This design comes from an exercise in tuning for small area, a short achievable clock period and few clock cycles on the open sky130 flow, not from production work.
At most, simulation tests tie the RTL to the original design; equivalence was not proved.
The series may have gaps, and a smaller design here may also do less where the tests do not look.
Only the layout flow was run in runs 2 and 3; the RTL was not checked for function there.

==> flow/design.v <==
module RoundAnyRawFNToRecFN_7(
  input         io_invalidExc,	 
                io_infiniteExc,	 
                io_in_isNaN,	 
                io_in_isInf,	 
                io_in_isZero,	 
                io_in_sign,	 
  input  [12:0] io_in_sExp,	 
  input  [55:0] io_in_sig,	 
  input  [2:0]  io_roundingMode,	 
  output [64:0] io_out,	 
  output [4:0]  io_exceptionFlags	 
);
  wire        roundingMode_near_even = io_roundingMode == 3'h0;	 
  wire        roundingMode_odd = io_roundingMode == 3'h6;	 
  wire        roundMagUp = io_roundingMode == 3'h2 & io_in_sign | io_roundingMode == 3'h3 & ~io_in_sign;	 
  wire [11:0] _roundMask_T_1 = ~(io_in_sExp[11:0]);	 
  wire [64:0] roundMask_shift = $signed(65'sh10000000000000000 >>> _roundMask_T_1[5:0]);	 
  wire [7:0]  _GEN = {{roundMask_shift[24:21], roundMask_shift[28:27]} & 6'h33, 2'h0} | {roundMask_shift[28:25], roundMask_shift[32:29]} & 8'h33;	 
  wire [18:0] _GEN_0 = {roundMask_shift[18:17], roundMask_shift[20:19], roundMask_shift[22:21], _GEN, roundMask_shift[32:31], roundMask_shift[34:33], roundMask_shift[36]} & 19'h55555;	 
  wire [64:0] roundMask_shift_1 = $signed(65'sh10000000000000000 >>> _roundMask_T_1[5:0]);	 
  wire [53:0] _roundMask_T_129 = _roundMask_T_1[11] ? (_roundMask_T_1[10] ? {~(_roundMask_T_1[9] | _roundMask_T_1[8] | _roundMask_T_1[7] | _roundMask_T_1[6] ? 51'h0 : ~{roundMask_shift[13], roundMask_shift[14], roundMask_shift[15], roundMask_shift[16], roundMask_shift[17], _GEN_0[18:15] | {roundMask_shift[20:19], roundMask_shift[22:21]} & 4'h5, _GEN_0[14:7] | _GEN & 8'h55, _GEN[1], _GEN_0[5] | roundMask_shift[31], roundMask_shift[32], roundMask_shift[33], {_GEN_0[2:0], 1'h0} | {roundMask_shift[36:35], roundMask_shift[38:37]} & 4'h5, roundMask_shift[38], roundMask_shift[39], roundMask_shift[40], roundMask_shift[41], roundMask_shift[42], roundMask_shift[43], roundMask_shift[44], roundMask_shift[45], roundMask_shift[46], roundMask_shift[47], roundMask_shift[48], roundMask_shift[49], {{roundMask_shift[50:49], roundMask_shift[52]} & 3'h5, 1'h0} | {roundMask_shift[52:51], roundMask_shift[54:53]} & 4'h5, roundMask_shift[54], roundMask_shift[55], roundMask_shift[56], roundMask_shift[57], roundMask_shift[58], roundMask_shift[59], roundMask_shift[60], roundMask_shift[61], roundMask_shift[62], roundMask_shift[63]}), 3'h7} : {51'h0, _roundMask_T_1[9] & _roundMask_T_1[8] & _roundMask_T_1[7] & _roundMask_T_1[6] ? {roundMask_shift_1[0], roundMask_shift_1[1], roundMask_shift_1[2]} : 3'h0}) : 54'h0;	 
  wire [54:0] _GEN_1 = {1'h1, ~_roundMask_T_129};	 
  wire [54:0] _GEN_2 = {_roundMask_T_129, 1'h1};	 
  wire [54:0] _roundPosBit_T = io_in_sig[55:1] & _GEN_1 & _GEN_2;	 
  wire [54:0] _anyRoundExtra_T = io_in_sig[54:0] & _GEN_2;	 
  wire        anyRound = (|_roundPosBit_T) | (|_anyRoundExtra_T);	 
  wire        _overflow_roundMagUp_T = roundingMode_near_even | io_roundingMode == 3'h4;	 
  wire [54:0] roundedSig = _overflow_roundMagUp_T & (|_roundPosBit_T) | roundMagUp & anyRound ? {1'h0, io_in_sig[55:2] | _roundMask_T_129} + 55'h1 & ~(roundingMode_near_even & (|_roundPosBit_T) & ~(|_anyRoundExtra_T) ? {_roundMask_T_129, 1'h1} : 55'h0) : {1'h0, io_in_sig[55:2] & ~_roundMask_T_129} | (roundingMode_odd & anyRound ? _GEN_1 & _GEN_2 : 55'h0);	 
  wire [13:0] sRoundedExp = {io_in_sExp[12], io_in_sExp} + {12'h0, roundedSig[54:53]};	 
  wire        common_totalUnderflow = $signed(sRoundedExp) < 14'sh3CE;	 
  wire        isNaNOut = io_invalidExc | io_in_isNaN;	 
  wire        notNaN_isSpecialInfOut = io_infiniteExc | io_in_isInf;	 
  wire        commonCase = ~isNaNOut & ~notNaN_isSpecialInfOut & ~io_in_isZero;	 
  wire        overflow = commonCase & $signed(sRoundedExp[13:10]) > 4'sh2;	 
  wire        overflow_roundMagUp = _overflow_roundMagUp_T | roundMagUp;	 
  wire        pegMinNonzeroMagOut = commonCase & common_totalUnderflow & (roundMagUp | roundingMode_odd);	 
  wire        pegMaxFiniteMagOut = overflow & ~overflow_roundMagUp;	 
  wire        notNaN_isInfOut = notNaN_isSpecialInfOut | overflow & overflow_roundMagUp;	 
  assign io_out = {~isNaNOut & io_in_sign, sRoundedExp[11:0] & ~(io_in_isZero | common_totalUnderflow ? 12'hE00 : 12'h0) & ~(pegMinNonzeroMagOut ? 12'hC31 : 12'h0) & {1'h1, ~pegMaxFiniteMagOut, 10'h3FF} & {2'h3, ~notNaN_isInfOut, 9'h1FF} | (pegMinNonzeroMagOut ? 12'h3CE : 12'h0) | (pegMaxFiniteMagOut ? 12'hBFF : 12'h0) | (notNaN_isInfOut ? 12'hC00 : 12'h0) | (isNaNOut ? 12'hE00 : 12'h0), (isNaNOut | io_in_isZero | common_totalUnderflow ? {isNaNOut, 51'h0} : roundedSig[51:0]) | {52{pegMaxFiniteMagOut}}};	 
  assign io_exceptionFlags = {io_invalidExc, io_infiniteExc, overflow, commonCase & (common_totalUnderflow | anyRound & io_in_sExp[12:11] != 2'h1 & _roundMask_T_129[0]), overflow | commonCase & (common_totalUnderflow | anyRound)};	 
endmodule
module RoundRawFNToRecFN_2(
  input         io_invalidExc,	 
                io_infiniteExc,	 
                io_in_isNaN,	 
                io_in_isInf,	 
                io_in_isZero,	 
                io_in_sign,	 
  input  [12:0] io_in_sExp,	 
  input  [55:0] io_in_sig,	 
  input  [2:0]  io_roundingMode,	 
  output [64:0] io_out,	 
  output [4:0]  io_exceptionFlags	 
);
  RoundAnyRawFNToRecFN_7 roundAnyRawFNToRecFN (	 
    .io_invalidExc     (io_invalidExc),
    .io_infiniteExc    (io_infiniteExc),
    .io_in_isNaN       (io_in_isNaN),
    .io_in_isInf       (io_in_isInf),
    .io_in_isZero      (io_in_isZero),
    .io_in_sign        (io_in_sign),
    .io_in_sExp        (io_in_sExp),
    .io_in_sig         (io_in_sig),
    .io_roundingMode   (io_roundingMode),
    .io_out            (io_out),
    .io_exceptionFlags (io_exceptionFlags)
  );
endmodule
module SrtStage(
  input         sqrt,
  input  [57:0] ws,
  input  [57:0] wc,
  input  [54:0] q,
  input  [54:0] qm,
  input  [54:0] m,        
  input  [57:0] dv,       
  output [57:0] ws_o,
  output [57:0] wc_o,
  output [54:0] q_o,
  output [54:0] qm_o
);
  wire [4:0] es = ws[56:52];
  wire [4:0] ec = wc[56:52];
  wire       dz = &(es ^ ec);           
  wire [4:0] ey = es + ec;
  wire       dp = ~dz & ~ey[4];         
  wire       dn = ~dz & ey[4];          
  wire [57:0] xp = sqrt ? {2'b0, q, 1'b0} | {3'b0, m} : dv;
  wire [57:0] xn = sqrt ? {2'b0, qm, 1'b0} | {2'b0, m, 1'b0} | {3'b0, m} : dv;
  wire [57:0] f  = ({58{dp}} & ~xp) | ({58{dn}} & xn);
  wire [57:0] a  = {ws[56:0], 1'b0};
  wire [57:0] b  = {wc[56:0], 1'b0};
  wire [57:0] mj = (a & b) | (a & f) | (b & f);
  assign ws_o = a ^ b ^ f;
  assign wc_o = {mj[56:0], dp};
  assign q_o  = dp ? (q | m) : dz ? q : (qm | m);
  assign qm_o = dp ? q : dz ? (qm | m) : qm;
endmodule
module DivSqrtRecF64(
  input         clock,
                reset,
  output        io_inReady_div,
                io_inReady_sqrt,
  input         io_inValid,
                io_sqrtOp,
  input  [64:0] io_a,
                io_b,
  input  [2:0]  io_roundingMode,
  output        io_outValid_div,
                io_outValid_sqrt,
  output [64:0] io_out,
  output [4:0]  io_exceptionFlags
);
  reg         busy;
  reg  [4:0]  cnt;
  reg         sqrtOp;
  reg  [2:0]  rm;
  reg         sign;
  reg         isNaN, isInf, isZero, majorExc;
  reg  [12:0] sExp;
  reg  [11:0] expB;
  reg  [51:0] fractB;
  reg  [57:0] ws, wc;
  reg  [54:0] q, qm;
  reg  [64:0] out;
  reg  [4:0]  flags;
  reg         ovDiv, ovSqrt;
  wire rawA_isZero = io_a[63:61] == 3'h0;
  wire rawA_isNaN  = (&io_a[63:62]) & io_a[61];
  wire rawA_isInf  = (&io_a[63:62]) & ~io_a[61];
  wire rawB_isZero = io_b[63:61] == 3'h0;
  wire rawB_isNaN  = (&io_b[63:62]) & io_b[61];
  wire rawB_isInf  = (&io_b[63:62]) & ~io_b[61];
  wire nvDiv  = rawA_isZero & rawB_isZero | rawA_isInf & rawB_isInf;
  wire nvSqrt = ~rawB_isNaN & ~rawB_isZero & io_b[64];
  wire majorExc_S = io_sqrtOp
    ? rawB_isNaN & ~io_b[51] | nvSqrt
    : rawA_isNaN & ~io_a[51] | rawB_isNaN & ~io_b[51] | nvDiv
      | ~rawA_isNaN & ~rawA_isInf & rawB_isZero;
  wire isNaN_S  = io_sqrtOp ? rawB_isNaN | nvSqrt : rawA_isNaN | rawB_isNaN | nvDiv;
  wire isInf_S  = io_sqrtOp ? rawB_isInf : rawA_isInf | rawB_isZero;
  wire isZero_S = io_sqrtOp ? rawB_isZero : rawA_isZero | rawB_isInf;
  wire sign_S   = ~io_sqrtOp & io_a[64] ^ io_b[64];
  wire [57:0] ws0 = io_sqrtOp
    ? (io_b[52] ? {4'b0, 1'b1, io_b[51:0], 1'b0} : {5'b0, 1'b1, io_b[51:0]})
    : {4'b0, 1'b1, io_a[51:0], 1'b1};
  wire [57:0] wc0 = io_sqrtOp ? {4'hF, 54'h0} : ~{4'b0, 1'b1, io_b[51:0], 1'b0};
  wire [57:0] dv = {4'b0, 1'b1, fractB, 1'b0};
  wire [54:0] m1 = 55'h1 << (6'd53 - {cnt, 1'b0});
  wire [54:0] m2 = {1'b0, m1[54:1]};
  wire [57:0] ws1, wc1, ws2, wc2;
  wire [54:0] q1, qm1, q2, qm2;
  SrtStage st1 (.sqrt(sqrtOp), .ws(ws),  .wc(wc),  .q(q),  .qm(qm),  .m(m1), .dv(dv),
                .ws_o(ws1), .wc_o(wc1), .q_o(q1), .qm_o(qm1));
  SrtStage st2 (.sqrt(sqrtOp), .ws(ws1), .wc(wc1), .q(q1), .qm(qm1), .m(m2), .dv(dv),
                .ws_o(ws2), .wc_o(wc2), .q_o(q2), .qm_o(qm2));
  wire [57:0] wsum = ws + wc;
  wire        remNeg = wsum[57];
  wire [57:0] zt0 = (ws ^ wc) ^ {(ws[56:0] | wc[56:0]), 1'b0};
  wire        remZero = ~|zt0;
  wire [57:0] xr = sqrtOp ? {2'b0, qm, 1'b1} : dv;
  wire [57:0] rs = ws ^ wc ^ xr;
  wire [57:0] rc = {((ws[56:0] & wc[56:0]) | (ws[56:0] & xr[56:0]) | (wc[56:0] & xr[56:0])), 1'b0};
  wire [57:0] zt1 = (rs ^ rc) ^ {(rs[56:0] | rc[56:0]), 1'b0};
  wire        remZeroN = ~|zt1;
  wire [54:0] qf = remNeg ? qm : q;
  wire        stk = remNeg ? ~remZeroN : ~remZero;
  wire [54:0] sigF = qf[54] ? {qf[54:1], qf[0] | stk} : {qf[53:0], stk};
  wire [13:0] sExpQuot = {1'b0, sExp} + {{3{expB[11]}}, ~expB[10:0]};
  wire [12:0] sExpDiv  = {$signed(sExpQuot) > 14'shDFF ? 4'h6 : sExpQuot[12:9], sExpQuot[8:0]};
  wire [12:0] sExpSqrt = {2'b0, expB[11:1]} + 13'h400;
  wire [64:0] rOut;
  wire [4:0]  rFlags;
  RoundRawFNToRecFN_2 round (
    .io_invalidExc     (majorExc & isNaN),
    .io_infiniteExc    (majorExc & ~isNaN),
    .io_in_isNaN       (isNaN),
    .io_in_isInf       (isInf),
    .io_in_isZero      (isZero),
    .io_in_sign        (sign),
    .io_in_sExp        (sExp),
    .io_in_sig         ({1'b0, q}),
    .io_roundingMode   (rm),
    .io_out            (rOut),
    .io_exceptionFlags (rFlags)
  );
  always @(posedge clock) begin
    if (reset) begin
      busy   <= 1'b0;
      ovDiv  <= 1'b0;
      ovSqrt <= 1'b0;
    end else begin
      busy   <= busy ? cnt != 5'd28 : io_inValid;
      ovDiv  <= busy & cnt == 5'd28 & ~sqrtOp;
      ovSqrt <= busy & cnt == 5'd28 & sqrtOp;
    end
    cnt <= busy ? cnt + 5'd1 : 5'd0;
    if (~busy) begin
      sqrtOp   <= io_sqrtOp;
      rm       <= io_roundingMode;
      sign     <= sign_S;
      isNaN    <= isNaN_S;
      isInf    <= isInf_S;
      isZero   <= isZero_S;
      majorExc <= majorExc_S;
      expB     <= io_b[63:52];
      fractB   <= io_b[51:0];
    end
    if (~busy)
      sExp <= {1'b0, io_a[63:52]};
    else if (cnt == 5'd0)
      sExp <= sqrtOp ? sExpSqrt : sExpDiv;
    else if (cnt == 5'd27)
      sExp <= sExp + {12'h0, qf[54]};
    ws <= busy ? ws2 : ws0;
    wc <= busy ? wc2 : wc0;
    q  <= ~busy ? {1'b1, 54'h0} : cnt == 5'd27 ? sigF : q2;
    qm <= ~busy ? 55'h0 : qm2;
    out   <= rOut;
    flags <= rFlags;
  end
  assign io_inReady_div    = ~busy;
  assign io_inReady_sqrt   = ~busy;
  assign io_outValid_div   = ovDiv;
  assign io_outValid_sqrt  = ovSqrt;
  assign io_out            = out;
  assign io_exceptionFlags = flags;
endmodule
==> flow/run.sh <==
#!/bin/bash
# synth_recipe.tcl (not shown) runs the flow's synth.tcl, then flattens the netlist and writes it again
# the make line also repeats each setting of config.mk as NAME=value (left out here)
make -C /OpenROAD-flow-scripts/flow DESIGN_CONFIG=/design/flow/config.mk WORK_HOME=/design/flow/orfs CLKGATE_MAP_FILE= SYNTH_SCRIPT=/design/flow/synth_recipe.tcl finish
==> flow/config.mk <==
export PLATFORM = sky130hd
export DESIGN_NAME = DivSqrtRecF64
export DESIGN_NICKNAME = DivSqrtRecF64
export VERILOG_FILES = /design/flow/design.v
export SDC_FILE = /design/flow/constraint.sdc
export NUM_CORES = 8
export LEC_CHECK = 0
export CAP_MARGIN = 20
export CORE_MARGIN = 2
export CORE_UTILIZATION = 40
export SETUP_SLACK_MARGIN = 0.3
export SLEW_MARGIN = 20
==> flow/constraint.sdc <==
create_clock -name core_clock -period 11.0 [get_ports {clock}]
set_input_delay 2.2000 -clock core_clock [delete_from_list [all_inputs] [get_ports {clock}]]
set_output_delay 2.2000 -clock core_clock [all_outputs]
set_load 0.01 [all_outputs]
==> results by group, run 1 <==
Run status
  • Status: timing/DRC/antenna clean

Setup path
  • Reg2reg setup slack: 2.45 ns
  • CP arrival: 9.07 ns
  • CP max stage delay: 0.84 ns
  • Critical Path Source Type: flop
  • Reg2Reg Depth: 21
  • Slowest-stage cell, CP: a21oi_2
  • R2R Path End: out[44]
  • Worst Path Max Fanout: 37
  • Data required time at the worst endpoint: 11.52 ns
  • Critical path class: flop to flop
  • CP bufs+invs: 1
  • CP top delay family: simple AND/OR/NAND/NOR gates
  • Critical path, cell by cell: or2_1, a21oi_2, a211oi_1, or4b_2, nor4_4, and3_1, o211ai_1, o32ai_1, ha_1, inv_1, fa_1, and4b_1, nand3_1, mux2i_1, nand2_1, a32o_1, nand3b_2, nor2_1, nand2_2, or4_1, o311ai_1
  • R2r startpoint: sExp[10]
  • Critical Path Sink Type: flop

Synth
  • Avg Inst Size Synth: 8.05 um^2
  • Ys Warns: 1
  • EDFF count, synth: 85
  • Net count after synthesis: 5,232
  • Flops & latches, synth: 390
  • Synth top area share: 16.0%
  • Post-Syn Area: 38,100 um^2
  • Synth async-reset ratio: 0%
  • Most common cell in the synthesized netlist: o21ai_0
  • Top post-synthesis cells by area: dfxtp_1, fa_1, mux2i_1, edfxtp_1, ha_1
  • Cell taking the most area after synthesis: dfxtp_1
  • Seq/Total Area, Yosys: 22.8%
  • Most common library cells after synthesis: o21ai_0, nor2_1, nand2_1
  • Cell count after synthesis: 4,729
  • Yosys cell types: 102
  • Synth Flop Type: dfxtp_1

STA
  • Setup TNS: 0 ns
  • Setup Skew: 0.0235 ns
  • Setup ws final: 2.45 ns
  • Final period util: 77.7%
  • # setup viols final: 0
  • Final Hold Viols: 0
  • Final slew viol count: 0
  • RSZ-0062 raised after global routing: false
  • Final min period: 8.55 ns
  • Slew HR: 21.6%
  • Hold_ws: 0.507 ns
  • Slew @ Worst Pin: 1.15 ns
  • Max Clock Freq: 0.117 GHz

Die
  • Row count: 113
  • Starting Density: 40.2%
  • Core footprint: 94,600 um^2
  • Die area: 97,600 um^2
  • Die height: 312 um
  • Die span in x: 312 um
  • Io pins: 211

Routing
  • DRC Markers: 0
  • Vias per inst: 6.25
  • Remaining antenna violation count: 0
  • Detailed Route WL: 163 mm
  • Initial DRC count: 4,014
  • First-pass DRT Iterations: 6
  • Vias: 37,300

GRT
  • Largest net degree at the start of global routing: 204
  • Total GRT Usage: 32.5%
  • Vias in the first global route: 35,900
  • Total grt overflow: 0
  • Initial antenna violation count: 2
  • First-pass GRT wire length: 240 mm

Clock tree
  • Max clock buf depth: 3
  • CTS tree: built
  • Clk latency of the worst-skew pair: 0.64 ns
  • Clock transition at path regs: 0.06 ns
  • Number of setup buffers added after CTS: 0
  • Clk root buf: clkbuf_16
  • H-Tree Depth: 2
  • CTS Hold Bufs: 0
  • CTS buffer count: 50
  • Clock Sinks: 390
  • Number of gates resized after CTS: 0

Place
  • Routability cong.: 1.05
  • Worst slack at placement: 2.63 ns
  • Inst Count DP: 5,873
  • Post-DP HPWL: 121 mm
  • PortBufs: 210

Final layout
  • Non-filler cells, final: 5,966
  • Layout cells sized above 1: 7.26%
  • Area grow syn2layout: 12.2%
  • Fin nets: 5,163

Worst hold path
  • Startpoint of the worst hold path: majorExc
  • Cells on Worst Hold Path: 1
  • Worst hold path class: flop to flop
  • Hold endpoint: flags[4]

Run
  • Maxcap violations: 0
Testbench counts for the RTL of run 1, summed over its fixed seeds: cycles 720,008.
## run 1: sequential cells by signal, summed over array words and instances (netlist names), 3 cells and up
name,cells
rm,3
expB,12
out,65
cnt,5
wc,58
sExp,13
fractB,52
qm,55
flags,5
q,55
ws,58
## run 1: cells in the final DEF (no fill, tap or decap), drive strengths merged, types with 86 or more instances in the layout
cell / n
o21ai: 445
inv: 276
xnor2: 194
dfxtp: 305
a21oi: 368
mux2i: 272
clkdlybuf4s50: 208
nor2: 385
a221oi: 86
ha: 199
nand3: 135
buf: 92
nor3: 102
fa: 167
nand2: 379
## run 1: cells by family (layout without fill, tap and decap cells)
kind of cell / Yosys count / in the layout / share of synthesized area, %
AO/OA/AOI/OAI: 1397 / 1397 / 23.2
XOR/XNOR: 271 / 271 / 6.24
adder cells (fa/ha/maj): 366 / 366 / 15.3
buffers and inverters: 694 / 665 / 7.30
flip-flops: 390 / 390 / 22.8
multiplexers: 357 / 357 / 9.67
other: 0 / 1 / 0
AND/OR/NAND/NOR: 1254 / 1254 / 15.5
## run 1: worst register-to-register path: stages (launching register included)
cell and delay, ns:
edfxtp_1 0.82, or2_1 0.71, a21oi_2 0.85, a211oi_1 0.13, or4b_2 0.76, nor4_4 0.52
and3_1 0.29, o211ai_1 0.16, o32ai_1 0.38, ha_1 0.23, inv_1 0.06, fa_1 0.51
and4b_1 0.44, nand3_1 0.19, mux2i_1 0.16, nand2_1 0.11, a32o_1 0.17, nand3b_2 0.18
nor2_1 0.44, nand2_2 0.56, or4_1 0.67, o311ai_1 0.10
## run 1: worst max-delay path by stage
stage,startpoint,end,slack [ns],depth (start not counted)
floorplan,wc[53],ws[12],4.47,27
global placement,sExp[10],out[44],2.78,21
detailed placement,sExp[10],out[44],2.63,21
CTS,sExp[10],out[44],2.59,21
global route,sExp[10],out[1],1.94,23
finish,sExp[10],out[44],2.45,21
## run 1: metal layers
metal  up-vias  routed length (um)  GRT usage (%)
met3       483               13800           5.29
met2      2071               72500           51.2
met1     17900               66000           42.0
met4         2               11000           19.3
li1      16900                   -              -
met5         -                  11              0
## run 1: cell type report
| class | instances | area, um^2 |
|---|---|---|
| fill | 9405 | 51900 |
| multi-input combinational | 3645 | 26800 |
| sequential | 390 | 8670 |
| timing repair buffer | 300 | 2820 |
| tap | 1265 | 1580 |
| clock buffer | 71 | 1440 |
| inverter | 273 | 1030 |
| clock inverter | 21 | 329 |
| antenna | 1 | 2.50 |
## run 1: per-stage QoR
stage | utilization, % | instance area, um^2
CTS | 45.1 | 42700
detailed placement | 43.3 | 40900
global route | 45.1 | 42700
floorplan | - | 38100
finish | 45.2 | 42700
global placement | 43.2 | 40900
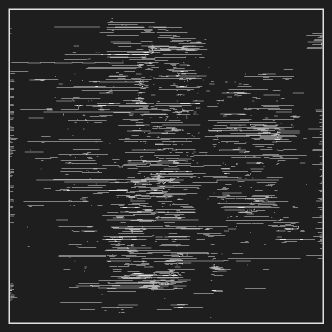
Fig. 1. Metal 3 (run 1).
Drawn at 1 px/um.
wire length on this layer	13,800 um
share of all routed wire	8.5%
longest straight run	113 um
main direction	horizontal

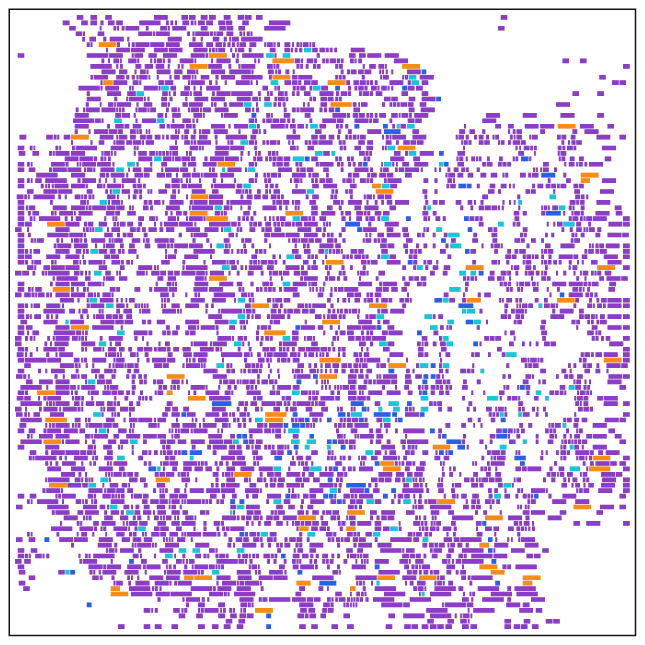
Fig. 2. Cell sizes after repair (run 1).
Drawn at 2 px/um.
color	size	cells	share	most used
blue	_3 and _4 cells	115	2.4%	buf_4
orange	_6 and larger	75	1.6%	clkbuf_16
purple	_0 and _1 cells	4,359	93%	o21ai_0
cyan	_2 cells	151	3.2%	mux2_2

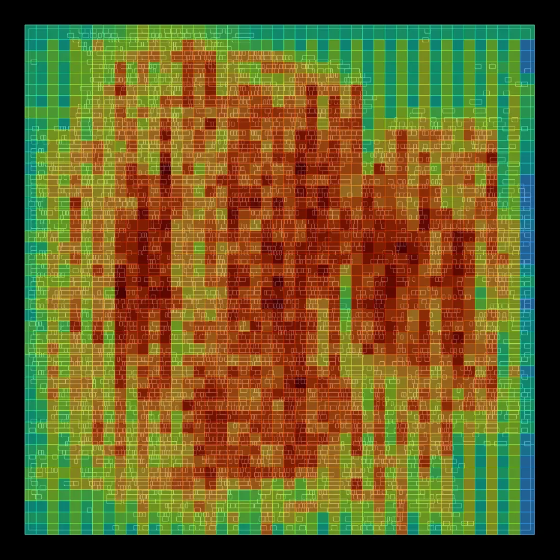
Fig. 3. Routing congestion map (run 1).
WL/cell: 27.4 um
Final Core Density: 45.2%

Fig. 4: run 1, cell classes on the final placement
Drawn at 2 px/um.
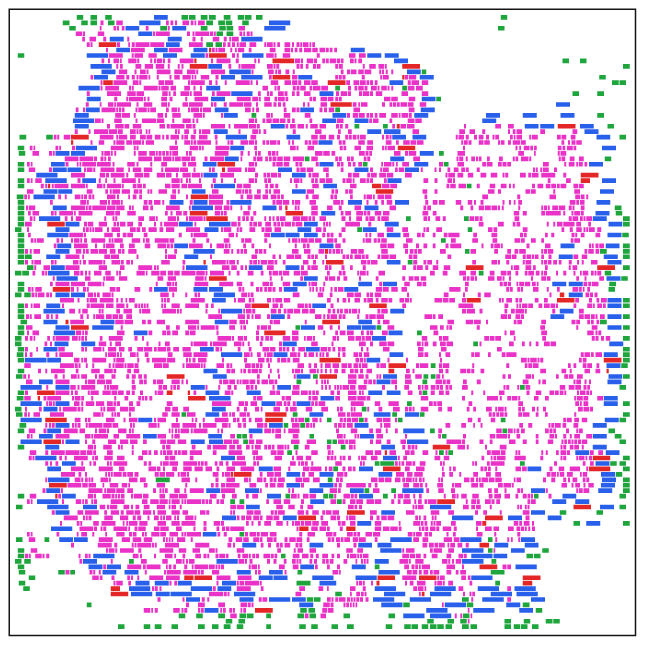

## Run 2: files that changed since run 1, shown whole
removed: flow/run.sh
==> flow/design.v <==
module RoundMask(
  input  [12:0] sExp,
  output [53:0] mask
);
  wire [11:0] _roundMask_T_1 = ~(sExp[11:0]);
  wire [64:0] roundMask_shift = $signed(65'sh10000000000000000 >>> _roundMask_T_1[5:0]);
  wire [7:0]  _GEN = {{roundMask_shift[24:21], roundMask_shift[28:27]} & 6'h33, 2'h0} | {roundMask_shift[28:25], roundMask_shift[32:29]} & 8'h33;
  wire [18:0] _GEN_0 = {roundMask_shift[18:17], roundMask_shift[20:19], roundMask_shift[22:21], _GEN, roundMask_shift[32:31], roundMask_shift[34:33], roundMask_shift[36]} & 19'h55555;
  wire [64:0] roundMask_shift_1 = $signed(65'sh10000000000000000 >>> _roundMask_T_1[5:0]);
  wire [53:0] _roundMask_T_129 = _roundMask_T_1[11] ? (_roundMask_T_1[10] ? {~(_roundMask_T_1[9] | _roundMask_T_1[8] | _roundMask_T_1[7] | _roundMask_T_1[6] ? 51'h0 : ~{roundMask_shift[13], roundMask_shift[14], roundMask_shift[15], roundMask_shift[16], roundMask_shift[17], _GEN_0[18:15] | {roundMask_shift[20:19], roundMask_shift[22:21]} & 4'h5, _GEN_0[14:7] | _GEN & 8'h55, _GEN[1], _GEN_0[5] | roundMask_shift[31], roundMask_shift[32], roundMask_shift[33], {_GEN_0[2:0], 1'h0} | {roundMask_shift[36:35], roundMask_shift[38:37]} & 4'h5, roundMask_shift[38], roundMask_shift[39], roundMask_shift[40], roundMask_shift[41], roundMask_shift[42], roundMask_shift[43], roundMask_shift[44], roundMask_shift[45], roundMask_shift[46], roundMask_shift[47], roundMask_shift[48], roundMask_shift[49], {{roundMask_shift[50:49], roundMask_shift[52]} & 3'h5, 1'h0} | {roundMask_shift[52:51], roundMask_shift[54:53]} & 4'h5, roundMask_shift[54], roundMask_shift[55], roundMask_shift[56], roundMask_shift[57], roundMask_shift[58], roundMask_shift[59], roundMask_shift[60], roundMask_shift[61], roundMask_shift[62], roundMask_shift[63]}), 3'h7} : {51'h0, _roundMask_T_1[9] & _roundMask_T_1[8] & _roundMask_T_1[7] & _roundMask_T_1[6] ? {roundMask_shift_1[0], roundMask_shift_1[1], roundMask_shift_1[2]} : 3'h0}) : 54'h0;
  assign mask = _roundMask_T_129;
endmodule
module RoundPre(
  input  [12:0] sExp,
  input  [54:0] sig,         
  output [53:0] kept,        
  output        roundPos,
  output        extra
);
  wire [53:0] mask;
  RoundMask rm (.sExp(sExp), .mask(mask));
  wire [55:0] s = {1'b0, sig};
  assign kept     = s[55:2] | mask;
  assign roundPos = |(s[55:1] & {1'b1, ~mask} & {mask, 1'b1});
  assign extra    = |(s[54:0] & {mask, 1'b1});
endmodule
module RoundPost(
  input         io_invalidExc,
                io_infiniteExc,
                io_in_isNaN,
                io_in_isInf,
                io_in_isZero,
                io_in_sign,
  input  [12:0] io_in_sExp,
  input  [53:0] kept,
  input         roundPos,
  input         extra,
  input  [2:0]  io_roundingMode,
  output [64:0] io_out,
  output [4:0]  io_exceptionFlags
);
  wire [53:0] mask;
  RoundMask rm (.sExp(io_in_sExp), .mask(mask));
  wire        roundingMode_near_even = io_roundingMode == 3'h0;
  wire        roundingMode_odd = io_roundingMode == 3'h6;
  wire        roundMagUp = io_roundingMode == 3'h2 & io_in_sign | io_roundingMode == 3'h3 & ~io_in_sign;
  wire [54:0] _GEN_1 = {1'h1, ~mask};
  wire [54:0] _GEN_2 = {mask, 1'h1};
  wire        anyRound = roundPos | extra;
  wire        _overflow_roundMagUp_T = roundingMode_near_even | io_roundingMode == 3'h4;
  wire        doInc = _overflow_roundMagUp_T & roundPos | roundMagUp & anyRound;
  wire [54:0] incSig = {1'h0, kept} + 55'h1 & ~(roundingMode_near_even & roundPos & ~extra ? {mask, 1'h1} : 55'h0);
  wire [54:0] truncSig = {1'h0, kept & ~mask} | (roundingMode_odd & anyRound ? _GEN_1 & _GEN_2 : 55'h0);
  wire [54:0] roundedSig = doInc ? incSig : truncSig;
  wire [13:0] e0 = {io_in_sExp[12], io_in_sExp};
  wire [13:0] e1 = e0 + 14'h1;
  wire [13:0] e2 = e0 + 14'h2;
  wire        tu0 = $signed(e0) < 14'sh3CE;
  wire        tu1 = $signed(e1) < 14'sh3CE;
  wire        tu2 = $signed(e2) < 14'sh3CE;
  wire        ov0 = $signed(e0[13:10]) > 4'sh2;
  wire        ov1 = $signed(e1[13:10]) > 4'sh2;
  wire        ov2 = $signed(e2[13:10]) > 4'sh2;
  wire        sel1 = ~roundedSig[54] & roundedSig[53];
  wire        sel2 = roundedSig[54];
  wire [13:0] sRoundedExp = sel2 ? e2 : sel1 ? e1 : e0;
  wire        common_totalUnderflow = sel2 ? tu2 : sel1 ? tu1 : tu0;
  wire        expOverflow = sel2 ? ov2 : sel1 ? ov1 : ov0;
  wire        isNaNOut = io_invalidExc | io_in_isNaN;
  wire        notNaN_isSpecialInfOut = io_infiniteExc | io_in_isInf;
  wire        commonCase = ~isNaNOut & ~notNaN_isSpecialInfOut & ~io_in_isZero;
  wire        overflow = commonCase & expOverflow;
  wire        overflow_roundMagUp = _overflow_roundMagUp_T | roundMagUp;
  wire        pegMinNonzeroMagOut = commonCase & common_totalUnderflow & (roundMagUp | roundingMode_odd);
  wire        pegMaxFiniteMagOut = overflow & ~overflow_roundMagUp;
  wire        notNaN_isInfOut = notNaN_isSpecialInfOut | overflow & overflow_roundMagUp;
  assign io_out = {~isNaNOut & io_in_sign, sRoundedExp[11:0] & ~(io_in_isZero | common_totalUnderflow ? 12'hE00 : 12'h0) & ~(pegMinNonzeroMagOut ? 12'hC31 : 12'h0) & {1'h1, ~pegMaxFiniteMagOut, 10'h3FF} & {2'h3, ~notNaN_isInfOut, 9'h1FF} | (pegMinNonzeroMagOut ? 12'h3CE : 12'h0) | (pegMaxFiniteMagOut ? 12'hBFF : 12'h0) | (notNaN_isInfOut ? 12'hC00 : 12'h0) | (isNaNOut ? 12'hE00 : 12'h0), (isNaNOut | io_in_isZero | common_totalUnderflow ? {isNaNOut, 51'h0} : roundedSig[51:0]) | {52{pegMaxFiniteMagOut}}};
  assign io_exceptionFlags = {io_invalidExc, io_infiniteExc, overflow, commonCase & (common_totalUnderflow | anyRound & io_in_sExp[12:11] != 2'h1 & mask[0]), overflow | commonCase & (common_totalUnderflow | anyRound)};
endmodule
module SrtDigit(
  input  [4:0] es,
  input  [4:0] ec,
  output       dp,
  output       dz,
  output       dn
);
  wire [4:0] ey = es + ec;
  assign dz = &(es ^ ec);
  assign dp = ~dz & ~ey[4];
  assign dn = ~dz & ey[4];
endmodule
module SrtStep(
  input  [57:0] ws,
  input  [57:0] wc,
  input  [54:0] q,
  input  [54:0] qm,
  input  [54:0] m,        
  input  [57:0] xp,
  input  [57:0] xn,
  input         dp,
  input         dz,
  input         dn,
  output [57:0] ws_o,
  output [57:0] wc_o,
  output [54:0] q_o,
  output [54:0] qm_o
);
  wire [57:0] f  = ({58{dp}} & ~xp) | ({58{dn}} & xn);
  wire [57:0] a  = {ws[56:0], 1'b0};
  wire [57:0] b  = {wc[56:0], 1'b0};
  wire [57:0] mj = (a & b) | (a & f) | (b & f);
  assign ws_o = a ^ b ^ f;
  assign wc_o = {mj[56:0], dp};
  assign q_o  = dp ? (q | m) : dz ? q : (qm | m);
  assign qm_o = dp ? q : dz ? (qm | m) : qm;
endmodule
module SrtNextDigit(
  input  [5:0] ws,        
  input  [5:0] wc,
  input  [5:0] xp,        
  input  [5:0] xn,
  input        dp,
  input        dn,
  output       ndp,
  output       ndz,
  output       ndn
);
  wire [5:0] f  = ({6{dp}} & ~xp) | ({6{dn}} & xn);
  wire [5:0] s  = ws ^ wc ^ f;
  wire [5:0] c  = (ws & wc) | (ws & f) | (wc & f);
  SrtDigit d (.es(s[5:1]), .ec(c[4:0]), .dp(ndp), .dz(ndz), .dn(ndn));
endmodule
module DivSqrtRecF64(
  input         clock,
                reset,
  output        io_inReady_div,
                io_inReady_sqrt,
  input         io_inValid,
                io_sqrtOp,
  input  [64:0] io_a,
                io_b,
  input  [2:0]  io_roundingMode,
  output        io_outValid_div,
                io_outValid_sqrt,
  output [64:0] io_out,
  output [4:0]  io_exceptionFlags
);
  reg         busy;
  reg         ready;       
  reg  [4:0]  cnt;
  reg         sqrtOp;
  reg  [2:0]  rm;
  reg         sign;
  reg         isNaN, isInf, isZero, majorExc;
  reg  [12:0] sExp;
  reg  [11:0] expB;
  reg  [51:0] fractB;
  reg  [57:0] ws, wc;
  reg  [54:0] q, qm;
  reg  [64:0] out;
  reg  [4:0]  flags;
  reg         ovDiv, ovSqrt;
  reg         nrm, rExtra;
  wire rawA_isZero = io_a[63:61] == 3'h0;
  wire rawA_isNaN  = (&io_a[63:62]) & io_a[61];
  wire rawA_isInf  = (&io_a[63:62]) & ~io_a[61];
  wire rawB_isZero = io_b[63:61] == 3'h0;
  wire rawB_isNaN  = (&io_b[63:62]) & io_b[61];
  wire rawB_isInf  = (&io_b[63:62]) & ~io_b[61];
  wire nvDiv  = rawA_isZero & rawB_isZero | rawA_isInf & rawB_isInf;
  wire nvSqrt = ~rawB_isNaN & ~rawB_isZero & io_b[64];
  wire majorExc_S = io_sqrtOp
    ? rawB_isNaN & ~io_b[51] | nvSqrt
    : rawA_isNaN & ~io_a[51] | rawB_isNaN & ~io_b[51] | nvDiv
      | ~rawA_isNaN & ~rawA_isInf & rawB_isZero;
  wire isNaN_S  = io_sqrtOp ? rawB_isNaN | nvSqrt : rawA_isNaN | rawB_isNaN | nvDiv;
  wire isInf_S  = io_sqrtOp ? rawB_isInf : rawA_isInf | rawB_isZero;
  wire isZero_S = io_sqrtOp ? rawB_isZero : rawA_isZero | rawB_isInf;
  wire sign_S   = ~io_sqrtOp & io_a[64] ^ io_b[64];
  wire [57:0] ws0 = io_sqrtOp
    ? (io_b[52] ? {4'b0, 1'b1, io_b[51:0], 1'b0} : {5'b0, 1'b1, io_b[51:0]})
    : {4'b0, 1'b1, io_a[51:0], 1'b1};
  wire [57:0] wc0 = io_sqrtOp ? {4'hF, 54'h0} : ~{4'b0, 1'b1, io_b[51:0], 1'b0};
  wire [57:0] dv = {4'b0, 1'b1, fractB, 1'b0};
  wire [54:0] m1, m2;
  genvar k;
  generate
    for (k = 0; k < 27; k = k + 1) begin : g_pos
      wire hit = cnt == k;
      assign m1[53 - 2*k] = hit;
      assign m1[52 - 2*k] = 1'b0;
      assign m2[52 - 2*k] = hit;
      assign m2[53 - 2*k] = 1'b0;
    end
  endgenerate
  assign m1[54] = 1'b0;
  assign m2[54] = 1'b0;
  wire [57:0] xp1 = sqrtOp ? {2'b0, q, 1'b0} | {3'b0, m1} : dv;
  wire [57:0] xn1 = sqrtOp ? {2'b0, qm, 1'b0} | {2'b0, m1, 1'b0} | {3'b0, m1} : dv;
  wire        dp1, dz1, dn1;
  SrtDigit dg1 (.es(ws[56:52]), .ec(wc[56:52]), .dp(dp1), .dz(dz1), .dn(dn1));
  wire        pdp, pdz, pdn, zdp, zdz, zdn, ndp, ndz, ndn;
  SrtNextDigit nxp (.ws(ws[55:50]), .wc(wc[55:50]), .xp(xp1[56:51]), .xn(xn1[56:51]),
                    .dp(1'b1), .dn(1'b0), .ndp(pdp), .ndz(pdz), .ndn(pdn));
  SrtNextDigit nxz (.ws(ws[55:50]), .wc(wc[55:50]), .xp(xp1[56:51]), .xn(xn1[56:51]),
                    .dp(1'b0), .dn(1'b0), .ndp(zdp), .ndz(zdz), .ndn(zdn));
  SrtNextDigit nxn (.ws(ws[55:50]), .wc(wc[55:50]), .xp(xp1[56:51]), .xn(xn1[56:51]),
                    .dp(1'b0), .dn(1'b1), .ndp(ndp), .ndz(ndz), .ndn(ndn));
  wire        dp2 = dp1 ? pdp : dz1 ? zdp : ndp;
  wire        dz2 = dp1 ? pdz : dz1 ? zdz : ndz;
  wire        dn2 = dp1 ? pdn : dz1 ? zdn : ndn;
  wire [57:0] ws1, wc1, ws2, wc2;
  wire [54:0] q1, qm1, q2, qm2;
  SrtStep st1 (.ws(ws), .wc(wc), .q(q), .qm(qm), .m(m1), .xp(xp1), .xn(xn1),
               .dp(dp1), .dz(dz1), .dn(dn1), .ws_o(ws1), .wc_o(wc1), .q_o(q1), .qm_o(qm1));
  wire [57:0] xp2 = sqrtOp ? {2'b0, q1, 1'b0} | {3'b0, m2} : dv;
  wire [57:0] xn2 = sqrtOp ? {2'b0, qm1, 1'b0} | {2'b0, m2, 1'b0} | {3'b0, m2} : dv;
  SrtStep st2 (.ws(ws1), .wc(wc1), .q(q1), .qm(qm1), .m(m2), .xp(xp2), .xn(xn2),
               .dp(dp2), .dz(dz2), .dn(dn2), .ws_o(ws2), .wc_o(wc2), .q_o(q2), .qm_o(qm2));
  wire [57:0] wsum = ws + wc;
  wire        remNeg = wsum[57];
  wire [57:0] zt0 = (ws ^ wc) ^ {(ws[56:0] | wc[56:0]), 1'b0};
  wire        remZero = ~|zt0;
  wire [57:0] xr = sqrtOp ? {2'b0, qm, 1'b1} : dv;
  wire [57:0] rs = ws ^ wc ^ xr;
  wire [57:0] rc = {((ws[56:0] & wc[56:0]) | (ws[56:0] & xr[56:0]) | (wc[56:0] & xr[56:0])), 1'b0};
  wire [57:0] zt1 = (rs ^ rc) ^ {(rs[56:0] | rc[56:0]), 1'b0};
  wire        remZeroN = ~|zt1;
  wire [54:0] sigQ  = nrm ? {q[54:1], q[0]} : {q[53:0], 1'b0};
  wire [54:0] sigQM = nrm ? {qm[54:1], qm[0]} : {qm[53:0], 1'b0};
  wire [54:0] sigS  = remNeg ? sigQM : sigQ;
  wire        stk   = remNeg ? ~remZeroN : ~remZero;
  wire [54:0] sigF  = {sigS[54:1], sigS[0] | stk};
  wire [53:0] kept;
  wire        roundPos, extra;
  RoundPre rpre (.sExp(sExp), .sig(sigF), .kept(kept), .roundPos(roundPos), .extra(extra));
  wire [13:0] sExpQuot = {1'b0, sExp} + {{3{expB[11]}}, ~expB[10:0]};
  wire [12:0] sExpDiv  = {$signed(sExpQuot) > 14'shDFF ? 4'h6 : sExpQuot[12:9], sExpQuot[8:0]};
  wire [12:0] sExpSqrt = {2'b0, expB[11:1]} + 13'h400;
  wire        ge = ws[52:1] >= fractB;       
  wire [64:0] rOut;
  wire [4:0]  rFlags;
  RoundPost rpost (
    .io_invalidExc     (majorExc & isNaN),
    .io_infiniteExc    (majorExc & ~isNaN),
    .io_in_isNaN       (isNaN),
    .io_in_isInf       (isInf),
    .io_in_isZero      (isZero),
    .io_in_sign        (sign),
    .io_in_sExp        (sExp),
    .kept              (q[53:0]),
    .roundPos          (q[54]),
    .extra             (rExtra),
    .io_roundingMode   (rm),
    .io_out            (rOut),
    .io_exceptionFlags (rFlags)
  );
  always @(posedge clock) begin
    if (reset) begin
      busy   <= 1'b0;
      ready  <= 1'b1;
      ovDiv  <= 1'b0;
      ovSqrt <= 1'b0;
    end else begin
      busy   <= busy ? cnt != 5'd28 : io_inValid;
      ready  <= busy ? cnt == 5'd28 : ~io_inValid;
      ovDiv  <= busy & cnt == 5'd28 & ~sqrtOp;
      ovSqrt <= busy & cnt == 5'd28 & sqrtOp;
    end
    cnt <= busy ? cnt + 5'd1 : 5'd0;
    if (~busy) begin
      sqrtOp   <= io_sqrtOp;
      rm       <= io_roundingMode;
      sign     <= sign_S;
      isNaN    <= isNaN_S;
      isInf    <= isInf_S;
      isZero   <= isZero_S;
      majorExc <= majorExc_S;
      expB     <= io_b[63:52];
      fractB   <= io_b[51:0];
    end
    if (~busy)
      sExp <= {1'b0, io_a[63:52]};
    else if (cnt == 5'd0)
      sExp <= sqrtOp ? sExpSqrt : sExpDiv;
    else if (cnt == 5'd1)
      sExp <= sExp + {12'h0, nrm};
    if (cnt == 5'd0)
      nrm <= ~sqrtOp & ge;
    if (cnt == 5'd27)
      rExtra <= extra;
    ws <= busy ? ws2 : ws0;
    wc <= busy ? wc2 : wc0;
    q  <= ~busy ? {1'b1, 54'h0} : cnt == 5'd27 ? {roundPos, kept} : q2;
    qm <= ~busy ? 55'h0 : qm2;
    out   <= rOut;
    flags <= rFlags;
  end
  assign io_inReady_div    = ready;
  assign io_inReady_sqrt   = ready;
  assign io_outValid_div   = ovDiv;
  assign io_outValid_sqrt  = ovSqrt;
  assign io_out            = out;
  assign io_exceptionFlags = flags;
endmodule
==> flow/flow/run.sh <==
#!/bin/bash
# The standard layout, with the timing repair asked to leave extra setup slack
# (the clock, constraints and every other setting stay the design's).
set -euo pipefail
bash standard.sh SETUP_SLACK_MARGIN=7.7 finish > layout.log 2>&1
==> flow/standard.sh <==
#!/bin/bash
# synth_recipe.tcl (not shown) runs the flow's synth.tcl, then flattens the netlist and writes it again
# the make line also repeats each setting of config.mk as NAME=value (left out here)
make -C /OpenROAD-flow-scripts/flow DESIGN_CONFIG=/design/flow/config.mk WORK_HOME=/design/flow/orfs CLKGATE_MAP_FILE= SYNTH_SCRIPT=/design/flow/synth_recipe.tcl "${@:-finish}"
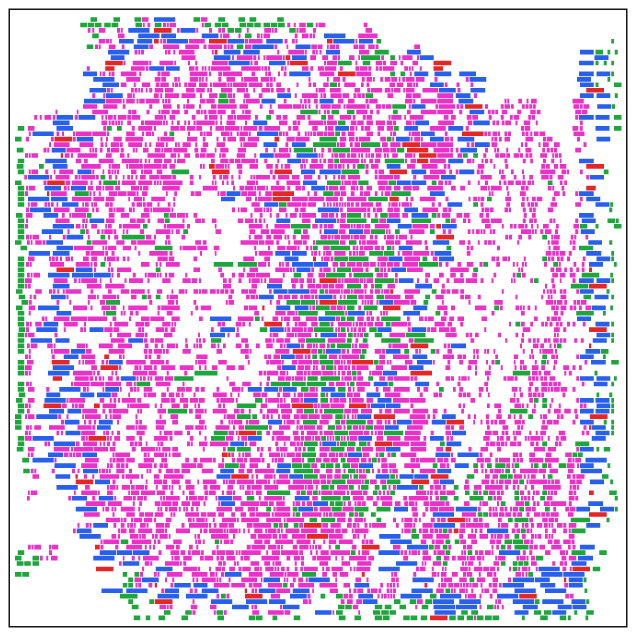
Fig. 5. Cell classes on the final placement (run 2).
Drawn at 2 px/um.
color	class	cells
red	clock drivers and dummy loads	94
blue	sequential cells	393
magenta	combinational and other logic	3,918
green	remaining buffers and delay cells	574

==> run 2 against run 1 <==
Effect of this change:
- area after synthesis is 2.8% lower
- synthesized cell count is 1.7% lower
- final area is 17% higher
- die area is 2.8% lower
- clock skew hardly changed
- fmax is 83% higher
==> results by group, run 2 <==
Routing
  • Initial DRC count: 6,331
  • Detailed Route WL: 195 mm
  • DRC Markers: 0
  • First-pass DRT Iterations: 9
  • Remaining antenna violation count: 0
  • Vias per inst: 6.58
  • WL/cell: 31.6 um
  • Vias: 40,600

Synth
  • Ys Warns: 1
  • Most common cell in the synthesized netlist: nand2_1
  • Seq/Total Area, Yosys: 23.6%
  • Post-Syn Area: 37,000 um^2
  • EDFF count, synth: 87
  • Avg Inst Size Synth: 7.96 um^2
  • Cell taking the most area after synthesis: dfxtp_1
  • Yosys cell types: 78
  • Net count after synthesis: 5,225
  • Synth top area share: 16.6%
  • Most common library cells after synthesis: nand2_1, o21ai_0, nor2_1
  • Flops & latches, synth: 393
  • Cell count after synthesis: 4,647
  • Synth async-reset ratio: 0%
  • Synth Flop Type: dfxtp_1
  • Top post-synthesis cells by area: dfxtp_1, fa_1, ha_1, edfxtp_1, o21ai_0

STA
  • Max Clock Freq: 0.214 GHz
  • Setup TNS: 0 ns
  • RSZ-0062 raised after global routing: true
  • Final slew viol count: 0
  • Final Hold Viols: 0
  • Slew @ Worst Pin: 1.13 ns
  • Setup ws final: 6.33 ns
  • Final min period: 4.67 ns
  • Setup Skew: 0.0239 ns
  • Slew HR: 24.6%
  • # setup viols final: 0
  • Final period util: 42.5%

Final layout
  • Commonest non-fill, non-tap cell in the layout: nand2_1
  • Filler instances: 8,293
  • Max reg flops: 65
  • Layout cells sized above 1: 27.7%
  • Most frequent cells in the layout: nand2_1, nor2_1, inv_1
  • Largest Register: out
  • Fin nets: 5,515
  • Area grow syn2layout: 35.3%
  • Top flop regs: out (65), wc (58), ws (58)

Clock tree
  • Max clock buf depth: 3
  • CTS Hold Bufs: 0
  • Clk root buf: clkbuf_16
  • Clk latency of the worst-skew pair: 0.67 ns
  • Clock Sinks: 393
  • CTS buffer count: 50
  • Clock transition at path regs: 0.06 ns
  • H-Tree Depth: 2
  • CTS tree: built

GRT
  • Total GRT Usage: 38.7%
  • Vias in the first global route: 37,700
  • Initial antenna violation count: 7
  • Largest net degree at the start of global routing: 94
  • Total grt overflow: 0
  • First-pass GRT wire length: 268 mm

Die
  • Starting Density: 40.3%
  • Die area: 94,900 um^2
  • Row count: 111
  • Core footprint: 91,700 um^2
  • Die height: 308 um
  • Die span in x: 308 um
  • Io pins: 211

Place
  • Routability cong.: 1.05
  • Worst slack at placement: 4.87 ns
  • PortBufs: 210
  • Post-DP HPWL: 129 mm

Run
  • Maxcap violations: 0

Setup path
  • Critical Path Sink Type: flop
  • Worst Path Max Fanout: 62
  • Critical Path Source Type: flop
  • Data required time at the worst endpoint: 11.59 ns
  • Critical path class: flop to flop
  • CP arrival: 5.26 ns

Run status
  • Status: timing/DRC/antenna clean

Worst hold path
  • Worst hold path class: flop to flop
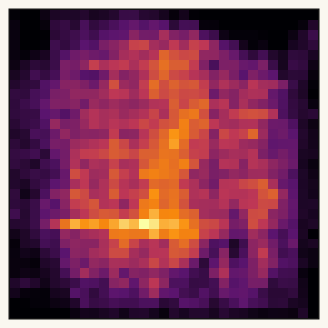
Fig. 6. Signal metal coverage by tile (run 2).
Drawn at 1 px/um. 31 x 31 tiles, from black (low) to pale yellow (high), scaled to the fullest tile. Values are wire area over tile area, all layers added.
fullest tile	1.2
emptiest ninth of the die	north-east
tiles over half the peak	20%
nearly empty tiles	7.3%

-- run 2: critical path, stage by stage (launching register included) --
cell and delay [ns]:
dfxtp_2 0.42, inv_2 0.11, ha_4 0.31, and4_4 0.30
nand2_1 0.49, nand2_2 0.31, buf_8 0.50, mux2i_1 0.88
a31oi_1 0.25, o21ai_2 0.16, o211ai_1 0.11, fa_2 0.53
nand2_1 0.05, o21ai_1 0.11
-- run 2: cells by family (layout without fill, tap and decap cells) --
| kind of cell | after synthesis | in the layout | share of synthesized area (%) |
|---|---|---|---|
| XOR/XNOR | 206 | 206 | 4.88 |
| adder cells (fa/ha/maj) | 441 | 441 | 18.5 |
| multiplexers | 164 | 164 | 6.27 |
| AO/OA/AOI/OAI | 1340 | 1346 | 22.3 |
| AND/OR/NAND/NOR | 1404 | 1407 | 17.1 |
| other | 0 | 6 | 0 |
| flip-flops | 393 | 393 | 23.6 |
| buffers and inverters | 699 | 1022 | 7.24 |
-- run 2: path summary, 6_finish.rpt --
kind / from / endpoint / slack [ns] / cells after the start
setup reg to reg: ws[54] / ws[45] / 6.33 / 13
hold / removal: cnt[0] / cnt[0] / 0.49 / 1
hold reg to reg: cnt[0] / cnt[0] / 0.49 / 1
setup / recovery: ws[54] / ws[45] / 6.33 / 13
-- run 2: timing repair --
action	CTS	global route
endpoints found under the setup margin	372	342
resized for setup	1125	387
pin swaps	149	164
gates cloned	45	17
buffers inserted	156	104
-- run 2: cell type report --
class	count	area [um^2]	share of cell area [%]
inverter	353	1390	2.79
multi-input combinational	3564	29700	59.4
clock buffer	61	1340	2.68
sequential	393	9060	18.1
antenna	6	15.0	0.0300
clock inverter	33	409	0.818
timing repair inverter	1	5.00	0.0100
timing repair buffer	574	6590	13.2
tap	1186	1480	2.97
-- run 2: per-stage QoR --
stage                     hold slack, ns  utilization (%)  cell area (um^2)  instances
final                              0.487             54.6             50000       6171
after global placement             0.441             44.1             40500       5749
after global routing               0.495             54.6             50000       6166
after detailed placement           0.447             44.1             40500       5749
after CTS                          0.461             51.6             47300       6044
after floorplan                    0.424                -             38000       4647
-- run 2: layer usage --
layer | routed length [um] | global-route usage (%) | vias up
li1 | - | - | 17200
met1 | 74400 | 50.8 | 19400
met2 | 79100 | 55.2 | 3145
met3 | 25600 | 12.1 | 826
met4 | 15600 | 23.2 | 10
met5 | 265 | 0.672 | -
Fig. 7: run 2, metal 3
Drawn at 1 px/um.
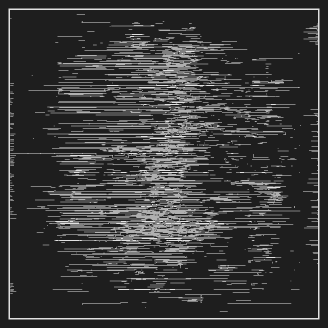

## Run 3: files that changed since run 2, shown whole
==> flow/design.v <==
module RoundMask(
  input  [12:0] sExp,
  output [53:0] mask
);
  wire [11:0] _roundMask_T_1 = ~(sExp[11:0]);
  wire [64:0] roundMask_shift = $signed(65'sh10000000000000000 >>> _roundMask_T_1[5:0]);
  wire [7:0]  _GEN = {{roundMask_shift[24:21], roundMask_shift[28:27]} & 6'h33, 2'h0} | {roundMask_shift[28:25], roundMask_shift[32:29]} & 8'h33;
  wire [18:0] _GEN_0 = {roundMask_shift[18:17], roundMask_shift[20:19], roundMask_shift[22:21], _GEN, roundMask_shift[32:31], roundMask_shift[34:33], roundMask_shift[36]} & 19'h55555;
  wire [64:0] roundMask_shift_1 = $signed(65'sh10000000000000000 >>> _roundMask_T_1[5:0]);
  wire [53:0] _roundMask_T_129 = _roundMask_T_1[11] ? (_roundMask_T_1[10] ? {~(_roundMask_T_1[9] | _roundMask_T_1[8] | _roundMask_T_1[7] | _roundMask_T_1[6] ? 51'h0 : ~{roundMask_shift[13], roundMask_shift[14], roundMask_shift[15], roundMask_shift[16], roundMask_shift[17], _GEN_0[18:15] | {roundMask_shift[20:19], roundMask_shift[22:21]} & 4'h5, _GEN_0[14:7] | _GEN & 8'h55, _GEN[1], _GEN_0[5] | roundMask_shift[31], roundMask_shift[32], roundMask_shift[33], {_GEN_0[2:0], 1'h0} | {roundMask_shift[36:35], roundMask_shift[38:37]} & 4'h5, roundMask_shift[38], roundMask_shift[39], roundMask_shift[40], roundMask_shift[41], roundMask_shift[42], roundMask_shift[43], roundMask_shift[44], roundMask_shift[45], roundMask_shift[46], roundMask_shift[47], roundMask_shift[48], roundMask_shift[49], {{roundMask_shift[50:49], roundMask_shift[52]} & 3'h5, 1'h0} | {roundMask_shift[52:51], roundMask_shift[54:53]} & 4'h5, roundMask_shift[54], roundMask_shift[55], roundMask_shift[56], roundMask_shift[57], roundMask_shift[58], roundMask_shift[59], roundMask_shift[60], roundMask_shift[61], roundMask_shift[62], roundMask_shift[63]}), 3'h7} : {51'h0, _roundMask_T_1[9] & _roundMask_T_1[8] & _roundMask_T_1[7] & _roundMask_T_1[6] ? {roundMask_shift_1[0], roundMask_shift_1[1], roundMask_shift_1[2]} : 3'h0}) : 54'h0;
  assign mask = _roundMask_T_129;
endmodule
module RoundPre(
  input  [12:0] sExp,
  input  [54:0] sig,         
  output [53:0] kept,        
  output        roundPos,
  output        extra
);
  wire [53:0] mask;
  RoundMask rm (.sExp(sExp), .mask(mask));
  wire [55:0] s = {1'b0, sig};
  assign kept     = s[55:2] | mask;
  assign roundPos = |(s[55:1] & {1'b1, ~mask} & {mask, 1'b1});
  assign extra    = |(s[54:0] & {mask, 1'b1});
endmodule
module RoundPost(
  input         io_invalidExc,
                io_infiniteExc,
                io_in_isNaN,
                io_in_isInf,
                io_in_isZero,
                io_in_sign,
  input  [12:0] io_in_sExp,
  input  [53:0] kept,
  input         roundPos,
  input         extra,
  input  [2:0]  io_roundingMode,
  output [64:0] io_out,
  output [4:0]  io_exceptionFlags
);
  wire [53:0] mask;
  RoundMask rm (.sExp(io_in_sExp), .mask(mask));
  wire        roundingMode_near_even = io_roundingMode == 3'h0;
  wire        roundingMode_odd = io_roundingMode == 3'h6;
  wire        roundMagUp = io_roundingMode == 3'h2 & io_in_sign | io_roundingMode == 3'h3 & ~io_in_sign;
  wire [54:0] _GEN_1 = {1'h1, ~mask};
  wire [54:0] _GEN_2 = {mask, 1'h1};
  wire        anyRound = roundPos | extra;
  wire        _overflow_roundMagUp_T = roundingMode_near_even | io_roundingMode == 3'h4;
  wire        doInc = _overflow_roundMagUp_T & roundPos | roundMagUp & anyRound;
  wire [54:0] incSig = {1'h0, kept} + 55'h1 & ~(roundingMode_near_even & roundPos & ~extra ? {mask, 1'h1} : 55'h0);
  wire [54:0] truncSig = {1'h0, kept & ~mask} | (roundingMode_odd & anyRound ? _GEN_1 & _GEN_2 : 55'h0);
  wire [54:0] roundedSig = doInc ? incSig : truncSig;
  wire [13:0] e0 = {io_in_sExp[12], io_in_sExp};
  wire [13:0] e1 = e0 + 14'h1;
  wire [13:0] e2 = e0 + 14'h2;
  wire        tu0 = $signed(e0) < 14'sh3CE;
  wire        tu1 = $signed(e1) < 14'sh3CE;
  wire        tu2 = $signed(e2) < 14'sh3CE;
  wire        ov0 = $signed(e0[13:10]) > 4'sh2;
  wire        ov1 = $signed(e1[13:10]) > 4'sh2;
  wire        ov2 = $signed(e2[13:10]) > 4'sh2;
  wire        sel1 = ~roundedSig[54] & roundedSig[53];
  wire        sel2 = roundedSig[54];
  wire [13:0] sRoundedExp = sel2 ? e2 : sel1 ? e1 : e0;
  wire        common_totalUnderflow = sel2 ? tu2 : sel1 ? tu1 : tu0;
  wire        expOverflow = sel2 ? ov2 : sel1 ? ov1 : ov0;
  wire        isNaNOut = io_invalidExc | io_in_isNaN;
  wire        notNaN_isSpecialInfOut = io_infiniteExc | io_in_isInf;
  wire        commonCase = ~isNaNOut & ~notNaN_isSpecialInfOut & ~io_in_isZero;
  wire        overflow = commonCase & expOverflow;
  wire        overflow_roundMagUp = _overflow_roundMagUp_T | roundMagUp;
  wire        pegMinNonzeroMagOut = commonCase & common_totalUnderflow & (roundMagUp | roundingMode_odd);
  wire        pegMaxFiniteMagOut = overflow & ~overflow_roundMagUp;
  wire        notNaN_isInfOut = notNaN_isSpecialInfOut | overflow & overflow_roundMagUp;
  assign io_out = {~isNaNOut & io_in_sign, sRoundedExp[11:0] & ~(io_in_isZero | common_totalUnderflow ? 12'hE00 : 12'h0) & ~(pegMinNonzeroMagOut ? 12'hC31 : 12'h0) & {1'h1, ~pegMaxFiniteMagOut, 10'h3FF} & {2'h3, ~notNaN_isInfOut, 9'h1FF} | (pegMinNonzeroMagOut ? 12'h3CE : 12'h0) | (pegMaxFiniteMagOut ? 12'hBFF : 12'h0) | (notNaN_isInfOut ? 12'hC00 : 12'h0) | (isNaNOut ? 12'hE00 : 12'h0), (isNaNOut | io_in_isZero | common_totalUnderflow ? {isNaNOut, 51'h0} : roundedSig[51:0]) | {52{pegMaxFiniteMagOut}}};
  assign io_exceptionFlags = {io_invalidExc, io_infiniteExc, overflow, commonCase & (common_totalUnderflow | anyRound & io_in_sExp[12:11] != 2'h1 & mask[0]), overflow | commonCase & (common_totalUnderflow | anyRound)};
endmodule
module SrtDigit(
  input  [3:0] es,
  input  [3:0] ec,
  output       dp,
  output       dz,
  output       dn
);
  wire [3:0] g = es & ec;
  wire [3:0] t = es | ec;
  wire       c3 = g[2] | t[2] & g[1] | t[2] & t[1] & g[0];    
  wire       neg = es[3] ^ ec[3] ^ c3;                        
  assign dz = &(t & ~g);                                      
  assign dp = ~dz & ~neg;
  assign dn = ~dz & neg;
endmodule
module SrtStep(
  input  [57:0] ws,
  input  [57:0] wc,
  input  [57:0] f,
  input         dp,       
  output [57:0] ws_o,
  output [57:0] wc_o
);
  wire [57:0] a  = {ws[56:0], 1'b0};
  wire [57:0] b  = {wc[56:0], 1'b0};
  wire [57:0] mj = (a & b) | (a & f) | (b & f);
  assign ws_o = a ^ b ^ f;
  assign wc_o = {mj[56:0], dp};
endmodule
module SrtNextDigit(
  input  [4:0] ws,        
  input  [4:0] wc,
  input  [4:0] xp,        
  input  [4:0] xn,
  input        dp,
  input        dn,
  output       ndp,
  output       ndz,
  output       ndn
);
  wire [4:0] f  = ({5{dp}} & ~xp) | ({5{dn}} & xn);
  wire [4:0] s  = ws ^ wc ^ f;
  wire [4:0] c  = (ws & wc) | (ws & f) | (wc & f);
  SrtDigit d (.es(s[4:1]), .ec(c[3:0]), .dp(ndp), .dz(ndz), .dn(ndn));
endmodule
module DivSqrtRecF64(
  input         clock,
                reset,
  output        io_inReady_div,
                io_inReady_sqrt,
  input         io_inValid,
                io_sqrtOp,
  input  [64:0] io_a,
                io_b,
  input  [2:0]  io_roundingMode,
  output        io_outValid_div,
                io_outValid_sqrt,
  output [64:0] io_out,
  output [4:0]  io_exceptionFlags
);
  reg         busy;
  reg         ready;       
  reg  [4:0]  cnt;
  reg         sqrtOp;
  reg  [2:0]  rm;
  reg         sign;
  reg         isNaN, isInf, isZero, majorExc;
  reg  [12:0] sExp;
  reg  [11:0] expB;
  reg  [51:0] fractB;
  reg  [57:0] ws, wc;
  reg  [54:0] q, qm;
  reg  [64:0] out;
  reg  [4:0]  flags;
  reg         ovDiv, ovSqrt;
  reg         nrm, rExtra;
  reg         c0, c1;      
  reg  [4:0]  xpt, xnt;    
  wire rawA_isZero = io_a[63:61] == 3'h0;
  wire rawA_isNaN  = (&io_a[63:62]) & io_a[61];
  wire rawA_isInf  = (&io_a[63:62]) & ~io_a[61];
  wire rawB_isZero = io_b[63:61] == 3'h0;
  wire rawB_isNaN  = (&io_b[63:62]) & io_b[61];
  wire rawB_isInf  = (&io_b[63:62]) & ~io_b[61];
  wire nvDiv  = rawA_isZero & rawB_isZero | rawA_isInf & rawB_isInf;
  wire nvSqrt = ~rawB_isNaN & ~rawB_isZero & io_b[64];
  wire majorExc_S = io_sqrtOp
    ? rawB_isNaN & ~io_b[51] | nvSqrt
    : rawA_isNaN & ~io_a[51] | rawB_isNaN & ~io_b[51] | nvDiv
      | ~rawA_isNaN & ~rawA_isInf & rawB_isZero;
  wire isNaN_S  = io_sqrtOp ? rawB_isNaN | nvSqrt : rawA_isNaN | rawB_isNaN | nvDiv;
  wire isInf_S  = io_sqrtOp ? rawB_isInf : rawA_isInf | rawB_isZero;
  wire isZero_S = io_sqrtOp ? rawB_isZero : rawA_isZero | rawB_isInf;
  wire sign_S   = ~io_sqrtOp & io_a[64] ^ io_b[64];
  wire [57:0] ws0 = io_sqrtOp
    ? (io_b[52] ? {4'b0, 1'b1, io_b[51:0], 1'b0} : {5'b0, 1'b1, io_b[51:0]})
    : {3'b0, 1'b1, io_a[51:0], 2'b01};
  wire [57:0] wc0 = io_sqrtOp ? {4'hF, 54'h0} : ~{3'b0, 1'b1, io_b[51:0], 2'b00};
  wire [57:0] dv = {3'b0, 1'b1, fractB, 2'b0};
  wire [54:0] m1, m2;
  genvar k;
  generate
    for (k = 0; k < 27; k = k + 1) begin : g_pos
      wire hit = k == 0 ? c0 : k == 1 ? c1 : cnt == k;
      assign m1[53 - 2*k] = hit;
      assign m1[52 - 2*k] = 1'b0;
      assign m2[52 - 2*k] = hit;
      assign m2[53 - 2*k] = 1'b0;
    end
  endgenerate
  assign m1[54] = 1'b0;
  assign m2[54] = 1'b0;
  wire [57:0] pa  = sqrtOp ? {2'b0, q, 1'b0}  : dv;
  wire [57:0] pb  = sqrtOp ? {2'b0, qm, 1'b0} : dv;
  wire [57:0] m1p = sqrtOp ? {3'b0, m1} : 58'h0;
  wire [57:0] m1n = sqrtOp ? {2'b0, m1, 1'b0} : 58'h0;
  wire [57:0] m2p = sqrtOp ? {3'b0, m2} : 58'h0;
  wire [57:0] m2n = sqrtOp ? {2'b0, m2, 1'b0} : 58'h0;
  wire [57:0] xp1 = pa | m1p;
  wire [57:0] xn1 = pb | m1n | m1p;
  wire        dp1, dz1, dn1;
  SrtDigit dg1 (.es(ws[56:53]), .ec(wc[56:53]), .dp(dp1), .dz(dz1), .dn(dn1));
  wire        pdp, pdz, pdn, zdp, zdz, zdn, ndp, ndz, ndn;
  SrtNextDigit nxp (.ws(ws[55:51]), .wc(wc[55:51]), .xp(xpt), .xn(xnt),
                    .dp(1'b1), .dn(1'b0), .ndp(pdp), .ndz(pdz), .ndn(pdn));
  SrtNextDigit nxz (.ws(ws[55:51]), .wc(wc[55:51]), .xp(xpt), .xn(xnt),
                    .dp(1'b0), .dn(1'b0), .ndp(zdp), .ndz(zdz), .ndn(zdn));
  SrtNextDigit nxn (.ws(ws[55:51]), .wc(wc[55:51]), .xp(xpt), .xn(xnt),
                    .dp(1'b0), .dn(1'b1), .ndp(ndp), .ndz(ndz), .ndn(ndn));
  wire        dp2 = dp1 ? pdp : dz1 ? zdp : ndp;
  wire        dz2 = dp1 ? pdz : dz1 ? zdz : ndz;
  wire        dn2 = dp1 ? pdn : dz1 ? zdn : ndn;
  wire [57:0] f1 = ({58{dp1}} & ~xp1) | ({58{dn1}} & xn1);
  wire [57:0] ws1, wc1, ws2, wc2;
  SrtStep st1 (.ws(ws), .wc(wc), .f(f1), .dp(dp1), .ws_o(ws1), .wc_o(wc1));
  wire [57:0] xp2 = (dn1 ? pb : pa) | (m1n & {58{~dz1}}) | m2p;
  wire [57:0] xn2 = (dp1 ? pa : pb) | (m1n & {58{dz1}}) | m2n | m2p;
  wire [57:0] f2 = ({58{dp2}} & ~xp2) | ({58{dn2}} & xn2);
  SrtStep st2 (.ws(ws1), .wc(wc1), .f(f2), .dp(dp2), .ws_o(ws2), .wc_o(wc2));
  wire        vge = dp1 | dz1 & ~dn2;
  wire        vgt = dp1 | dz1 & dp2;
  wire        hiq = ~dz1 ^ dn2;                  
  wire        loq = ~dz2;
  wire        him = dz1 ^ dp2;                   
  wire        lom = dz2;
  wire [54:0] q2  = (vge ? q : qm) | (m1 & {55{hiq}}) | (m2 & {55{loq}});
  wire [54:0] qm2 = (vgt ? q : qm) | (m1 & {55{him}}) | (m2 & {55{lom}});
  wire        sqN  = busy ? sqrtOp : io_sqrtOp;
  wire [54:0] qN   = busy ? q2 : {1'b1, 54'h0};
  wire [54:0] qmN  = busy ? qm2 : 55'h0;
  wire [1:0]  fbN  = busy ? fractB[51:50] : io_b[51:50];
  wire        c0N  = ~busy;
  wire        c1N  = busy & c0;
  wire [4:0]  xptN = sqN ? {1'b0, qN[54], qN[53], qN[52] | c0N, qN[51]} : {2'b0, 1'b1, fbN};
  wire [4:0]  xntN = sqN ? {1'b0, qmN[54], qmN[53] | c0N, qmN[52] | c0N, qmN[51] | c1N} : {2'b0, 1'b1, fbN};
  wire [57:0] wsum = ws + wc;
  wire        remNeg = wsum[57];
  wire [57:0] zt0 = (ws ^ wc) ^ {(ws[56:0] | wc[56:0]), 1'b0};
  wire        remZero = ~|zt0;
  wire [57:0] xr = pb | {57'h0, sqrtOp};
  wire [57:0] rs = ws ^ wc ^ xr;
  wire [57:0] rc = {((ws[56:0] & wc[56:0]) | (ws[56:0] & xr[56:0]) | (wc[56:0] & xr[56:0])), 1'b0};
  wire [57:0] zt1 = (rs ^ rc) ^ {(rs[56:0] | rc[56:0]), 1'b0};
  wire        remZeroN = ~|zt1;
  wire [54:0] sigQ  = nrm ? {q[54:1], q[0]} : {q[53:0], 1'b0};
  wire [54:0] sigQM = nrm ? {qm[54:1], qm[0]} : {qm[53:0], 1'b0};
  wire        stk   = remNeg ? ~remZeroN : ~remZero;
  wire [53:0] keptQ, keptQM;
  wire        posQ, posQM, extQ, extQM;
  RoundPre rpq  (.sExp(sExp), .sig(sigQ),  .kept(keptQ),  .roundPos(posQ),  .extra(extQ));
  RoundPre rpqm (.sExp(sExp), .sig(sigQM), .kept(keptQM), .roundPos(posQM), .extra(extQM));
  wire [53:0] kept     = remNeg ? keptQM : keptQ;
  wire        roundPos = remNeg ? posQM : posQ;
  wire        extra    = (remNeg ? extQM : extQ) | stk;
  wire [13:0] sExpQuot = {1'b0, sExp} + {{3{expB[11]}}, ~expB[10:0]};
  wire [12:0] sExpDiv  = {$signed(sExpQuot) > 14'shDFF ? 4'h6 : sExpQuot[12:9], sExpQuot[8:0]};
  wire [12:0] sExpSqrt = {2'b0, expB[11:1]} + 13'h400;
  wire        ge = ws[53:2] >= fractB;       
  wire [64:0] rOut;
  wire [4:0]  rFlags;
  RoundPost rpost (
    .io_invalidExc     (majorExc & isNaN),
    .io_infiniteExc    (majorExc & ~isNaN),
    .io_in_isNaN       (isNaN),
    .io_in_isInf       (isInf),
    .io_in_isZero      (isZero),
    .io_in_sign        (sign),
    .io_in_sExp        (sExp),
    .kept              (q[53:0]),
    .roundPos          (q[54]),
    .extra             (rExtra),
    .io_roundingMode   (rm),
    .io_out            (rOut),
    .io_exceptionFlags (rFlags)
  );
  always @(posedge clock) begin
    if (reset) begin
      busy   <= 1'b0;
      ready  <= 1'b1;
      ovDiv  <= 1'b0;
      ovSqrt <= 1'b0;
    end else begin
      busy   <= busy ? cnt != 5'd28 : io_inValid;
      ready  <= busy ? cnt == 5'd28 : ~io_inValid;
      ovDiv  <= busy & cnt == 5'd28 & ~sqrtOp;
      ovSqrt <= busy & cnt == 5'd28 & sqrtOp;
    end
    cnt <= busy ? cnt + 5'd1 : 5'd0;
    c0  <= c0N;
    c1  <= c1N;
    xpt <= xptN;
    xnt <= xntN;
    if (~busy) begin
      sqrtOp   <= io_sqrtOp;
      rm       <= io_roundingMode;
      sign     <= sign_S;
      isNaN    <= isNaN_S;
      isInf    <= isInf_S;
      isZero   <= isZero_S;
      majorExc <= majorExc_S;
      expB     <= io_b[63:52];
      fractB   <= io_b[51:0];
    end
    if (~busy)
      sExp <= {1'b0, io_a[63:52]};
    else if (cnt == 5'd0)
      sExp <= sqrtOp ? sExpSqrt : sExpDiv;
    else if (cnt == 5'd1)
      sExp <= sExp + {12'h0, nrm};
    if (cnt == 5'd0)
      nrm <= ~sqrtOp & ge;
    if (cnt == 5'd27)
      rExtra <= extra;
    ws <= busy ? ws2 : ws0;
    wc <= busy ? wc2 : wc0;
    q  <= ~busy ? {1'b1, 54'h0} : cnt == 5'd27 ? {roundPos, kept} : q2;
    qm <= ~busy ? 55'h0 : qm2;
    out   <= rOut;
    flags <= rFlags;
  end
  assign io_inReady_div    = ready;
  assign io_inReady_sqrt   = ready;
  assign io_outValid_div   = ovDiv;
  assign io_outValid_sqrt  = ovSqrt;
  assign io_out            = out;
  assign io_exceptionFlags = flags;
endmodule
==> flow/flow/run.sh <==
#!/bin/bash
# The standard layout (standard.sh), with two changes to how it is made:
#  - adders are left to ABC as plain gates instead of being mapped to the
#    library's full/half adder cells (ADDER_MAP_FILE empty);
#  - the timing repair steps aim for extra setup slack (SETUP_SLACK_MARGIN).
# The clock, the constraints and the rest of the flow are the design's.
set -euo pipefail
bash standard.sh ADDER_MAP_FILE= SETUP_SLACK_MARGIN=7.9 finish > layout.log 2>&1
==> flow/config.mk <==
export PLATFORM = sky130hd
export DESIGN_NAME = DivSqrtRecF64
export DESIGN_NICKNAME = DivSqrtRecF64
export VERILOG_FILES = /design/flow/design.v
export SDC_FILE = /design/flow/constraint.sdc
export NUM_CORES = 8
export LEC_CHECK = 0
export ABC_AREA = 1
export CAP_MARGIN = 20
export CORE_MARGIN = 2
export CORE_UTILIZATION = 40
export SETUP_SLACK_MARGIN = 0.3
export SLEW_MARGIN = 20
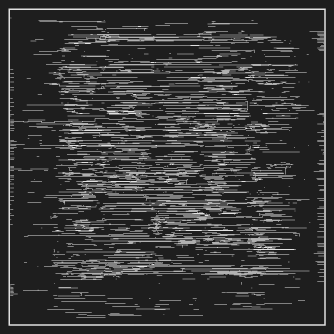
Fig. 8. Metal 3 (run 3).
Drawn at 1 px/um.
wire length on this layer	24.7 mm
nets with wire on the layer	1,014
share of all routed wire	12%
main direction	horizontal
longest straight run	160 um

==> run 3 against run 2 <==
Effect of this change:
- largest cell class unchanged
- cell count increased by 37%
- worst hold slack improved by 0.0074 ns
- critical path type is now flop to output port
- die area is 4.1% higher
- highest routed layer unchanged
- final area fell by 6.4%
- core utilization down 5.4 points
- critical endpoint is now io_inReady_div
- clock skew is 0.013 ns higher
==> results by group, run 3 <==
Run status
  • Status: timing/DRC/antenna clean

Clock tree
  • Clock Sinks: 403
  • Clock transition at path regs: 0.06 ns
  • CTS tree: built
  • CTS Hold Bufs: 0
  • CTS buffer count: 51
  • Clk root buf: clkbuf_16
  • H-Tree Depth: 2
  • Max clock buf depth: 3
  • Clk latency of the worst-skew pair: 0.69 ns

Worst hold path
  • Hold endpoint: qm[44]
  • Startpoint of the worst hold path: qm[44]
  • Worst hold path class: flop to flop
  • Cells on Worst Hold Path: 2

Place
  • Inst Count DP: 8,152
  • Post-DP HPWL: 153 mm
  • PortBufs: 210
  • Routability cong.: 1.07

Synth
  • Most common cell in the synthesized netlist: nand2_1
  • Cell count after synthesis: 6,899
  • Flops & latches, synth: 403
  • Post-Syn Area: 38,500 um^2
  • Synth Area in Simple Gates: 40.1%
  • Cell taking the most area after synthesis: nand2_1
  • Most common library cells after synthesis: nand2_1, inv_1, nor2_1
  • Post-synthesis compound-gate area fraction: 19.8%
  • Net count after synthesis: 7,036
  • Ys Warns: 1
  • EDFF count, synth: 86
  • Top post-synthesis cells by area: nand2_1, dfxtp_1, o21ai_0, inv_1, nor2_1
  • Avg Inst Size Synth: 5.58 um^2
  • Seq/Total Area, Yosys: 23.2%
  • Synth top area share: 20.5%
  • Largest family of logic cells by synthesized area: simple AND/OR/NAND/NOR gates
  • Yosys cell types: 70
  • Synth Flop Type: dfxtp_1
  • Mux contribution to synthesized area: 0.0260%
  • Synth async-reset ratio: 0%
  • Synth Area in XOR/XNOR: 4.84%
  • Fraction of the mapped netlist area in adder cells: 0%

Routing
  • DRC Markers: 0
  • Vias per inst: 5.83
  • Initial DRC count: 6,868
  • First-pass DRT Iterations: 8
  • Remaining antenna violation count: 0
  • Vias: 49,200

Final layout
  • Layout cells sized above 1: 11.7%
  • Commonest non-fill, non-tap cell in the layout: nand2_1
  • Area grow syn2layout: 21.5%
  • Non-filler cells, final: 8,432
  • Largest Register: out
  • Most frequent cells in the layout: nand2_1, inv_1, nor2_1
  • Filler instances: 10,400
  • Register area: 9010 um^2
  • Fin nets: 7,257
  • Multi-input logic area: 26,600 um^2

Setup path
  • R2R Path End: rExtra
  • Data required time at the worst endpoint: 8.80 ns
  • Worst Path Max Fanout: 2
  • Reg2reg setup slack: 7.83 ns
  • Critical Path Sink Type: output port
  • CP top delay family: flip-flops
  • Critical path, cell by cell: buf_6
  • CP arrival: 1.13 ns
  • Reg2Reg Depth: 19
  • Critical path class: flop to output port
  • R2r startpoint: sExp[2]
  • Slowest-stage cell, CP: dfxtp_2

GRT
  • First-pass GRT wire length: 296 mm
  • Largest net degree at the start of global routing: 104
  • Initial antenna violation count: 8
  • Vias in the first global route: 43,200
  • Total grt overflow: 0

STA
  • Final Hold Viols: 0
  • Final min period: 3.33 ns
  • RSZ-0062 raised after global routing: true
  • Final slew viol count: 0
  • Final period util: 30.2%
  • Setup TNS: 0 ns
  • Setup Skew: 0.0367 ns
  • Hold_ws: 0.494 ns
  • Max Clock Freq: 0.301 GHz
  • Slew @ Worst Pin: 1.02 ns
  • # setup viols final: 0
  • Slew HR: 32.1%

Die
  • Core footprint: 95,200 um^2
  • Row count: 113
  • Die height: 314 um
  • Die span in x: 314 um
  • Starting Density: 40.5%
  • Die area: 98,800 um^2
  • Io pins: 211

Run
  • Maxcap violations: 0
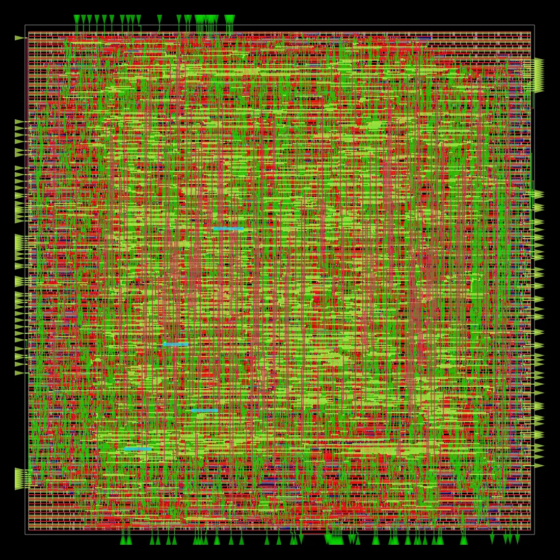
Fig. 9. The routed nets (run 3).
Detailed Route WL: 210 mm
WL/cell: 24.9 um
DR WL met3: 24.7 mm
Total GRT Usage: 40.4%
metal2 WL: 86.7 mm

==> run 3: changes by cell type after synthesis, sizes merged, moves of 60 or more <==
cell    delta
nor3     -102
nor2     +417
fa       -178
nand2   +1652
mux2i    -107
nand3    +473
clkbuf   -125
ha       -263
o21ai    +345
a21oi    -156
buf       +60
inv      +549
==> run 3: logic make-up after synthesis <==
kind of cell / count (synthesis)
AND/OR/NAND/NOR: 3740
AO/OA/AOI/OAI: 1358
buffers and inverters: 1184
flip-flops: 403
XOR/XNOR: 213
multiplexers: 1
==> run 3: cell type report <==
type / count / share of cell area (%)
clock inverters: 28 / 0.815
repair inverters: 4 / 0.0802
well taps: 1265 / 3.38
multi-input cells: 5328 / 56.8
diodes: 5 / 0.0267
repair buffers: 429 / 9.06
flip-flops and latches: 403 / 19.2
clock buffers: 67 / 3.14
inverters: 903 / 7.51
==> run 3: worst max-delay path by stage <==
stage | cells past startpoint | to | start
2_1_floorplan | 8 | ws[14] | io_sqrtOp
3_3_place_gp | 17 | nxn.f[3] | ws[53]
3_5_place_dp | 17 | nxn.f[3] | ws[53]
4_1_cts | 1 | io_inReady_sqrt | ready
5_1_grt | 1 | io_inReady_sqrt | ready
6_report | 1 | io_inReady_div | ready
==> run 3: what timing repair did <==
item / in CTS / in global routing
setup endpoints to repair: 376 / 371
pin swaps: 32 / 33
gates resized for setup: 582 / 292
setup buffers: 81 / 68
gates cloned: 22 / 9
==> run 3: stage by stage <==
stage	setup WS (ns)	area (um^2)	utilization, %
final	7.67	46800	49.2
after global routing	7.66	46800	49.2
after CTS	7.65	45200	47.5
after detailed placement	5.73	41500	43.6
after global placement	5.94	41500	43.6
after floorplan	7.90	38600	-
==> run 3: metal layers <==
layer | vias to the layer above | share of wire [%] | GRT usage [%]
met3 | 636 | 12 | 8.46
met2 | 3159 | 41 | 60.1
li1 | 22800 | - | -
met5 | - | 0.028 | 0
met1 | 22600 | 40 | 53.8
met4 | 8 | 7.2 | 24.0
Fig. 10: run 3, cell sizes after repair
Drawn at 2 px/um.
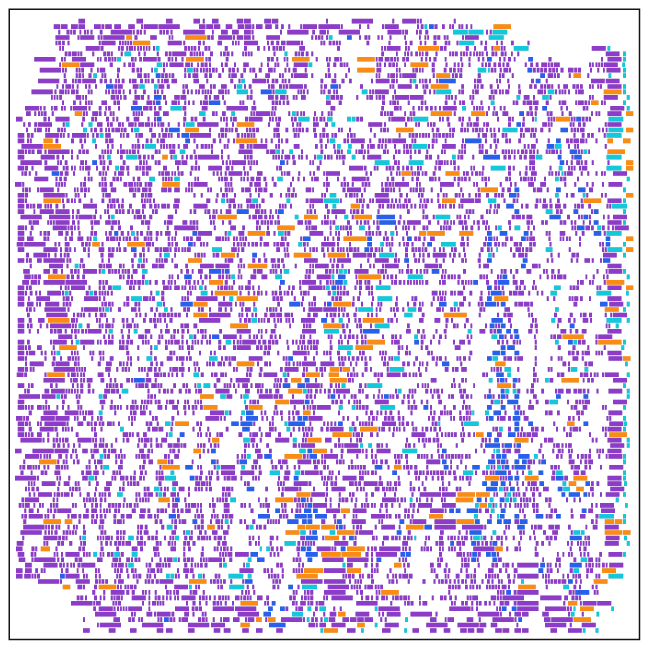

## Run 4: files that changed since run 3, shown whole
==> flow/design.v <==
module RoundTinyShift(
  input  [12:0] sExp,
  output [5:0]  shift,
  output        tiny         
);
  wire [11:0] e = sExp[11:0];
  wire [11:0] d = 12'h402 - e;
  assign tiny  = e <= 12'h401;
  assign shift = e <= 12'h3CC ? 6'd54 : tiny ? d[5:0] : 6'd0;
endmodule
module RoundFix(
  input         io_invalidExc,
                io_infiniteExc,
                io_in_isNaN,
                io_in_isInf,
                io_in_isZero,
                io_in_sign,
  input  [12:0] io_in_sExp,
  input  [53:0] kept,        
  input         keptTop,     
  input         roundPos,
  input         extra,
  input         passThru,    
  input         anyIn,
  input  [2:0]  io_roundingMode,
  output [54:0] roundedSig,
  output        anyRound,    
  output [64:0] io_out,
  output [4:0]  io_exceptionFlags
);
  wire        roundingMode_near_even = io_roundingMode == 3'h0;
  wire        roundingMode_odd = io_roundingMode == 3'h6;
  wire        roundMagUp = io_roundingMode == 3'h2 & io_in_sign | io_roundingMode == 3'h3 & ~io_in_sign;
  wire        _overflow_roundMagUp_T = roundingMode_near_even | io_roundingMode == 3'h4;
  assign      anyRound = roundPos | extra;
  wire        doInc = _overflow_roundMagUp_T & roundPos | roundMagUp & anyRound;
  wire [54:0] incSig = {1'h0, kept} + 55'h1 & ~{54'h0, roundingMode_near_even & roundPos & ~extra};
  wire [54:0] truncSig = {keptTop, kept} | {54'h0, roundingMode_odd & anyRound};
  assign      roundedSig = doInc ? incSig : truncSig;
  wire        anyR = passThru ? anyIn : anyRound;
  wire [5:0]  shift;
  wire        tiny;
  RoundTinyShift ts (.sExp(io_in_sExp), .shift(shift), .tiny(tiny));
  wire [13:0] e0 = {io_in_sExp[12], io_in_sExp};
  wire [13:0] e1 = e0 + 14'h1;
  wire [13:0] e2 = e0 + 14'h2;
  wire        tu0 = $signed(e0) < 14'sh3CE;
  wire        tu1 = $signed(e1) < 14'sh3CE;
  wire        tu2 = $signed(e2) < 14'sh3CE;
  wire        ov0 = $signed(e0[13:10]) > 4'sh2;
  wire        ov1 = $signed(e1[13:10]) > 4'sh2;
  wire        ov2 = $signed(e2[13:10]) > 4'sh2;
  wire        sel1 = ~roundedSig[54] & roundedSig[53];
  wire        sel2 = roundedSig[54];
  wire [13:0] sRoundedExp = sel2 ? e2 : sel1 ? e1 : e0;
  wire        common_totalUnderflow = sel2 ? tu2 : sel1 ? tu1 : tu0;
  wire        expOverflow = sel2 ? ov2 : sel1 ? ov1 : ov0;
  wire        isNaNOut = io_invalidExc | io_in_isNaN;
  wire        notNaN_isSpecialInfOut = io_infiniteExc | io_in_isInf;
  wire        commonCase = ~isNaNOut & ~notNaN_isSpecialInfOut & ~io_in_isZero;
  wire        overflow = commonCase & expOverflow;
  wire        overflow_roundMagUp = _overflow_roundMagUp_T | roundMagUp;
  wire        pegMinNonzeroMagOut = commonCase & common_totalUnderflow & (roundMagUp | roundingMode_odd);
  wire        pegMaxFiniteMagOut = overflow & ~overflow_roundMagUp;
  wire        notNaN_isInfOut = notNaN_isSpecialInfOut | overflow & overflow_roundMagUp;
  assign io_out = {~isNaNOut & io_in_sign, sRoundedExp[11:0] & ~(io_in_isZero | common_totalUnderflow ? 12'hE00 : 12'h0) & ~(pegMinNonzeroMagOut ? 12'hC31 : 12'h0) & {1'h1, ~pegMaxFiniteMagOut, 10'h3FF} & {2'h3, ~notNaN_isInfOut, 9'h1FF} | (pegMinNonzeroMagOut ? 12'h3CE : 12'h0) | (pegMaxFiniteMagOut ? 12'hBFF : 12'h0) | (notNaN_isInfOut ? 12'hC00 : 12'h0) | (isNaNOut ? 12'hE00 : 12'h0), (isNaNOut | io_in_isZero | common_totalUnderflow ? {isNaNOut, 51'h0} : roundedSig[51:0]) | {52{pegMaxFiniteMagOut}}};
  assign io_exceptionFlags = {io_invalidExc, io_infiniteExc, overflow, commonCase & (common_totalUnderflow | anyR & io_in_sExp[12:11] != 2'h1 & tiny), overflow | commonCase & (common_totalUnderflow | anyR)};
endmodule
module SrtDigit(
  input  [3:0] es,
  input  [3:0] ec,
  output       dp,
  output       dz,
  output       dn
);
  wire [3:0] g = es & ec;
  wire [3:0] t = es | ec;
  wire       c3 = g[2] | t[2] & g[1] | t[2] & t[1] & g[0];    
  wire       neg = es[3] ^ ec[3] ^ c3;                        
  assign dz = &(t & ~g);                                      
  assign dp = ~dz & ~neg;
  assign dn = ~dz & neg;
endmodule
module SrtStep(
  input  [56:0] ws,
  input  [56:0] wc,
  input  [56:0] f,
  input         dp,       
  output [56:0] ws_o,
  output [56:0] wc_o
);
  wire [56:0] a  = {ws[55:0], 1'b0};
  wire [56:0] b  = {wc[55:0], 1'b0};
  wire [56:0] mj = (a & b) | (a & f) | (b & f);
  assign ws_o = a ^ b ^ f;
  assign wc_o = {mj[55:0], dp};
endmodule
module SrtNextDigit(
  input  [4:0] ws,        
  input  [4:0] wc,
  input  [4:0] xp,        
  input  [4:0] xn,
  input        dp,
  input        dn,
  output       ndp,
  output       ndz,
  output       ndn
);
  wire [4:0] f  = ({5{dp}} & ~xp) | ({5{dn}} & xn);
  wire [4:0] s  = ws ^ wc ^ f;
  wire [4:0] c  = (ws & wc) | (ws & f) | (wc & f);
  SrtDigit d (.es(s[4:1]), .ec(c[3:0]), .dp(ndp), .dz(ndz), .dn(ndn));
endmodule
module DivSqrtRecF64(
  input         clock,
                reset,
  output        io_inReady_div,
                io_inReady_sqrt,
  input         io_inValid,
                io_sqrtOp,
  input  [64:0] io_a,
                io_b,
  input  [2:0]  io_roundingMode,
  output        io_outValid_div,
                io_outValid_sqrt,
  output [64:0] io_out,
  output [4:0]  io_exceptionFlags
);
  reg         busy;
  reg         ready;       
  reg  [4:0]  cnt;
  reg         sqrtOp;
  reg  [2:0]  rm;
  reg         sign;
  reg         isNaN, isInf, isZero, majorExc;
  reg  [12:0] sExp;
  reg  [11:0] expB;
  reg  [51:0] fractB;
  reg  [56:0] ws, wc;
  reg  [54:0] q, qm;
  reg  [64:0] out;
  reg  [4:0]  flags;
  reg         ovDiv, ovSqrt;
  reg         rExtra, rAny;
  reg         shr, shl;    
  reg  [5:0]  tcnt;
  reg         c0, c1;      
  reg  [4:0]  xpt, xnt;    
  wire rawA_isZero = io_a[63:61] == 3'h0;
  wire rawA_isNaN  = (&io_a[63:62]) & io_a[61];
  wire rawA_isInf  = (&io_a[63:62]) & ~io_a[61];
  wire rawB_isZero = io_b[63:61] == 3'h0;
  wire rawB_isNaN  = (&io_b[63:62]) & io_b[61];
  wire rawB_isInf  = (&io_b[63:62]) & ~io_b[61];
  wire nvDiv  = rawA_isZero & rawB_isZero | rawA_isInf & rawB_isInf;
  wire nvSqrt = ~rawB_isNaN & ~rawB_isZero & io_b[64];
  wire majorExc_S = io_sqrtOp
    ? rawB_isNaN & ~io_b[51] | nvSqrt
    : rawA_isNaN & ~io_a[51] | rawB_isNaN & ~io_b[51] | nvDiv
      | ~rawA_isNaN & ~rawA_isInf & rawB_isZero;
  wire isNaN_S  = io_sqrtOp ? rawB_isNaN | nvSqrt : rawA_isNaN | rawB_isNaN | nvDiv;
  wire isInf_S  = io_sqrtOp ? rawB_isInf : rawA_isInf | rawB_isZero;
  wire isZero_S = io_sqrtOp ? rawB_isZero : rawA_isZero | rawB_isInf;
  wire sign_S   = ~io_sqrtOp & io_a[64] ^ io_b[64];
  wire [56:0] ws0 = io_sqrtOp ? {4'b0, 1'b1, io_b[51:0]} : {2'b0, 1'b1, io_a[51:0], 2'b01};
  wire [56:0] wc0 = io_sqrtOp ? {3'h7, 1'b0, io_b[52], {52{io_b[52]}} & io_b[51:0]}
                              : ~{2'b0, 1'b1, io_b[51:0], 2'b00};
  wire [56:0] dv = {2'b0, 1'b1, fractB, 2'b0};
  wire [54:0] m1, m2;
  genvar k;
  generate
    for (k = 0; k < 27; k = k + 1) begin : g_pos
      wire hit = k == 0 ? c0 : k == 1 ? c1 : cnt == k;
      assign m1[53 - 2*k] = hit;
      assign m1[52 - 2*k] = 1'b0;
      assign m2[52 - 2*k] = hit;
      assign m2[53 - 2*k] = 1'b0;
    end
  endgenerate
  assign m1[54] = 1'b0;
  assign m2[54] = 1'b0;
  wire [56:0] pa  = sqrtOp ? {1'b0, q, 1'b0}  : dv;
  wire [56:0] pb  = sqrtOp ? {1'b0, qm, 1'b0} : dv;
  wire [56:0] m1p = sqrtOp ? {2'b0, m1} : 57'h0;
  wire [56:0] m1n = sqrtOp ? {1'b0, m1, 1'b0} : 57'h0;
  wire [56:0] m2p = sqrtOp ? {2'b0, m2} : 57'h0;
  wire [56:0] m2n = sqrtOp ? {1'b0, m2, 1'b0} : 57'h0;
  wire [56:0] xp1 = pa | m1p;
  wire [56:0] xn1 = pb | m1n | m1p;
  wire        dp1, dz1, dn1;
  SrtDigit dg1 (.es(ws[56:53]), .ec(wc[56:53]), .dp(dp1), .dz(dz1), .dn(dn1));
  wire        pdp, pdz, pdn, zdp, zdz, zdn, ndp, ndz, ndn;
  SrtNextDigit nxp (.ws(ws[55:51]), .wc(wc[55:51]), .xp(xpt), .xn(xnt),
                    .dp(1'b1), .dn(1'b0), .ndp(pdp), .ndz(pdz), .ndn(pdn));
  SrtNextDigit nxz (.ws(ws[55:51]), .wc(wc[55:51]), .xp(xpt), .xn(xnt),
                    .dp(1'b0), .dn(1'b0), .ndp(zdp), .ndz(zdz), .ndn(zdn));
  SrtNextDigit nxn (.ws(ws[55:51]), .wc(wc[55:51]), .xp(xpt), .xn(xnt),
                    .dp(1'b0), .dn(1'b1), .ndp(ndp), .ndz(ndz), .ndn(ndn));
  wire        dp2 = dp1 ? pdp : dz1 ? zdp : ndp;
  wire        dz2 = dp1 ? pdz : dz1 ? zdz : ndz;
  wire        dn2 = dp1 ? pdn : dz1 ? zdn : ndn;
  wire [56:0] f1 = ({57{dp1}} & ~xp1) | ({57{dn1}} & xn1);
  wire [56:0] ws1, wc1, ws2, wc2;
  SrtStep st1 (.ws(ws), .wc(wc), .f(f1), .dp(dp1), .ws_o(ws1), .wc_o(wc1));
  wire        sa = dp2 & ~dn1, sb = dp2 & dn1, sc = dn2 & dp1, sd = dn2 & ~dp1;
  wire [56:0] mp2 = (m1n & {57{~dz1}}) | m2p;                
  wire [56:0] mn2 = (m1n & {57{dz1}}) | m2n | m2p;           
  wire [56:0] f2 = (({57{sa}} & ~pa) | ({57{sb}} & ~pb) | ({57{sc}} & pa) | ({57{sd}} & pb))
                   & ~(mp2 & {57{dp2}}) | (mn2 & {57{dn2}});
  SrtStep st2 (.ws(ws1), .wc(wc1), .f(f2), .dp(dp2), .ws_o(ws2), .wc_o(wc2));
  wire        vge = dp1 | dz1 & ~dn2;
  wire        vgt = dp1 | dz1 & dp2;
  wire        hiq = ~dz1 ^ dn2;                  
  wire        loq = ~dz2;
  wire        him = dz1 ^ dp2;                   
  wire        lom = dz2;
  wire [54:0] q2  = (vge ? q : qm) | (m1 & {55{hiq}}) | (m2 & {55{loq}});
  wire [54:0] qm2 = (vgt ? q : qm) | (m1 & {55{him}}) | (m2 & {55{lom}});
  wire        sqN  = busy ? sqrtOp : io_sqrtOp;
  wire [54:0] qN   = busy ? q2 : {1'b1, 54'h0};
  wire [54:0] qmN  = busy ? qm2 : 55'h0;
  wire [1:0]  fbN  = busy ? fractB[51:50] : io_b[51:50];
  wire        c0N  = ~busy;
  wire        c1N  = busy & c0;
  wire [4:0]  xptN = sqN ? {1'b0, qN[54], qN[53], qN[52] | c0N, qN[51]} : {2'b0, 1'b1, fbN};
  wire [4:0]  xntN = sqN ? {1'b0, qmN[54], qmN[53] | c0N, qmN[52] | c0N, qmN[51] | c1N} : {2'b0, 1'b1, fbN};
  wire [56:0] wsum = ws + wc;
  wire        remNeg = wsum[56];
  wire [56:0] zt0 = (ws ^ wc) ^ {(ws[55:0] | wc[55:0]), 1'b0};
  wire        remZero = ~|zt0;
  wire [56:0] xr = pb | {56'h0, sqrtOp};
  wire [56:0] rs = ws ^ wc ^ xr;
  wire [56:0] rc = {((ws[55:0] & wc[55:0]) | (ws[55:0] & xr[55:0]) | (wc[55:0] & xr[55:0])), 1'b0};
  wire [56:0] zt1 = (rs ^ rc) ^ {(rs[55:0] | rc[55:0]), 1'b0};
  wire        remZeroN = ~|zt1;
  wire        stk   = remNeg ? ~remZeroN : ~remZero;
  wire [54:0] sigU  = remNeg ? qm : q;
  wire [54:0] qF    = {sigU[0], sigU[54:1]};
  wire [5:0]  tShift, tShift1;
  wire        tiny, tiny1;
  RoundTinyShift ts (.sExp(sExp), .shift(tShift), .tiny(tiny));
  wire        nrm   = ~sqrtOp & sigU[54];
  wire [12:0] sExp1 = sExp + 13'h1;
  RoundTinyShift ts1 (.sExp(sExp1), .shift(tShift1), .tiny(tiny1));
  wire [5:0]  tShiftF = nrm ? tShift1 + 6'd1 : tShift;
  wire        shrF    = nrm | tiny;
  wire        tDone = tcnt == 6'd0;
  wire        last  = cnt == 5'd28 & (shl ? tDone : ~tiny & (~shr | tDone));
  wire [13:0] sExpQuot = {1'b0, sExp} + {{3{expB[11]}}, ~expB[10:0]};
  wire [12:0] sExpDiv  = {$signed(sExpQuot) > 14'shDFF ? 4'h6 : sExpQuot[12:9], sExpQuot[8:0]};
  wire [12:0] sExpSqrt = {2'b0, expB[11:1]} + 13'h400;
  wire [64:0] rOut;
  wire [4:0]  rFlags;
  wire [54:0] rSig;
  wire        rAnyNow;
  RoundFix rfix (
    .io_invalidExc     (majorExc & isNaN),
    .io_infiniteExc    (majorExc & ~isNaN),
    .io_in_isNaN       (isNaN),
    .io_in_isInf       (isInf),
    .io_in_isZero      (isZero),
    .io_in_sign        (sign),
    .io_in_sExp        (sExp),
    .kept              (q[53:0]),
    .keptTop           (shl & q[54]),
    .roundPos          (~shl & q[54]),
    .extra             (~shl & rExtra),
    .passThru          (shl),
    .anyIn             (rAny),
    .io_roundingMode   (rm),
    .roundedSig        (rSig),
    .anyRound          (rAnyNow),
    .io_out            (rOut),
    .io_exceptionFlags (rFlags)
  );
  always @(posedge clock) begin
    if (reset) begin
      busy   <= 1'b0;
      ready  <= 1'b1;
      ovDiv  <= 1'b0;
      ovSqrt <= 1'b0;
    end else begin
      busy   <= busy ? ~last : io_inValid;
      ready  <= busy ? last : ~io_inValid;
      ovDiv  <= busy & last & ~sqrtOp;
      ovSqrt <= busy & last & sqrtOp;
    end
    cnt <= busy ? cnt + {4'h0, cnt != 5'd28} : 5'd0;
    c0  <= c0N;
    c1  <= c1N;
    xpt <= xptN;
    xnt <= xntN;
    if (~busy) begin
      sqrtOp   <= io_sqrtOp;
      rm       <= io_roundingMode;
      sign     <= sign_S;
      isNaN    <= isNaN_S;
      isInf    <= isInf_S;
      isZero   <= isZero_S;
      majorExc <= majorExc_S;
      expB     <= io_b[63:52];
      fractB   <= io_b[51:0];
    end
    if (~busy)
      sExp <= {1'b0, io_a[63:52]};
    else if (cnt == 5'd0)
      sExp <= sqrtOp ? sExpSqrt : sExpDiv;
    else if (cnt == 5'd27 & nrm)
      sExp <= sExp1;
    if (cnt == 5'd27) begin
      rExtra <= stk;
      tcnt   <= tShiftF;
      shr    <= shrF;
      shl    <= 1'b0;
    end else if (shr) begin
      if (~tDone) begin
        rExtra <= rExtra | q[54];
        tcnt   <= tcnt - 6'd1;
      end else if (tiny) begin
        rAny   <= rAnyNow;
        tcnt   <= tShift;
        shr    <= 1'b0;
        shl    <= 1'b1;
      end
    end else if (~tDone)
      tcnt <= tcnt - 6'd1;
    ws <= busy ? ws2 : ws0;
    wc <= busy ? wc2 : wc0;
    q  <= ~busy ? {1'b1, 54'h0} : cnt == 5'd27 ? qF :
          cnt != 5'd28 ? q2 :
          ~shr ? {q[53:0], 1'b0} :                 
          ~tDone ? {q[0], 1'b0, q[53:1]} : rSig;   
    qm <= ~busy ? 55'h0 : qm2;
    out   <= rOut;
    flags <= rFlags;
  end
  assign io_inReady_div    = ready;
  assign io_inReady_sqrt   = ready;
  assign io_outValid_div   = ovDiv;
  assign io_outValid_sqrt  = ovSqrt;
  assign io_out            = out;
  assign io_exceptionFlags = flags;
endmodule
==> flow/flow/run.sh <==
#!/bin/bash
# The standard layout (standard.sh), with two changes to how it is made:
#  - adders are left to ABC as plain gates instead of being mapped to the
#    library's full/half adder cells (ADDER_MAP_FILE empty);
#  - the timing repair steps aim for extra setup slack (SETUP_SLACK_MARGIN).
# The clock, the constraints and the rest of the flow are the design's.
# make's output goes to layout.log; ORFS keeps each step's log under orfs/logs.
set -euo pipefail
bash standard.sh ADDER_MAP_FILE= SETUP_SLACK_MARGIN=7.7 finish > layout.log 2>&1
==> flow/config.mk <==
export PLATFORM = sky130hd
export DESIGN_NAME = DivSqrtRecF64
export DESIGN_NICKNAME = DivSqrtRecF64
export VERILOG_FILES = /design/flow/design.v
export SDC_FILE = /design/flow/constraint.sdc
export NUM_CORES = 8
export LEC_CHECK = 0
export ABC_AREA = 1
export CAP_MARGIN = 20
export CORE_MARGIN = 2
export CORE_UTILIZATION = 50
export SETUP_SLACK_MARGIN = 0.3
export SLEW_MARGIN = 20
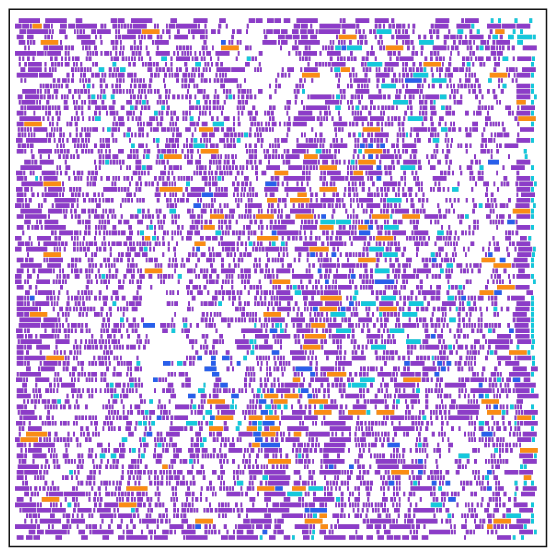
Fig. 11. Cell sizes after repair (run 4).
Drawn at 2 px/um.
color	size	cells	share	most used
purple	_0 and _1 cells	5,556	92%	nand2_1
cyan	_2 cells	288	4.8%	buf_2
orange	_6 and larger	103	1.7%	clkbuf_16
blue	_3 and _4 cells	93	1.5%	buf_4

==> run 4 against run 3 <==
Effect of this change:
- still clean on timing, DRC and antenna
- fmax increased by 1.2%
- count of clock-buffer cells in the layout decreased by 7
- via count decreased by 16%
- wire length decreased by 27%
- global-route usage increased by 0.22 points
- cell count decreased by 17%
- largest cell class unchanged
==> results by group, run 4 <==
Synth
  • Net count after synthesis: 6,055
  • Post-Syn Area: 34,800 um^2
  • Ys Warns: 1
  • Cell taking the most area after synthesis: nand2_1
  • Synth Flop Type: dfxtp_1
  • Flops & latches, synth: 409
  • EDFF count, synth: 92
  • Avg Inst Size Synth: 5.88 um^2
  • Top post-synthesis cells by area: nand2_1, dfxtp_1, edfxtp_1, nand3_1, inv_1
  • Cell count after synthesis: 5,918
  • Synth top area share: 19.7%

Final layout
  • Filler instances: 7,102
  • Commonest non-fill, non-tap cell in the layout: nand2_1
  • Largest Register: out
  • Top flop regs: out (65), wc (57), ws (57)
  • Layout cells sized above 1: 8.01%

Setup path
  • CP bufs+invs: 3
  • CP arrival: 3.86 ns
  • Data required time at the worst endpoint: 11.57 ns
  • Worst Setup SP: cnt[0]
  • Critical path class: flop to flop
  • Worst Path Max Fanout: 64
  • CP max stage delay: 0.69 ns
  • R2R Path End: q[9]
  • Reg2Reg Depth: 10
  • Critical Path Source Type: flop
  • CP top delay family: simple AND/OR/NAND/NOR gates

GRT
  • Initial antenna violation count: 10
  • First-pass GRT wire length: 223 mm
  • Total GRT Usage: 40.7%
  • Vias in the first global route: 36,500

Worst hold path
  • Worst hold path class: flop to flop
  • Hold endpoint: qm[42]

Routing
  • DRC Markers: 0
  • WL/cell: 21.9 um
  • Detailed Route WL: 153 mm
  • Initial DRC count: 5,779
  • First-pass DRT Iterations: 7

STA
  • # setup viols final: 0
  • Slew @ Worst Pin: 1.12 ns
  • Setup Skew: 0.0371 ns
  • Final Hold Viols: 0
  • Setup TNS: 0 ns
  • RSZ-0062 raised after global routing: true
  • Final slew viol count: 0
  • Max Clock Freq: 0.304 GHz

Clock tree
  • CTS tree: built
  • H-Tree Depth: 2
  • Clk root buf: clkbuf_16
  • Clock transition at path regs: 0.07 ns
  • CTS Hold Bufs: 0
  • Max clock buf depth: 3

Die
  • Core footprint: 68,700 um^2
  • Row count: 96
  • Die span in x: 268 um
  • Starting Density: 50.7%
  • Die area: 71,700 um^2
  • Io pins: 211
  • Die height: 268 um

Place
  • PortBufs: 210
  • Post-DP HPWL: 110 mm

Run status
  • Status: timing/DRC/antenna clean
Testbench counts for the RTL of run 4, summed over its fixed seeds: cycles 727,358.
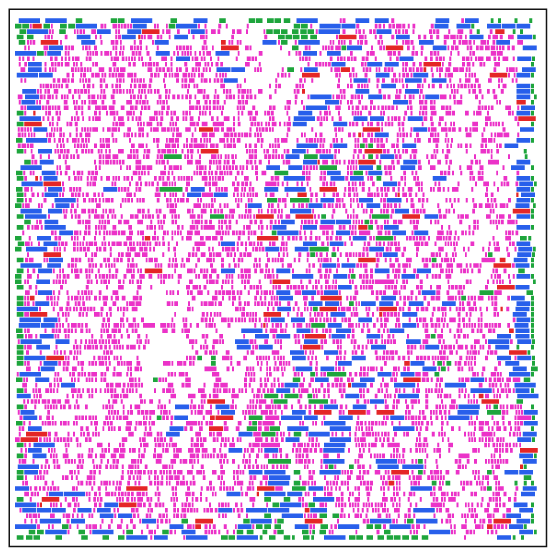
Fig. 12. Cell classes on the final placement (run 4).
Drawn at 2 px/um.
final instance area: 39,600 um^2
Final Core Density: 57.6%

[run 4: what timing repair did]
action                                  CTS  global route
setup buffers                            12            18
endpoints found under the setup margin  391           261
gates resized for setup                 392           116
pin swaps                                 4             7
cloned                                    5             6
[run 4: worst max-delay path by stage]
stage / to / cells past startpoint / slack, ns
2_1_floorplan: wc[15] / 6 / 7.75
3_3_place_gp: nxn.f[1] / 6 / 6.33
3_5_place_dp: nxn.f[1] / 6 / 6.25
4_1_cts: wc[5] / 18 / 7.69
5_1_grt: ws[8] / 19 / 7.60
6_report: q[9] / 10 / 7.71
[run 4: stage by stage]
stage | cell area [um^2] | worst slack (ns) | util, % | hold slack (ns)
3_3_place_gp | 37100 | 6.33 | 54.1 | 0.524
6_report | 39600 | 7.71 | 57.6 | 0.536
3_5_place_dp | 37100 | 6.25 | 54.1 | 0.527
2_1_floorplan | 34800 | 7.75 | - | 0.432
5_1_grt | 39600 | 7.60 | 57.6 | 0.582
4_1_cts | 39000 | 7.69 | 56.7 | 0.537
[run 4: layout make-up]
| cell class | instances | area [um^2] | area share (%) |
|---|---|---|---|
| multi-input cells | 4574 | 22300 | 56.3 |
| flip-flops and latches | 409 | 9160 | 23.1 |
| inverters | 688 | 2660 | 6.72 |
| repair buffers | 279 | 2650 | 6.68 |
| clock buffers | 60 | 1330 | 3.35 |
| well taps | 931 | 1160 | 2.94 |
| clock inverters | 30 | 338 | 0.853 |
| diodes | 4 | 10.0 | 0.0253 |
[run 4: tightest hold or removal path, delay by kind of cell, from the launching register on]
| family | cells | cell delay (ns) |
|---|---|---|
| AOI/OAI and AO/OA | 1 | 0.07 |
| DFF | 1 | 0.34 |
| and+or+nand+nor | 1 | 0.08 |
[run 4: cell families (layout without fill, tap and decap cells)]
logic type | Yosys count | after routing | synth area share, %
and+or+nand+nor | 3157 | 3160 | 38.2
AOI/OAI and AO/OA | 1190 | 1191 | 19.0
buffers and inverters | 940 | 1057 | 10.9
DFF | 409 | 409 | 26.2
xor gates and xnor gates | 219 | 220 | 5.59
muxes | 3 | 3 | 0.0863
other | 0 | 4 | 0
[run 4: routing by layer]
metal  routed length [um]  vias up  track usage, %
met5                   68        -               0
met1                61000    18800            55.8
met2                64500     2655            61.6
met4                 7600       10            18.0
met3                19600      400            8.27
li1                     -    19500               -
Fig. 13: run 4, signal metal coverage by tile
Drawn at 1.5 px/um. 27 x 27 tiles, from black (low) to pale yellow (high), scaled to the fullest tile. Values are wire area over tile area, all layers added.
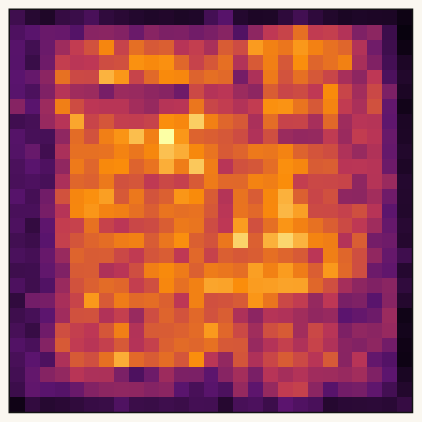

==> run 4 -> run 5 <==
--- a/flow/design.v
+++ b/flow/design.v
@@ -138,9 +138,9 @@
   reg  [51:0] fractB;
   reg  [56:0] ws, wc;
   reg  [54:0] q, qm;
+  reg         ovDiv, ovSqrt;
   reg  [64:0] out;
   reg  [4:0]  flags;
-  reg         ovDiv, ovSqrt;
   reg         rExtra, rAny;
   reg         shr, shl;    
   reg  [5:0]  tcnt;
@@ -162,9 +162,14 @@
   wire isInf_S  = io_sqrtOp ? rawB_isInf : rawA_isInf | rawB_isZero;
   wire isZero_S = io_sqrtOp ? rawB_isZero : rawA_isZero | rawB_isInf;
   wire sign_S   = ~io_sqrtOp & io_a[64] ^ io_b[64];
-  wire [56:0] ws0 = io_sqrtOp ? {4'b0, 1'b1, io_b[51:0]} : {2'b0, 1'b1, io_a[51:0], 2'b01};
-  wire [56:0] wc0 = io_sqrtOp ? {3'h7, 1'b0, io_b[52], {52{io_b[52]}} & io_b[51:0]}
+  wire        sqOne = io_b[52] & io_b[51];
+  wire [56:0] ws0 = ~io_sqrtOp ? {2'b0, 1'b1, io_a[51:0], 2'b01} :
+                     io_b[52] ? {1'b0, 1'b1, io_b[51:0], 3'b000} : {2'b0, 1'b1, io_b[51:0], 2'b00};
+  wire [56:0] wc0 = io_sqrtOp ? {1'b1, 1'b0, ~sqOne, ~sqOne, ~sqOne, 52'h0}
                               : ~{2'b0, 1'b1, io_b[51:0], 2'b00};
+  wire [54:0] q0  = io_sqrtOp & ~sqOne ? {3'b011, 52'h0} : {1'b1, 54'h0};
+  wire [54:0] qm0 = ~io_sqrtOp ? 55'h0 : sqOne ? {3'b011, 52'h0} : {3'b010, 52'h0};
+  wire [12:0] sExpSqrtIn = {io_b[63], ~io_b[63], io_b[62:53]};    
   wire [56:0] dv = {2'b0, 1'b1, fractB, 2'b0};
   wire [54:0] m1, m2;
   genvar k;
@@ -217,11 +222,11 @@
   wire [54:0] q2  = (vge ? q : qm) | (m1 & {55{hiq}}) | (m2 & {55{loq}});
   wire [54:0] qm2 = (vgt ? q : qm) | (m1 & {55{him}}) | (m2 & {55{lom}});
   wire        sqN  = busy ? sqrtOp : io_sqrtOp;
-  wire [54:0] qN   = busy ? q2 : {1'b1, 54'h0};
-  wire [54:0] qmN  = busy ? qm2 : 55'h0;
+  wire [54:0] qN   = busy ? q2 : q0;
+  wire [54:0] qmN  = busy ? qm2 : qm0;
   wire [1:0]  fbN  = busy ? fractB[51:50] : io_b[51:50];
-  wire        c0N  = ~busy;
-  wire        c1N  = busy & c0;
+  wire        c0N  = ~busy & ~io_sqrtOp;
+  wire        c1N  = busy ? c0 : io_sqrtOp;
   wire [4:0]  xptN = sqN ? {1'b0, qN[54], qN[53], qN[52] | c0N, qN[51]} : {2'b0, 1'b1, fbN};
   wire [4:0]  xntN = sqN ? {1'b0, qmN[54], qmN[53] | c0N, qmN[52] | c0N, qmN[51] | c1N} : {2'b0, 1'b1, fbN};
   wire [56:0] wsum = ws + wc;
@@ -248,7 +253,6 @@
   wire        last  = cnt == 5'd28 & (shl ? tDone : ~tiny & (~shr | tDone));
   wire [13:0] sExpQuot = {1'b0, sExp} + {{3{expB[11]}}, ~expB[10:0]};
   wire [12:0] sExpDiv  = {$signed(sExpQuot) > 14'shDFF ? 4'h6 : sExpQuot[12:9], sExpQuot[8:0]};
-  wire [12:0] sExpSqrt = {2'b0, expB[11:1]} + 13'h400;
   wire [64:0] rOut;
   wire [4:0]  rFlags;
   wire [54:0] rSig;
@@ -285,7 +289,7 @@
       ovDiv  <= busy & last & ~sqrtOp;
       ovSqrt <= busy & last & sqrtOp;
     end
-    cnt <= busy ? cnt + {4'h0, cnt != 5'd28} : 5'd0;
+    cnt <= busy ? cnt + {4'h0, cnt != 5'd28} : {4'h0, io_sqrtOp};
     c0  <= c0N;
     c1  <= c1N;
     xpt <= xptN;
@@ -302,9 +306,9 @@
       fractB   <= io_b[51:0];
     end
     if (~busy)
-      sExp <= {1'b0, io_a[63:52]};
+      sExp <= io_sqrtOp ? sExpSqrtIn : {1'b0, io_a[63:52]};
     else if (cnt == 5'd0)
-      sExp <= sqrtOp ? sExpSqrt : sExpDiv;
+      sExp <= sExpDiv;
     else if (cnt == 5'd27 & nrm)
       sExp <= sExp1;
     if (cnt == 5'd27) begin
@@ -326,11 +330,11 @@
       tcnt <= tcnt - 6'd1;
     ws <= busy ? ws2 : ws0;
     wc <= busy ? wc2 : wc0;
-    q  <= ~busy ? {1'b1, 54'h0} : cnt == 5'd27 ? qF :
+    q  <= ~busy ? q0 : cnt == 5'd27 ? qF :
           cnt != 5'd28 ? q2 :
           ~shr ? {q[53:0], 1'b0} :                 
           ~tDone ? {q[0], 1'b0, q[53:1]} : rSig;   
-    qm <= ~busy ? 55'h0 : qm2;
+    qm <= ~busy ? qm0 : qm2;
     out   <= rOut;
     flags <= rFlags;
   end
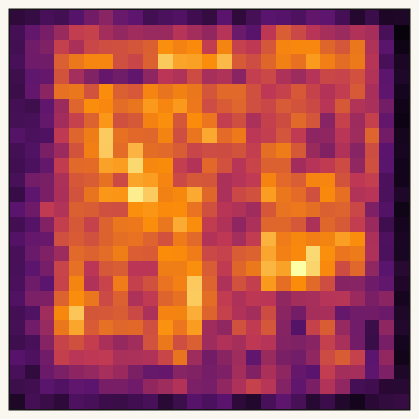
Fig. 14. Signal metal coverage by tile (run 5).
Drawn at 1.5 px/um. 27 x 27 tiles, from black (low) to pale yellow (high), scaled to the fullest tile. Values are wire area over tile area, all layers added.
Detailed Route WL: 159 mm
Total GRT Usage: 41.6%
vias: 40,900
WL/cell: 23.5 um

==> run 5 against run 4 <==
Effect of this change:
- largest cell class unchanged
- highest routed layer unchanged
- critical path type unchanged
- area after synthesis is 1.3% lower
- critical endpoint is now rExtra
==> results by group, run 5 <==
Run status
  • Status: timing/DRC/antenna clean

GRT
  • Largest net degree at the start of global routing: 155
  • Initial antenna violation count: 8
  • Total grt overflow: 0
  • Vias in the first global route: 35,500

Setup path
  • R2r startpoint: ws[47]
  • CP max stage delay: 0.79 ns
  • Data required time at the worst endpoint: 11.38 ns
  • Reg2reg setup slack: 7.59 ns
  • CP arrival: 3.79 ns
  • Slowest-stage cell, CP: a2111oi_1
  • Critical Path Sink: rExtra
  • Worst Setup SP: ws[47]
  • Critical path class: flop to flop
  • Critical Path Source Type: flop

Final layout
  • Largest Register: out
  • Commonest non-fill, non-tap cell in the layout: nand2_1
  • Final Core Density: 58.5%
  • Fin nets: 5,987
  • Top flop regs: out (65), wc (57), ws (57)
  • Max reg flops: 65
  • Area grow syn2layout: 16.4%
  • Layout cells sized above 1: 9.92%

Routing
  • First-pass DRT Iterations: 7
  • Vias per inst: 6.03
  • Remaining antenna violation count: 0
  • DRC Markers: 0

STA
  • # setup viols final: 0
  • Final period util: 31.0%
  • Max Clock Freq: 0.293 GHz
  • RSZ-0062 raised after global routing: true
  • Final Hold Viols: 0
  • Setup Skew: 0.0369 ns
  • Hold_ws: 0.464 ns
  • Slew HR: 28.4%
  • Setup TNS: 0 ns
  • Final slew viol count: 0
  • Final min period: 3.41 ns

Clock tree
  • Clk root buf: clkbuf_16
  • CTS tree: built
  • Clock transition at path regs: 0.06 ns
  • Clk latency of the worst-skew pair: 0.65 ns
  • CTS Hold Bufs: 0
  • CTS buffer count: 49

Die
  • Core footprint: 68,300 um^2
  • Starting Density: 50.2%
  • Die span in x: 266 um
  • Die area: 70,800 um^2
  • Die height: 266 um
  • Row count: 96

Worst hold path
  • Startpoint of the worst hold path: majorExc
  • Worst hold path class: flop to flop

Synth
  • Top post-synthesis cells by area: dfxtp_1, nand2_1, edfxtp_1, inv_1, o21ai_0
  • Synth top area share: 18.4%
  • Seq/Total Area, Yosys: 26.6%
  • Cell count after synthesis: 5,726
  • EDFF count, synth: 94
  • Most common library cells after synthesis: nand2_1, inv_1, o21ai_0
  • Flops & latches, synth: 409
  • Ys Warns: 1
  • Net count after synthesis: 5,863
  • Yosys cell types: 66
  • Synth async-reset ratio: 0%
  • Post-Syn Area: 34,300 um^2

Place
  • PortBufs: 210
  • Routability cong.: 1.02
  • Worst slack at placement: 5.91 ns
  • Post-DP HPWL: 112 mm
Testbench counts for the RTL of run 5, summed over its fixed seeds: cycles 717,792.
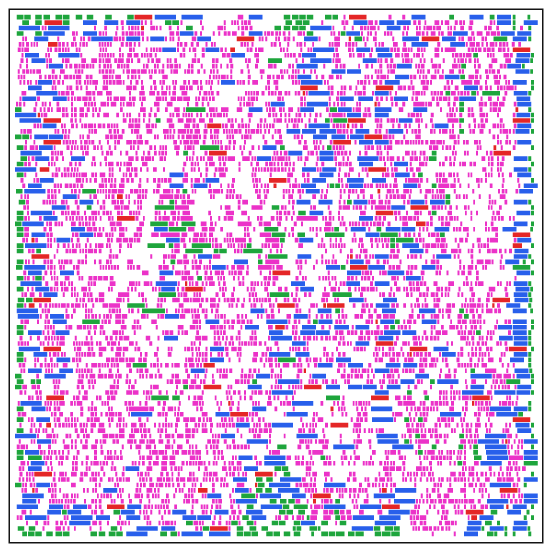
Fig. 15. Cell classes on the final placement (run 5).
Drawn at 2 px/um.
color	class	cells
blue	sequential cells	409
red	clock drivers and dummy loads	90
green	remaining buffers and delay cells	333
magenta	combinational and other logic	5,057

## run 5: cell count changes after synthesis, sizes merged, moves of 12 or more
cell    change
nand3      -60
a21o       -18
buf        -30
clkbuf     +48
or2        +12
o211ai     +66
nand2     -168
nor2       -73
a21oi      -86
xor2       +33
xnor2      +23
o22ai      -19
o21ai      +32
## run 5: worst min path at each step
| stage | endpoint | slack [ns] | depth (start not counted) |
|---|---|---|---|
| floorplan | flags[4] | 0.43 | 2 |
| global placement | flags[4] | 0.45 | 2 |
| detailed placement | flags[4] | 0.45 | 2 |
| CTS | flags[4] | 0.47 | 2 |
| global route | flags[4] | 0.50 | 2 |
| finish | flags[4] | 0.46 | 2 |
## run 5: layout make-up
class	instances	area [um^2]
fill	6926	28400
multi-input combinational	4361	22000
sequential	409	9210
timing repair buffer	333	3310
inverter	693	2740
clock buffer	72	1400
tap	882	1100
clock inverter	18	131
timing repair inverter	3	25.0
antenna	5	12.5
## run 5: what timing repair did
action / 4_1_cts / 5_1_grt
gates cloned: 6 / 18
setup buffers: 21 / 50
setup endpoints to repair: 405 / 285
gates resized for setup: 456 / 148
pin swaps: 5 / 10
## run 5: worst max-delay path: cells and delay by family, from the launching register on
kind | cells | cell delay, ns
AND/OR/NAND/NOR | 6 | 1.46
AO/OA/AOI/OAI | 1 | 0.79
XOR/XNOR | 1 | 0.38
flip-flops | 1 | 0.32
buffers and inverters | 1 | 0.18
## run 5: stage by stage
step | instance area, um^2 | instances
2_1_floorplan | 34400 | 5726
3_3_place_gp | 36700 | 6586
3_5_place_dp | 36700 | 6586
4_1_cts | 38700 | 6703
5_1_grt | 40000 | 6771
6_report | 40000 | 6776
## run 5: routing by layer
layer  vias up  track usage [%]  wire length (um)  share of wire [%]
li1      19000                -                 -                  -
met1     18700             56.9             61900                 39
met2      2766             61.7             66000                 42
met3       443             9.50             21600                 14
met4         2             19.8              9480                6.0
met5         -                0                15             0.0094
## run 5: kinds of logic (layout without fill, tap and decap cells)
logic type	Yosys count	after routing	share of synthesized area (%)
flops	409	409	26.6
other cells	0	5	0
compound gates	1188	1189	19.7
mux	5	5	0.164
buf+inv	963	1119	11.0
simple gates	2886	2892	35.4
xor+xnor	275	275	7.09

## Gallery

The routed nets.
Plate I
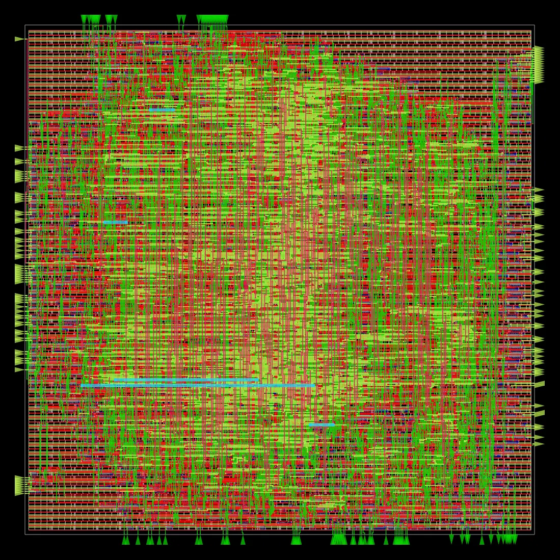
Plate II
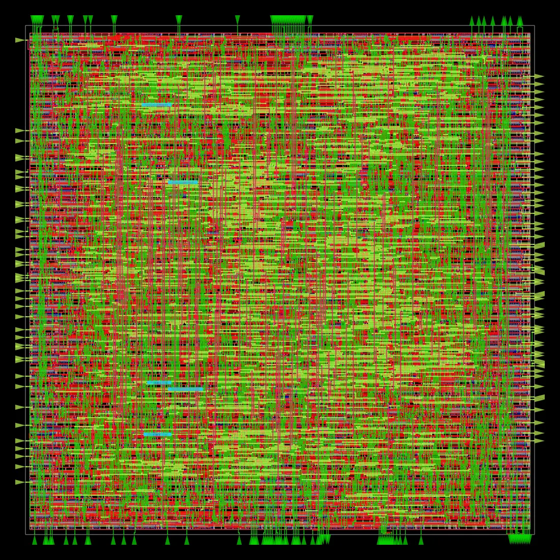
Plate III
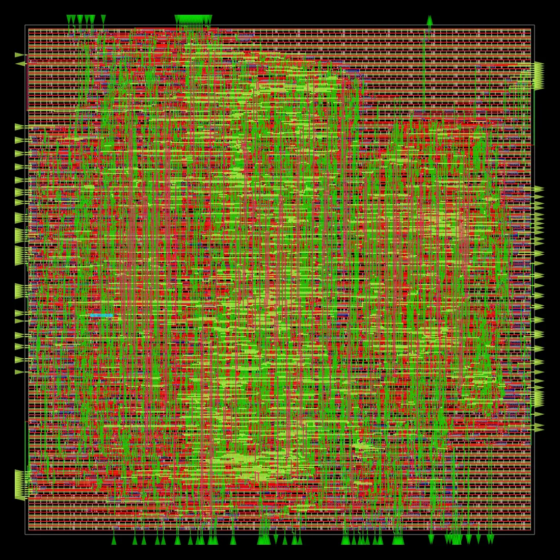
run 4 -> Plate II
run 1 -> Plate III
run 2 -> Plate I
The one with the least wire per cell is Plate II.
The one with the lowest track usage is Plate III.


## Gallery

Routing congestion map.
picture 1
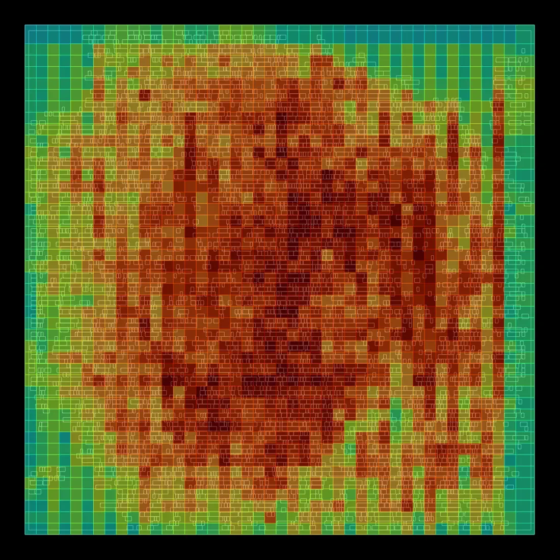
picture 2
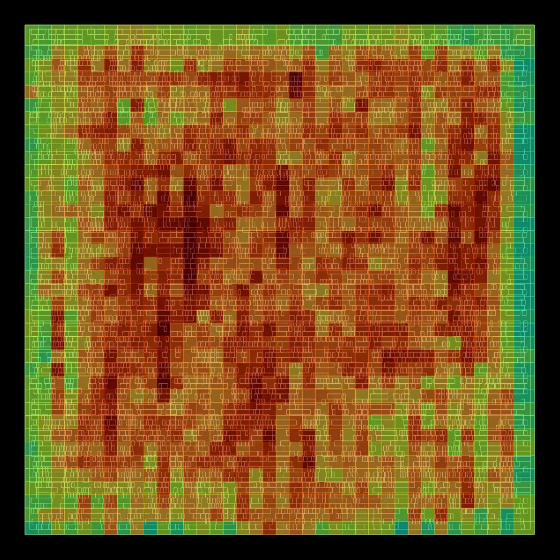
picture 3
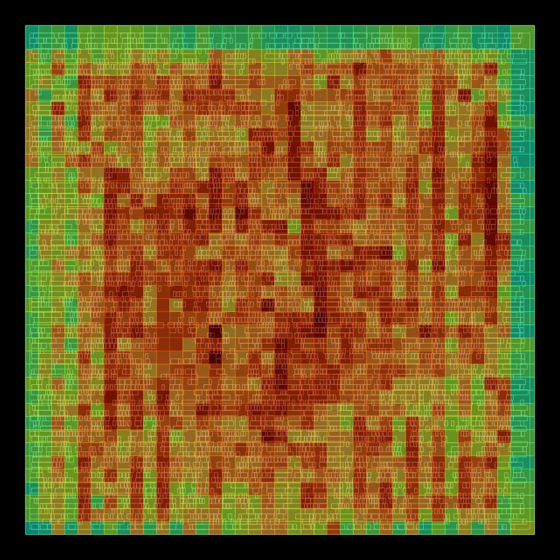
Of these, most wire per cell: picture 1
| from | picture |
|---|---|
| run 2 | picture 1 |
| run 4 | picture 3 |
| run 5 | picture 2 |

==> separate check: timing with driven ports <==
No port has a modelled driver above. Below, the same layouts with a new extraction and two added sets of constraints. Step 1 sets driving cells, clkbuf_16 on the clock port and buf_2 on the other inputs (assumed; they add their load-dependent delay and slew). Step 2 moves the port delays by t, midway between the first and last clock arrival at a register: inputs arrive t later, outputs are due t later. That takes back most of the time a late clock gives input paths. Three values: ideal ports, drivers, drivers and shift; two values: the first two.
run	t (ns)	setup WS [ns]	slew at the worst register clock pin (ns)	worst slew at a driven data input, ns	cell pins on the clock port's net
run 1	0.700	2.451 / 2.451 / 2.451	0.07 / 0.07	0.05	1
run 2	0.728	6.326 / 6.326 / 6.326	0.07 / 0.07	0.06	1
run 3	0.744	7.674 / 7.597 / 7.280	0.08 / 0.08	0.06	1
run 4	0.703	7.712 / 7.646 / 7.129	0.08 / 0.08	0.06	1
run 5	0.699	7.590 / 7.590 / 7.052	0.07 / 0.07	0.07	1
After both steps every run listed still meets setup and hold. For run 4, which loses most, drivers alone change the setup slack by -0.066 ns; drivers and shift together by -0.583 ns.
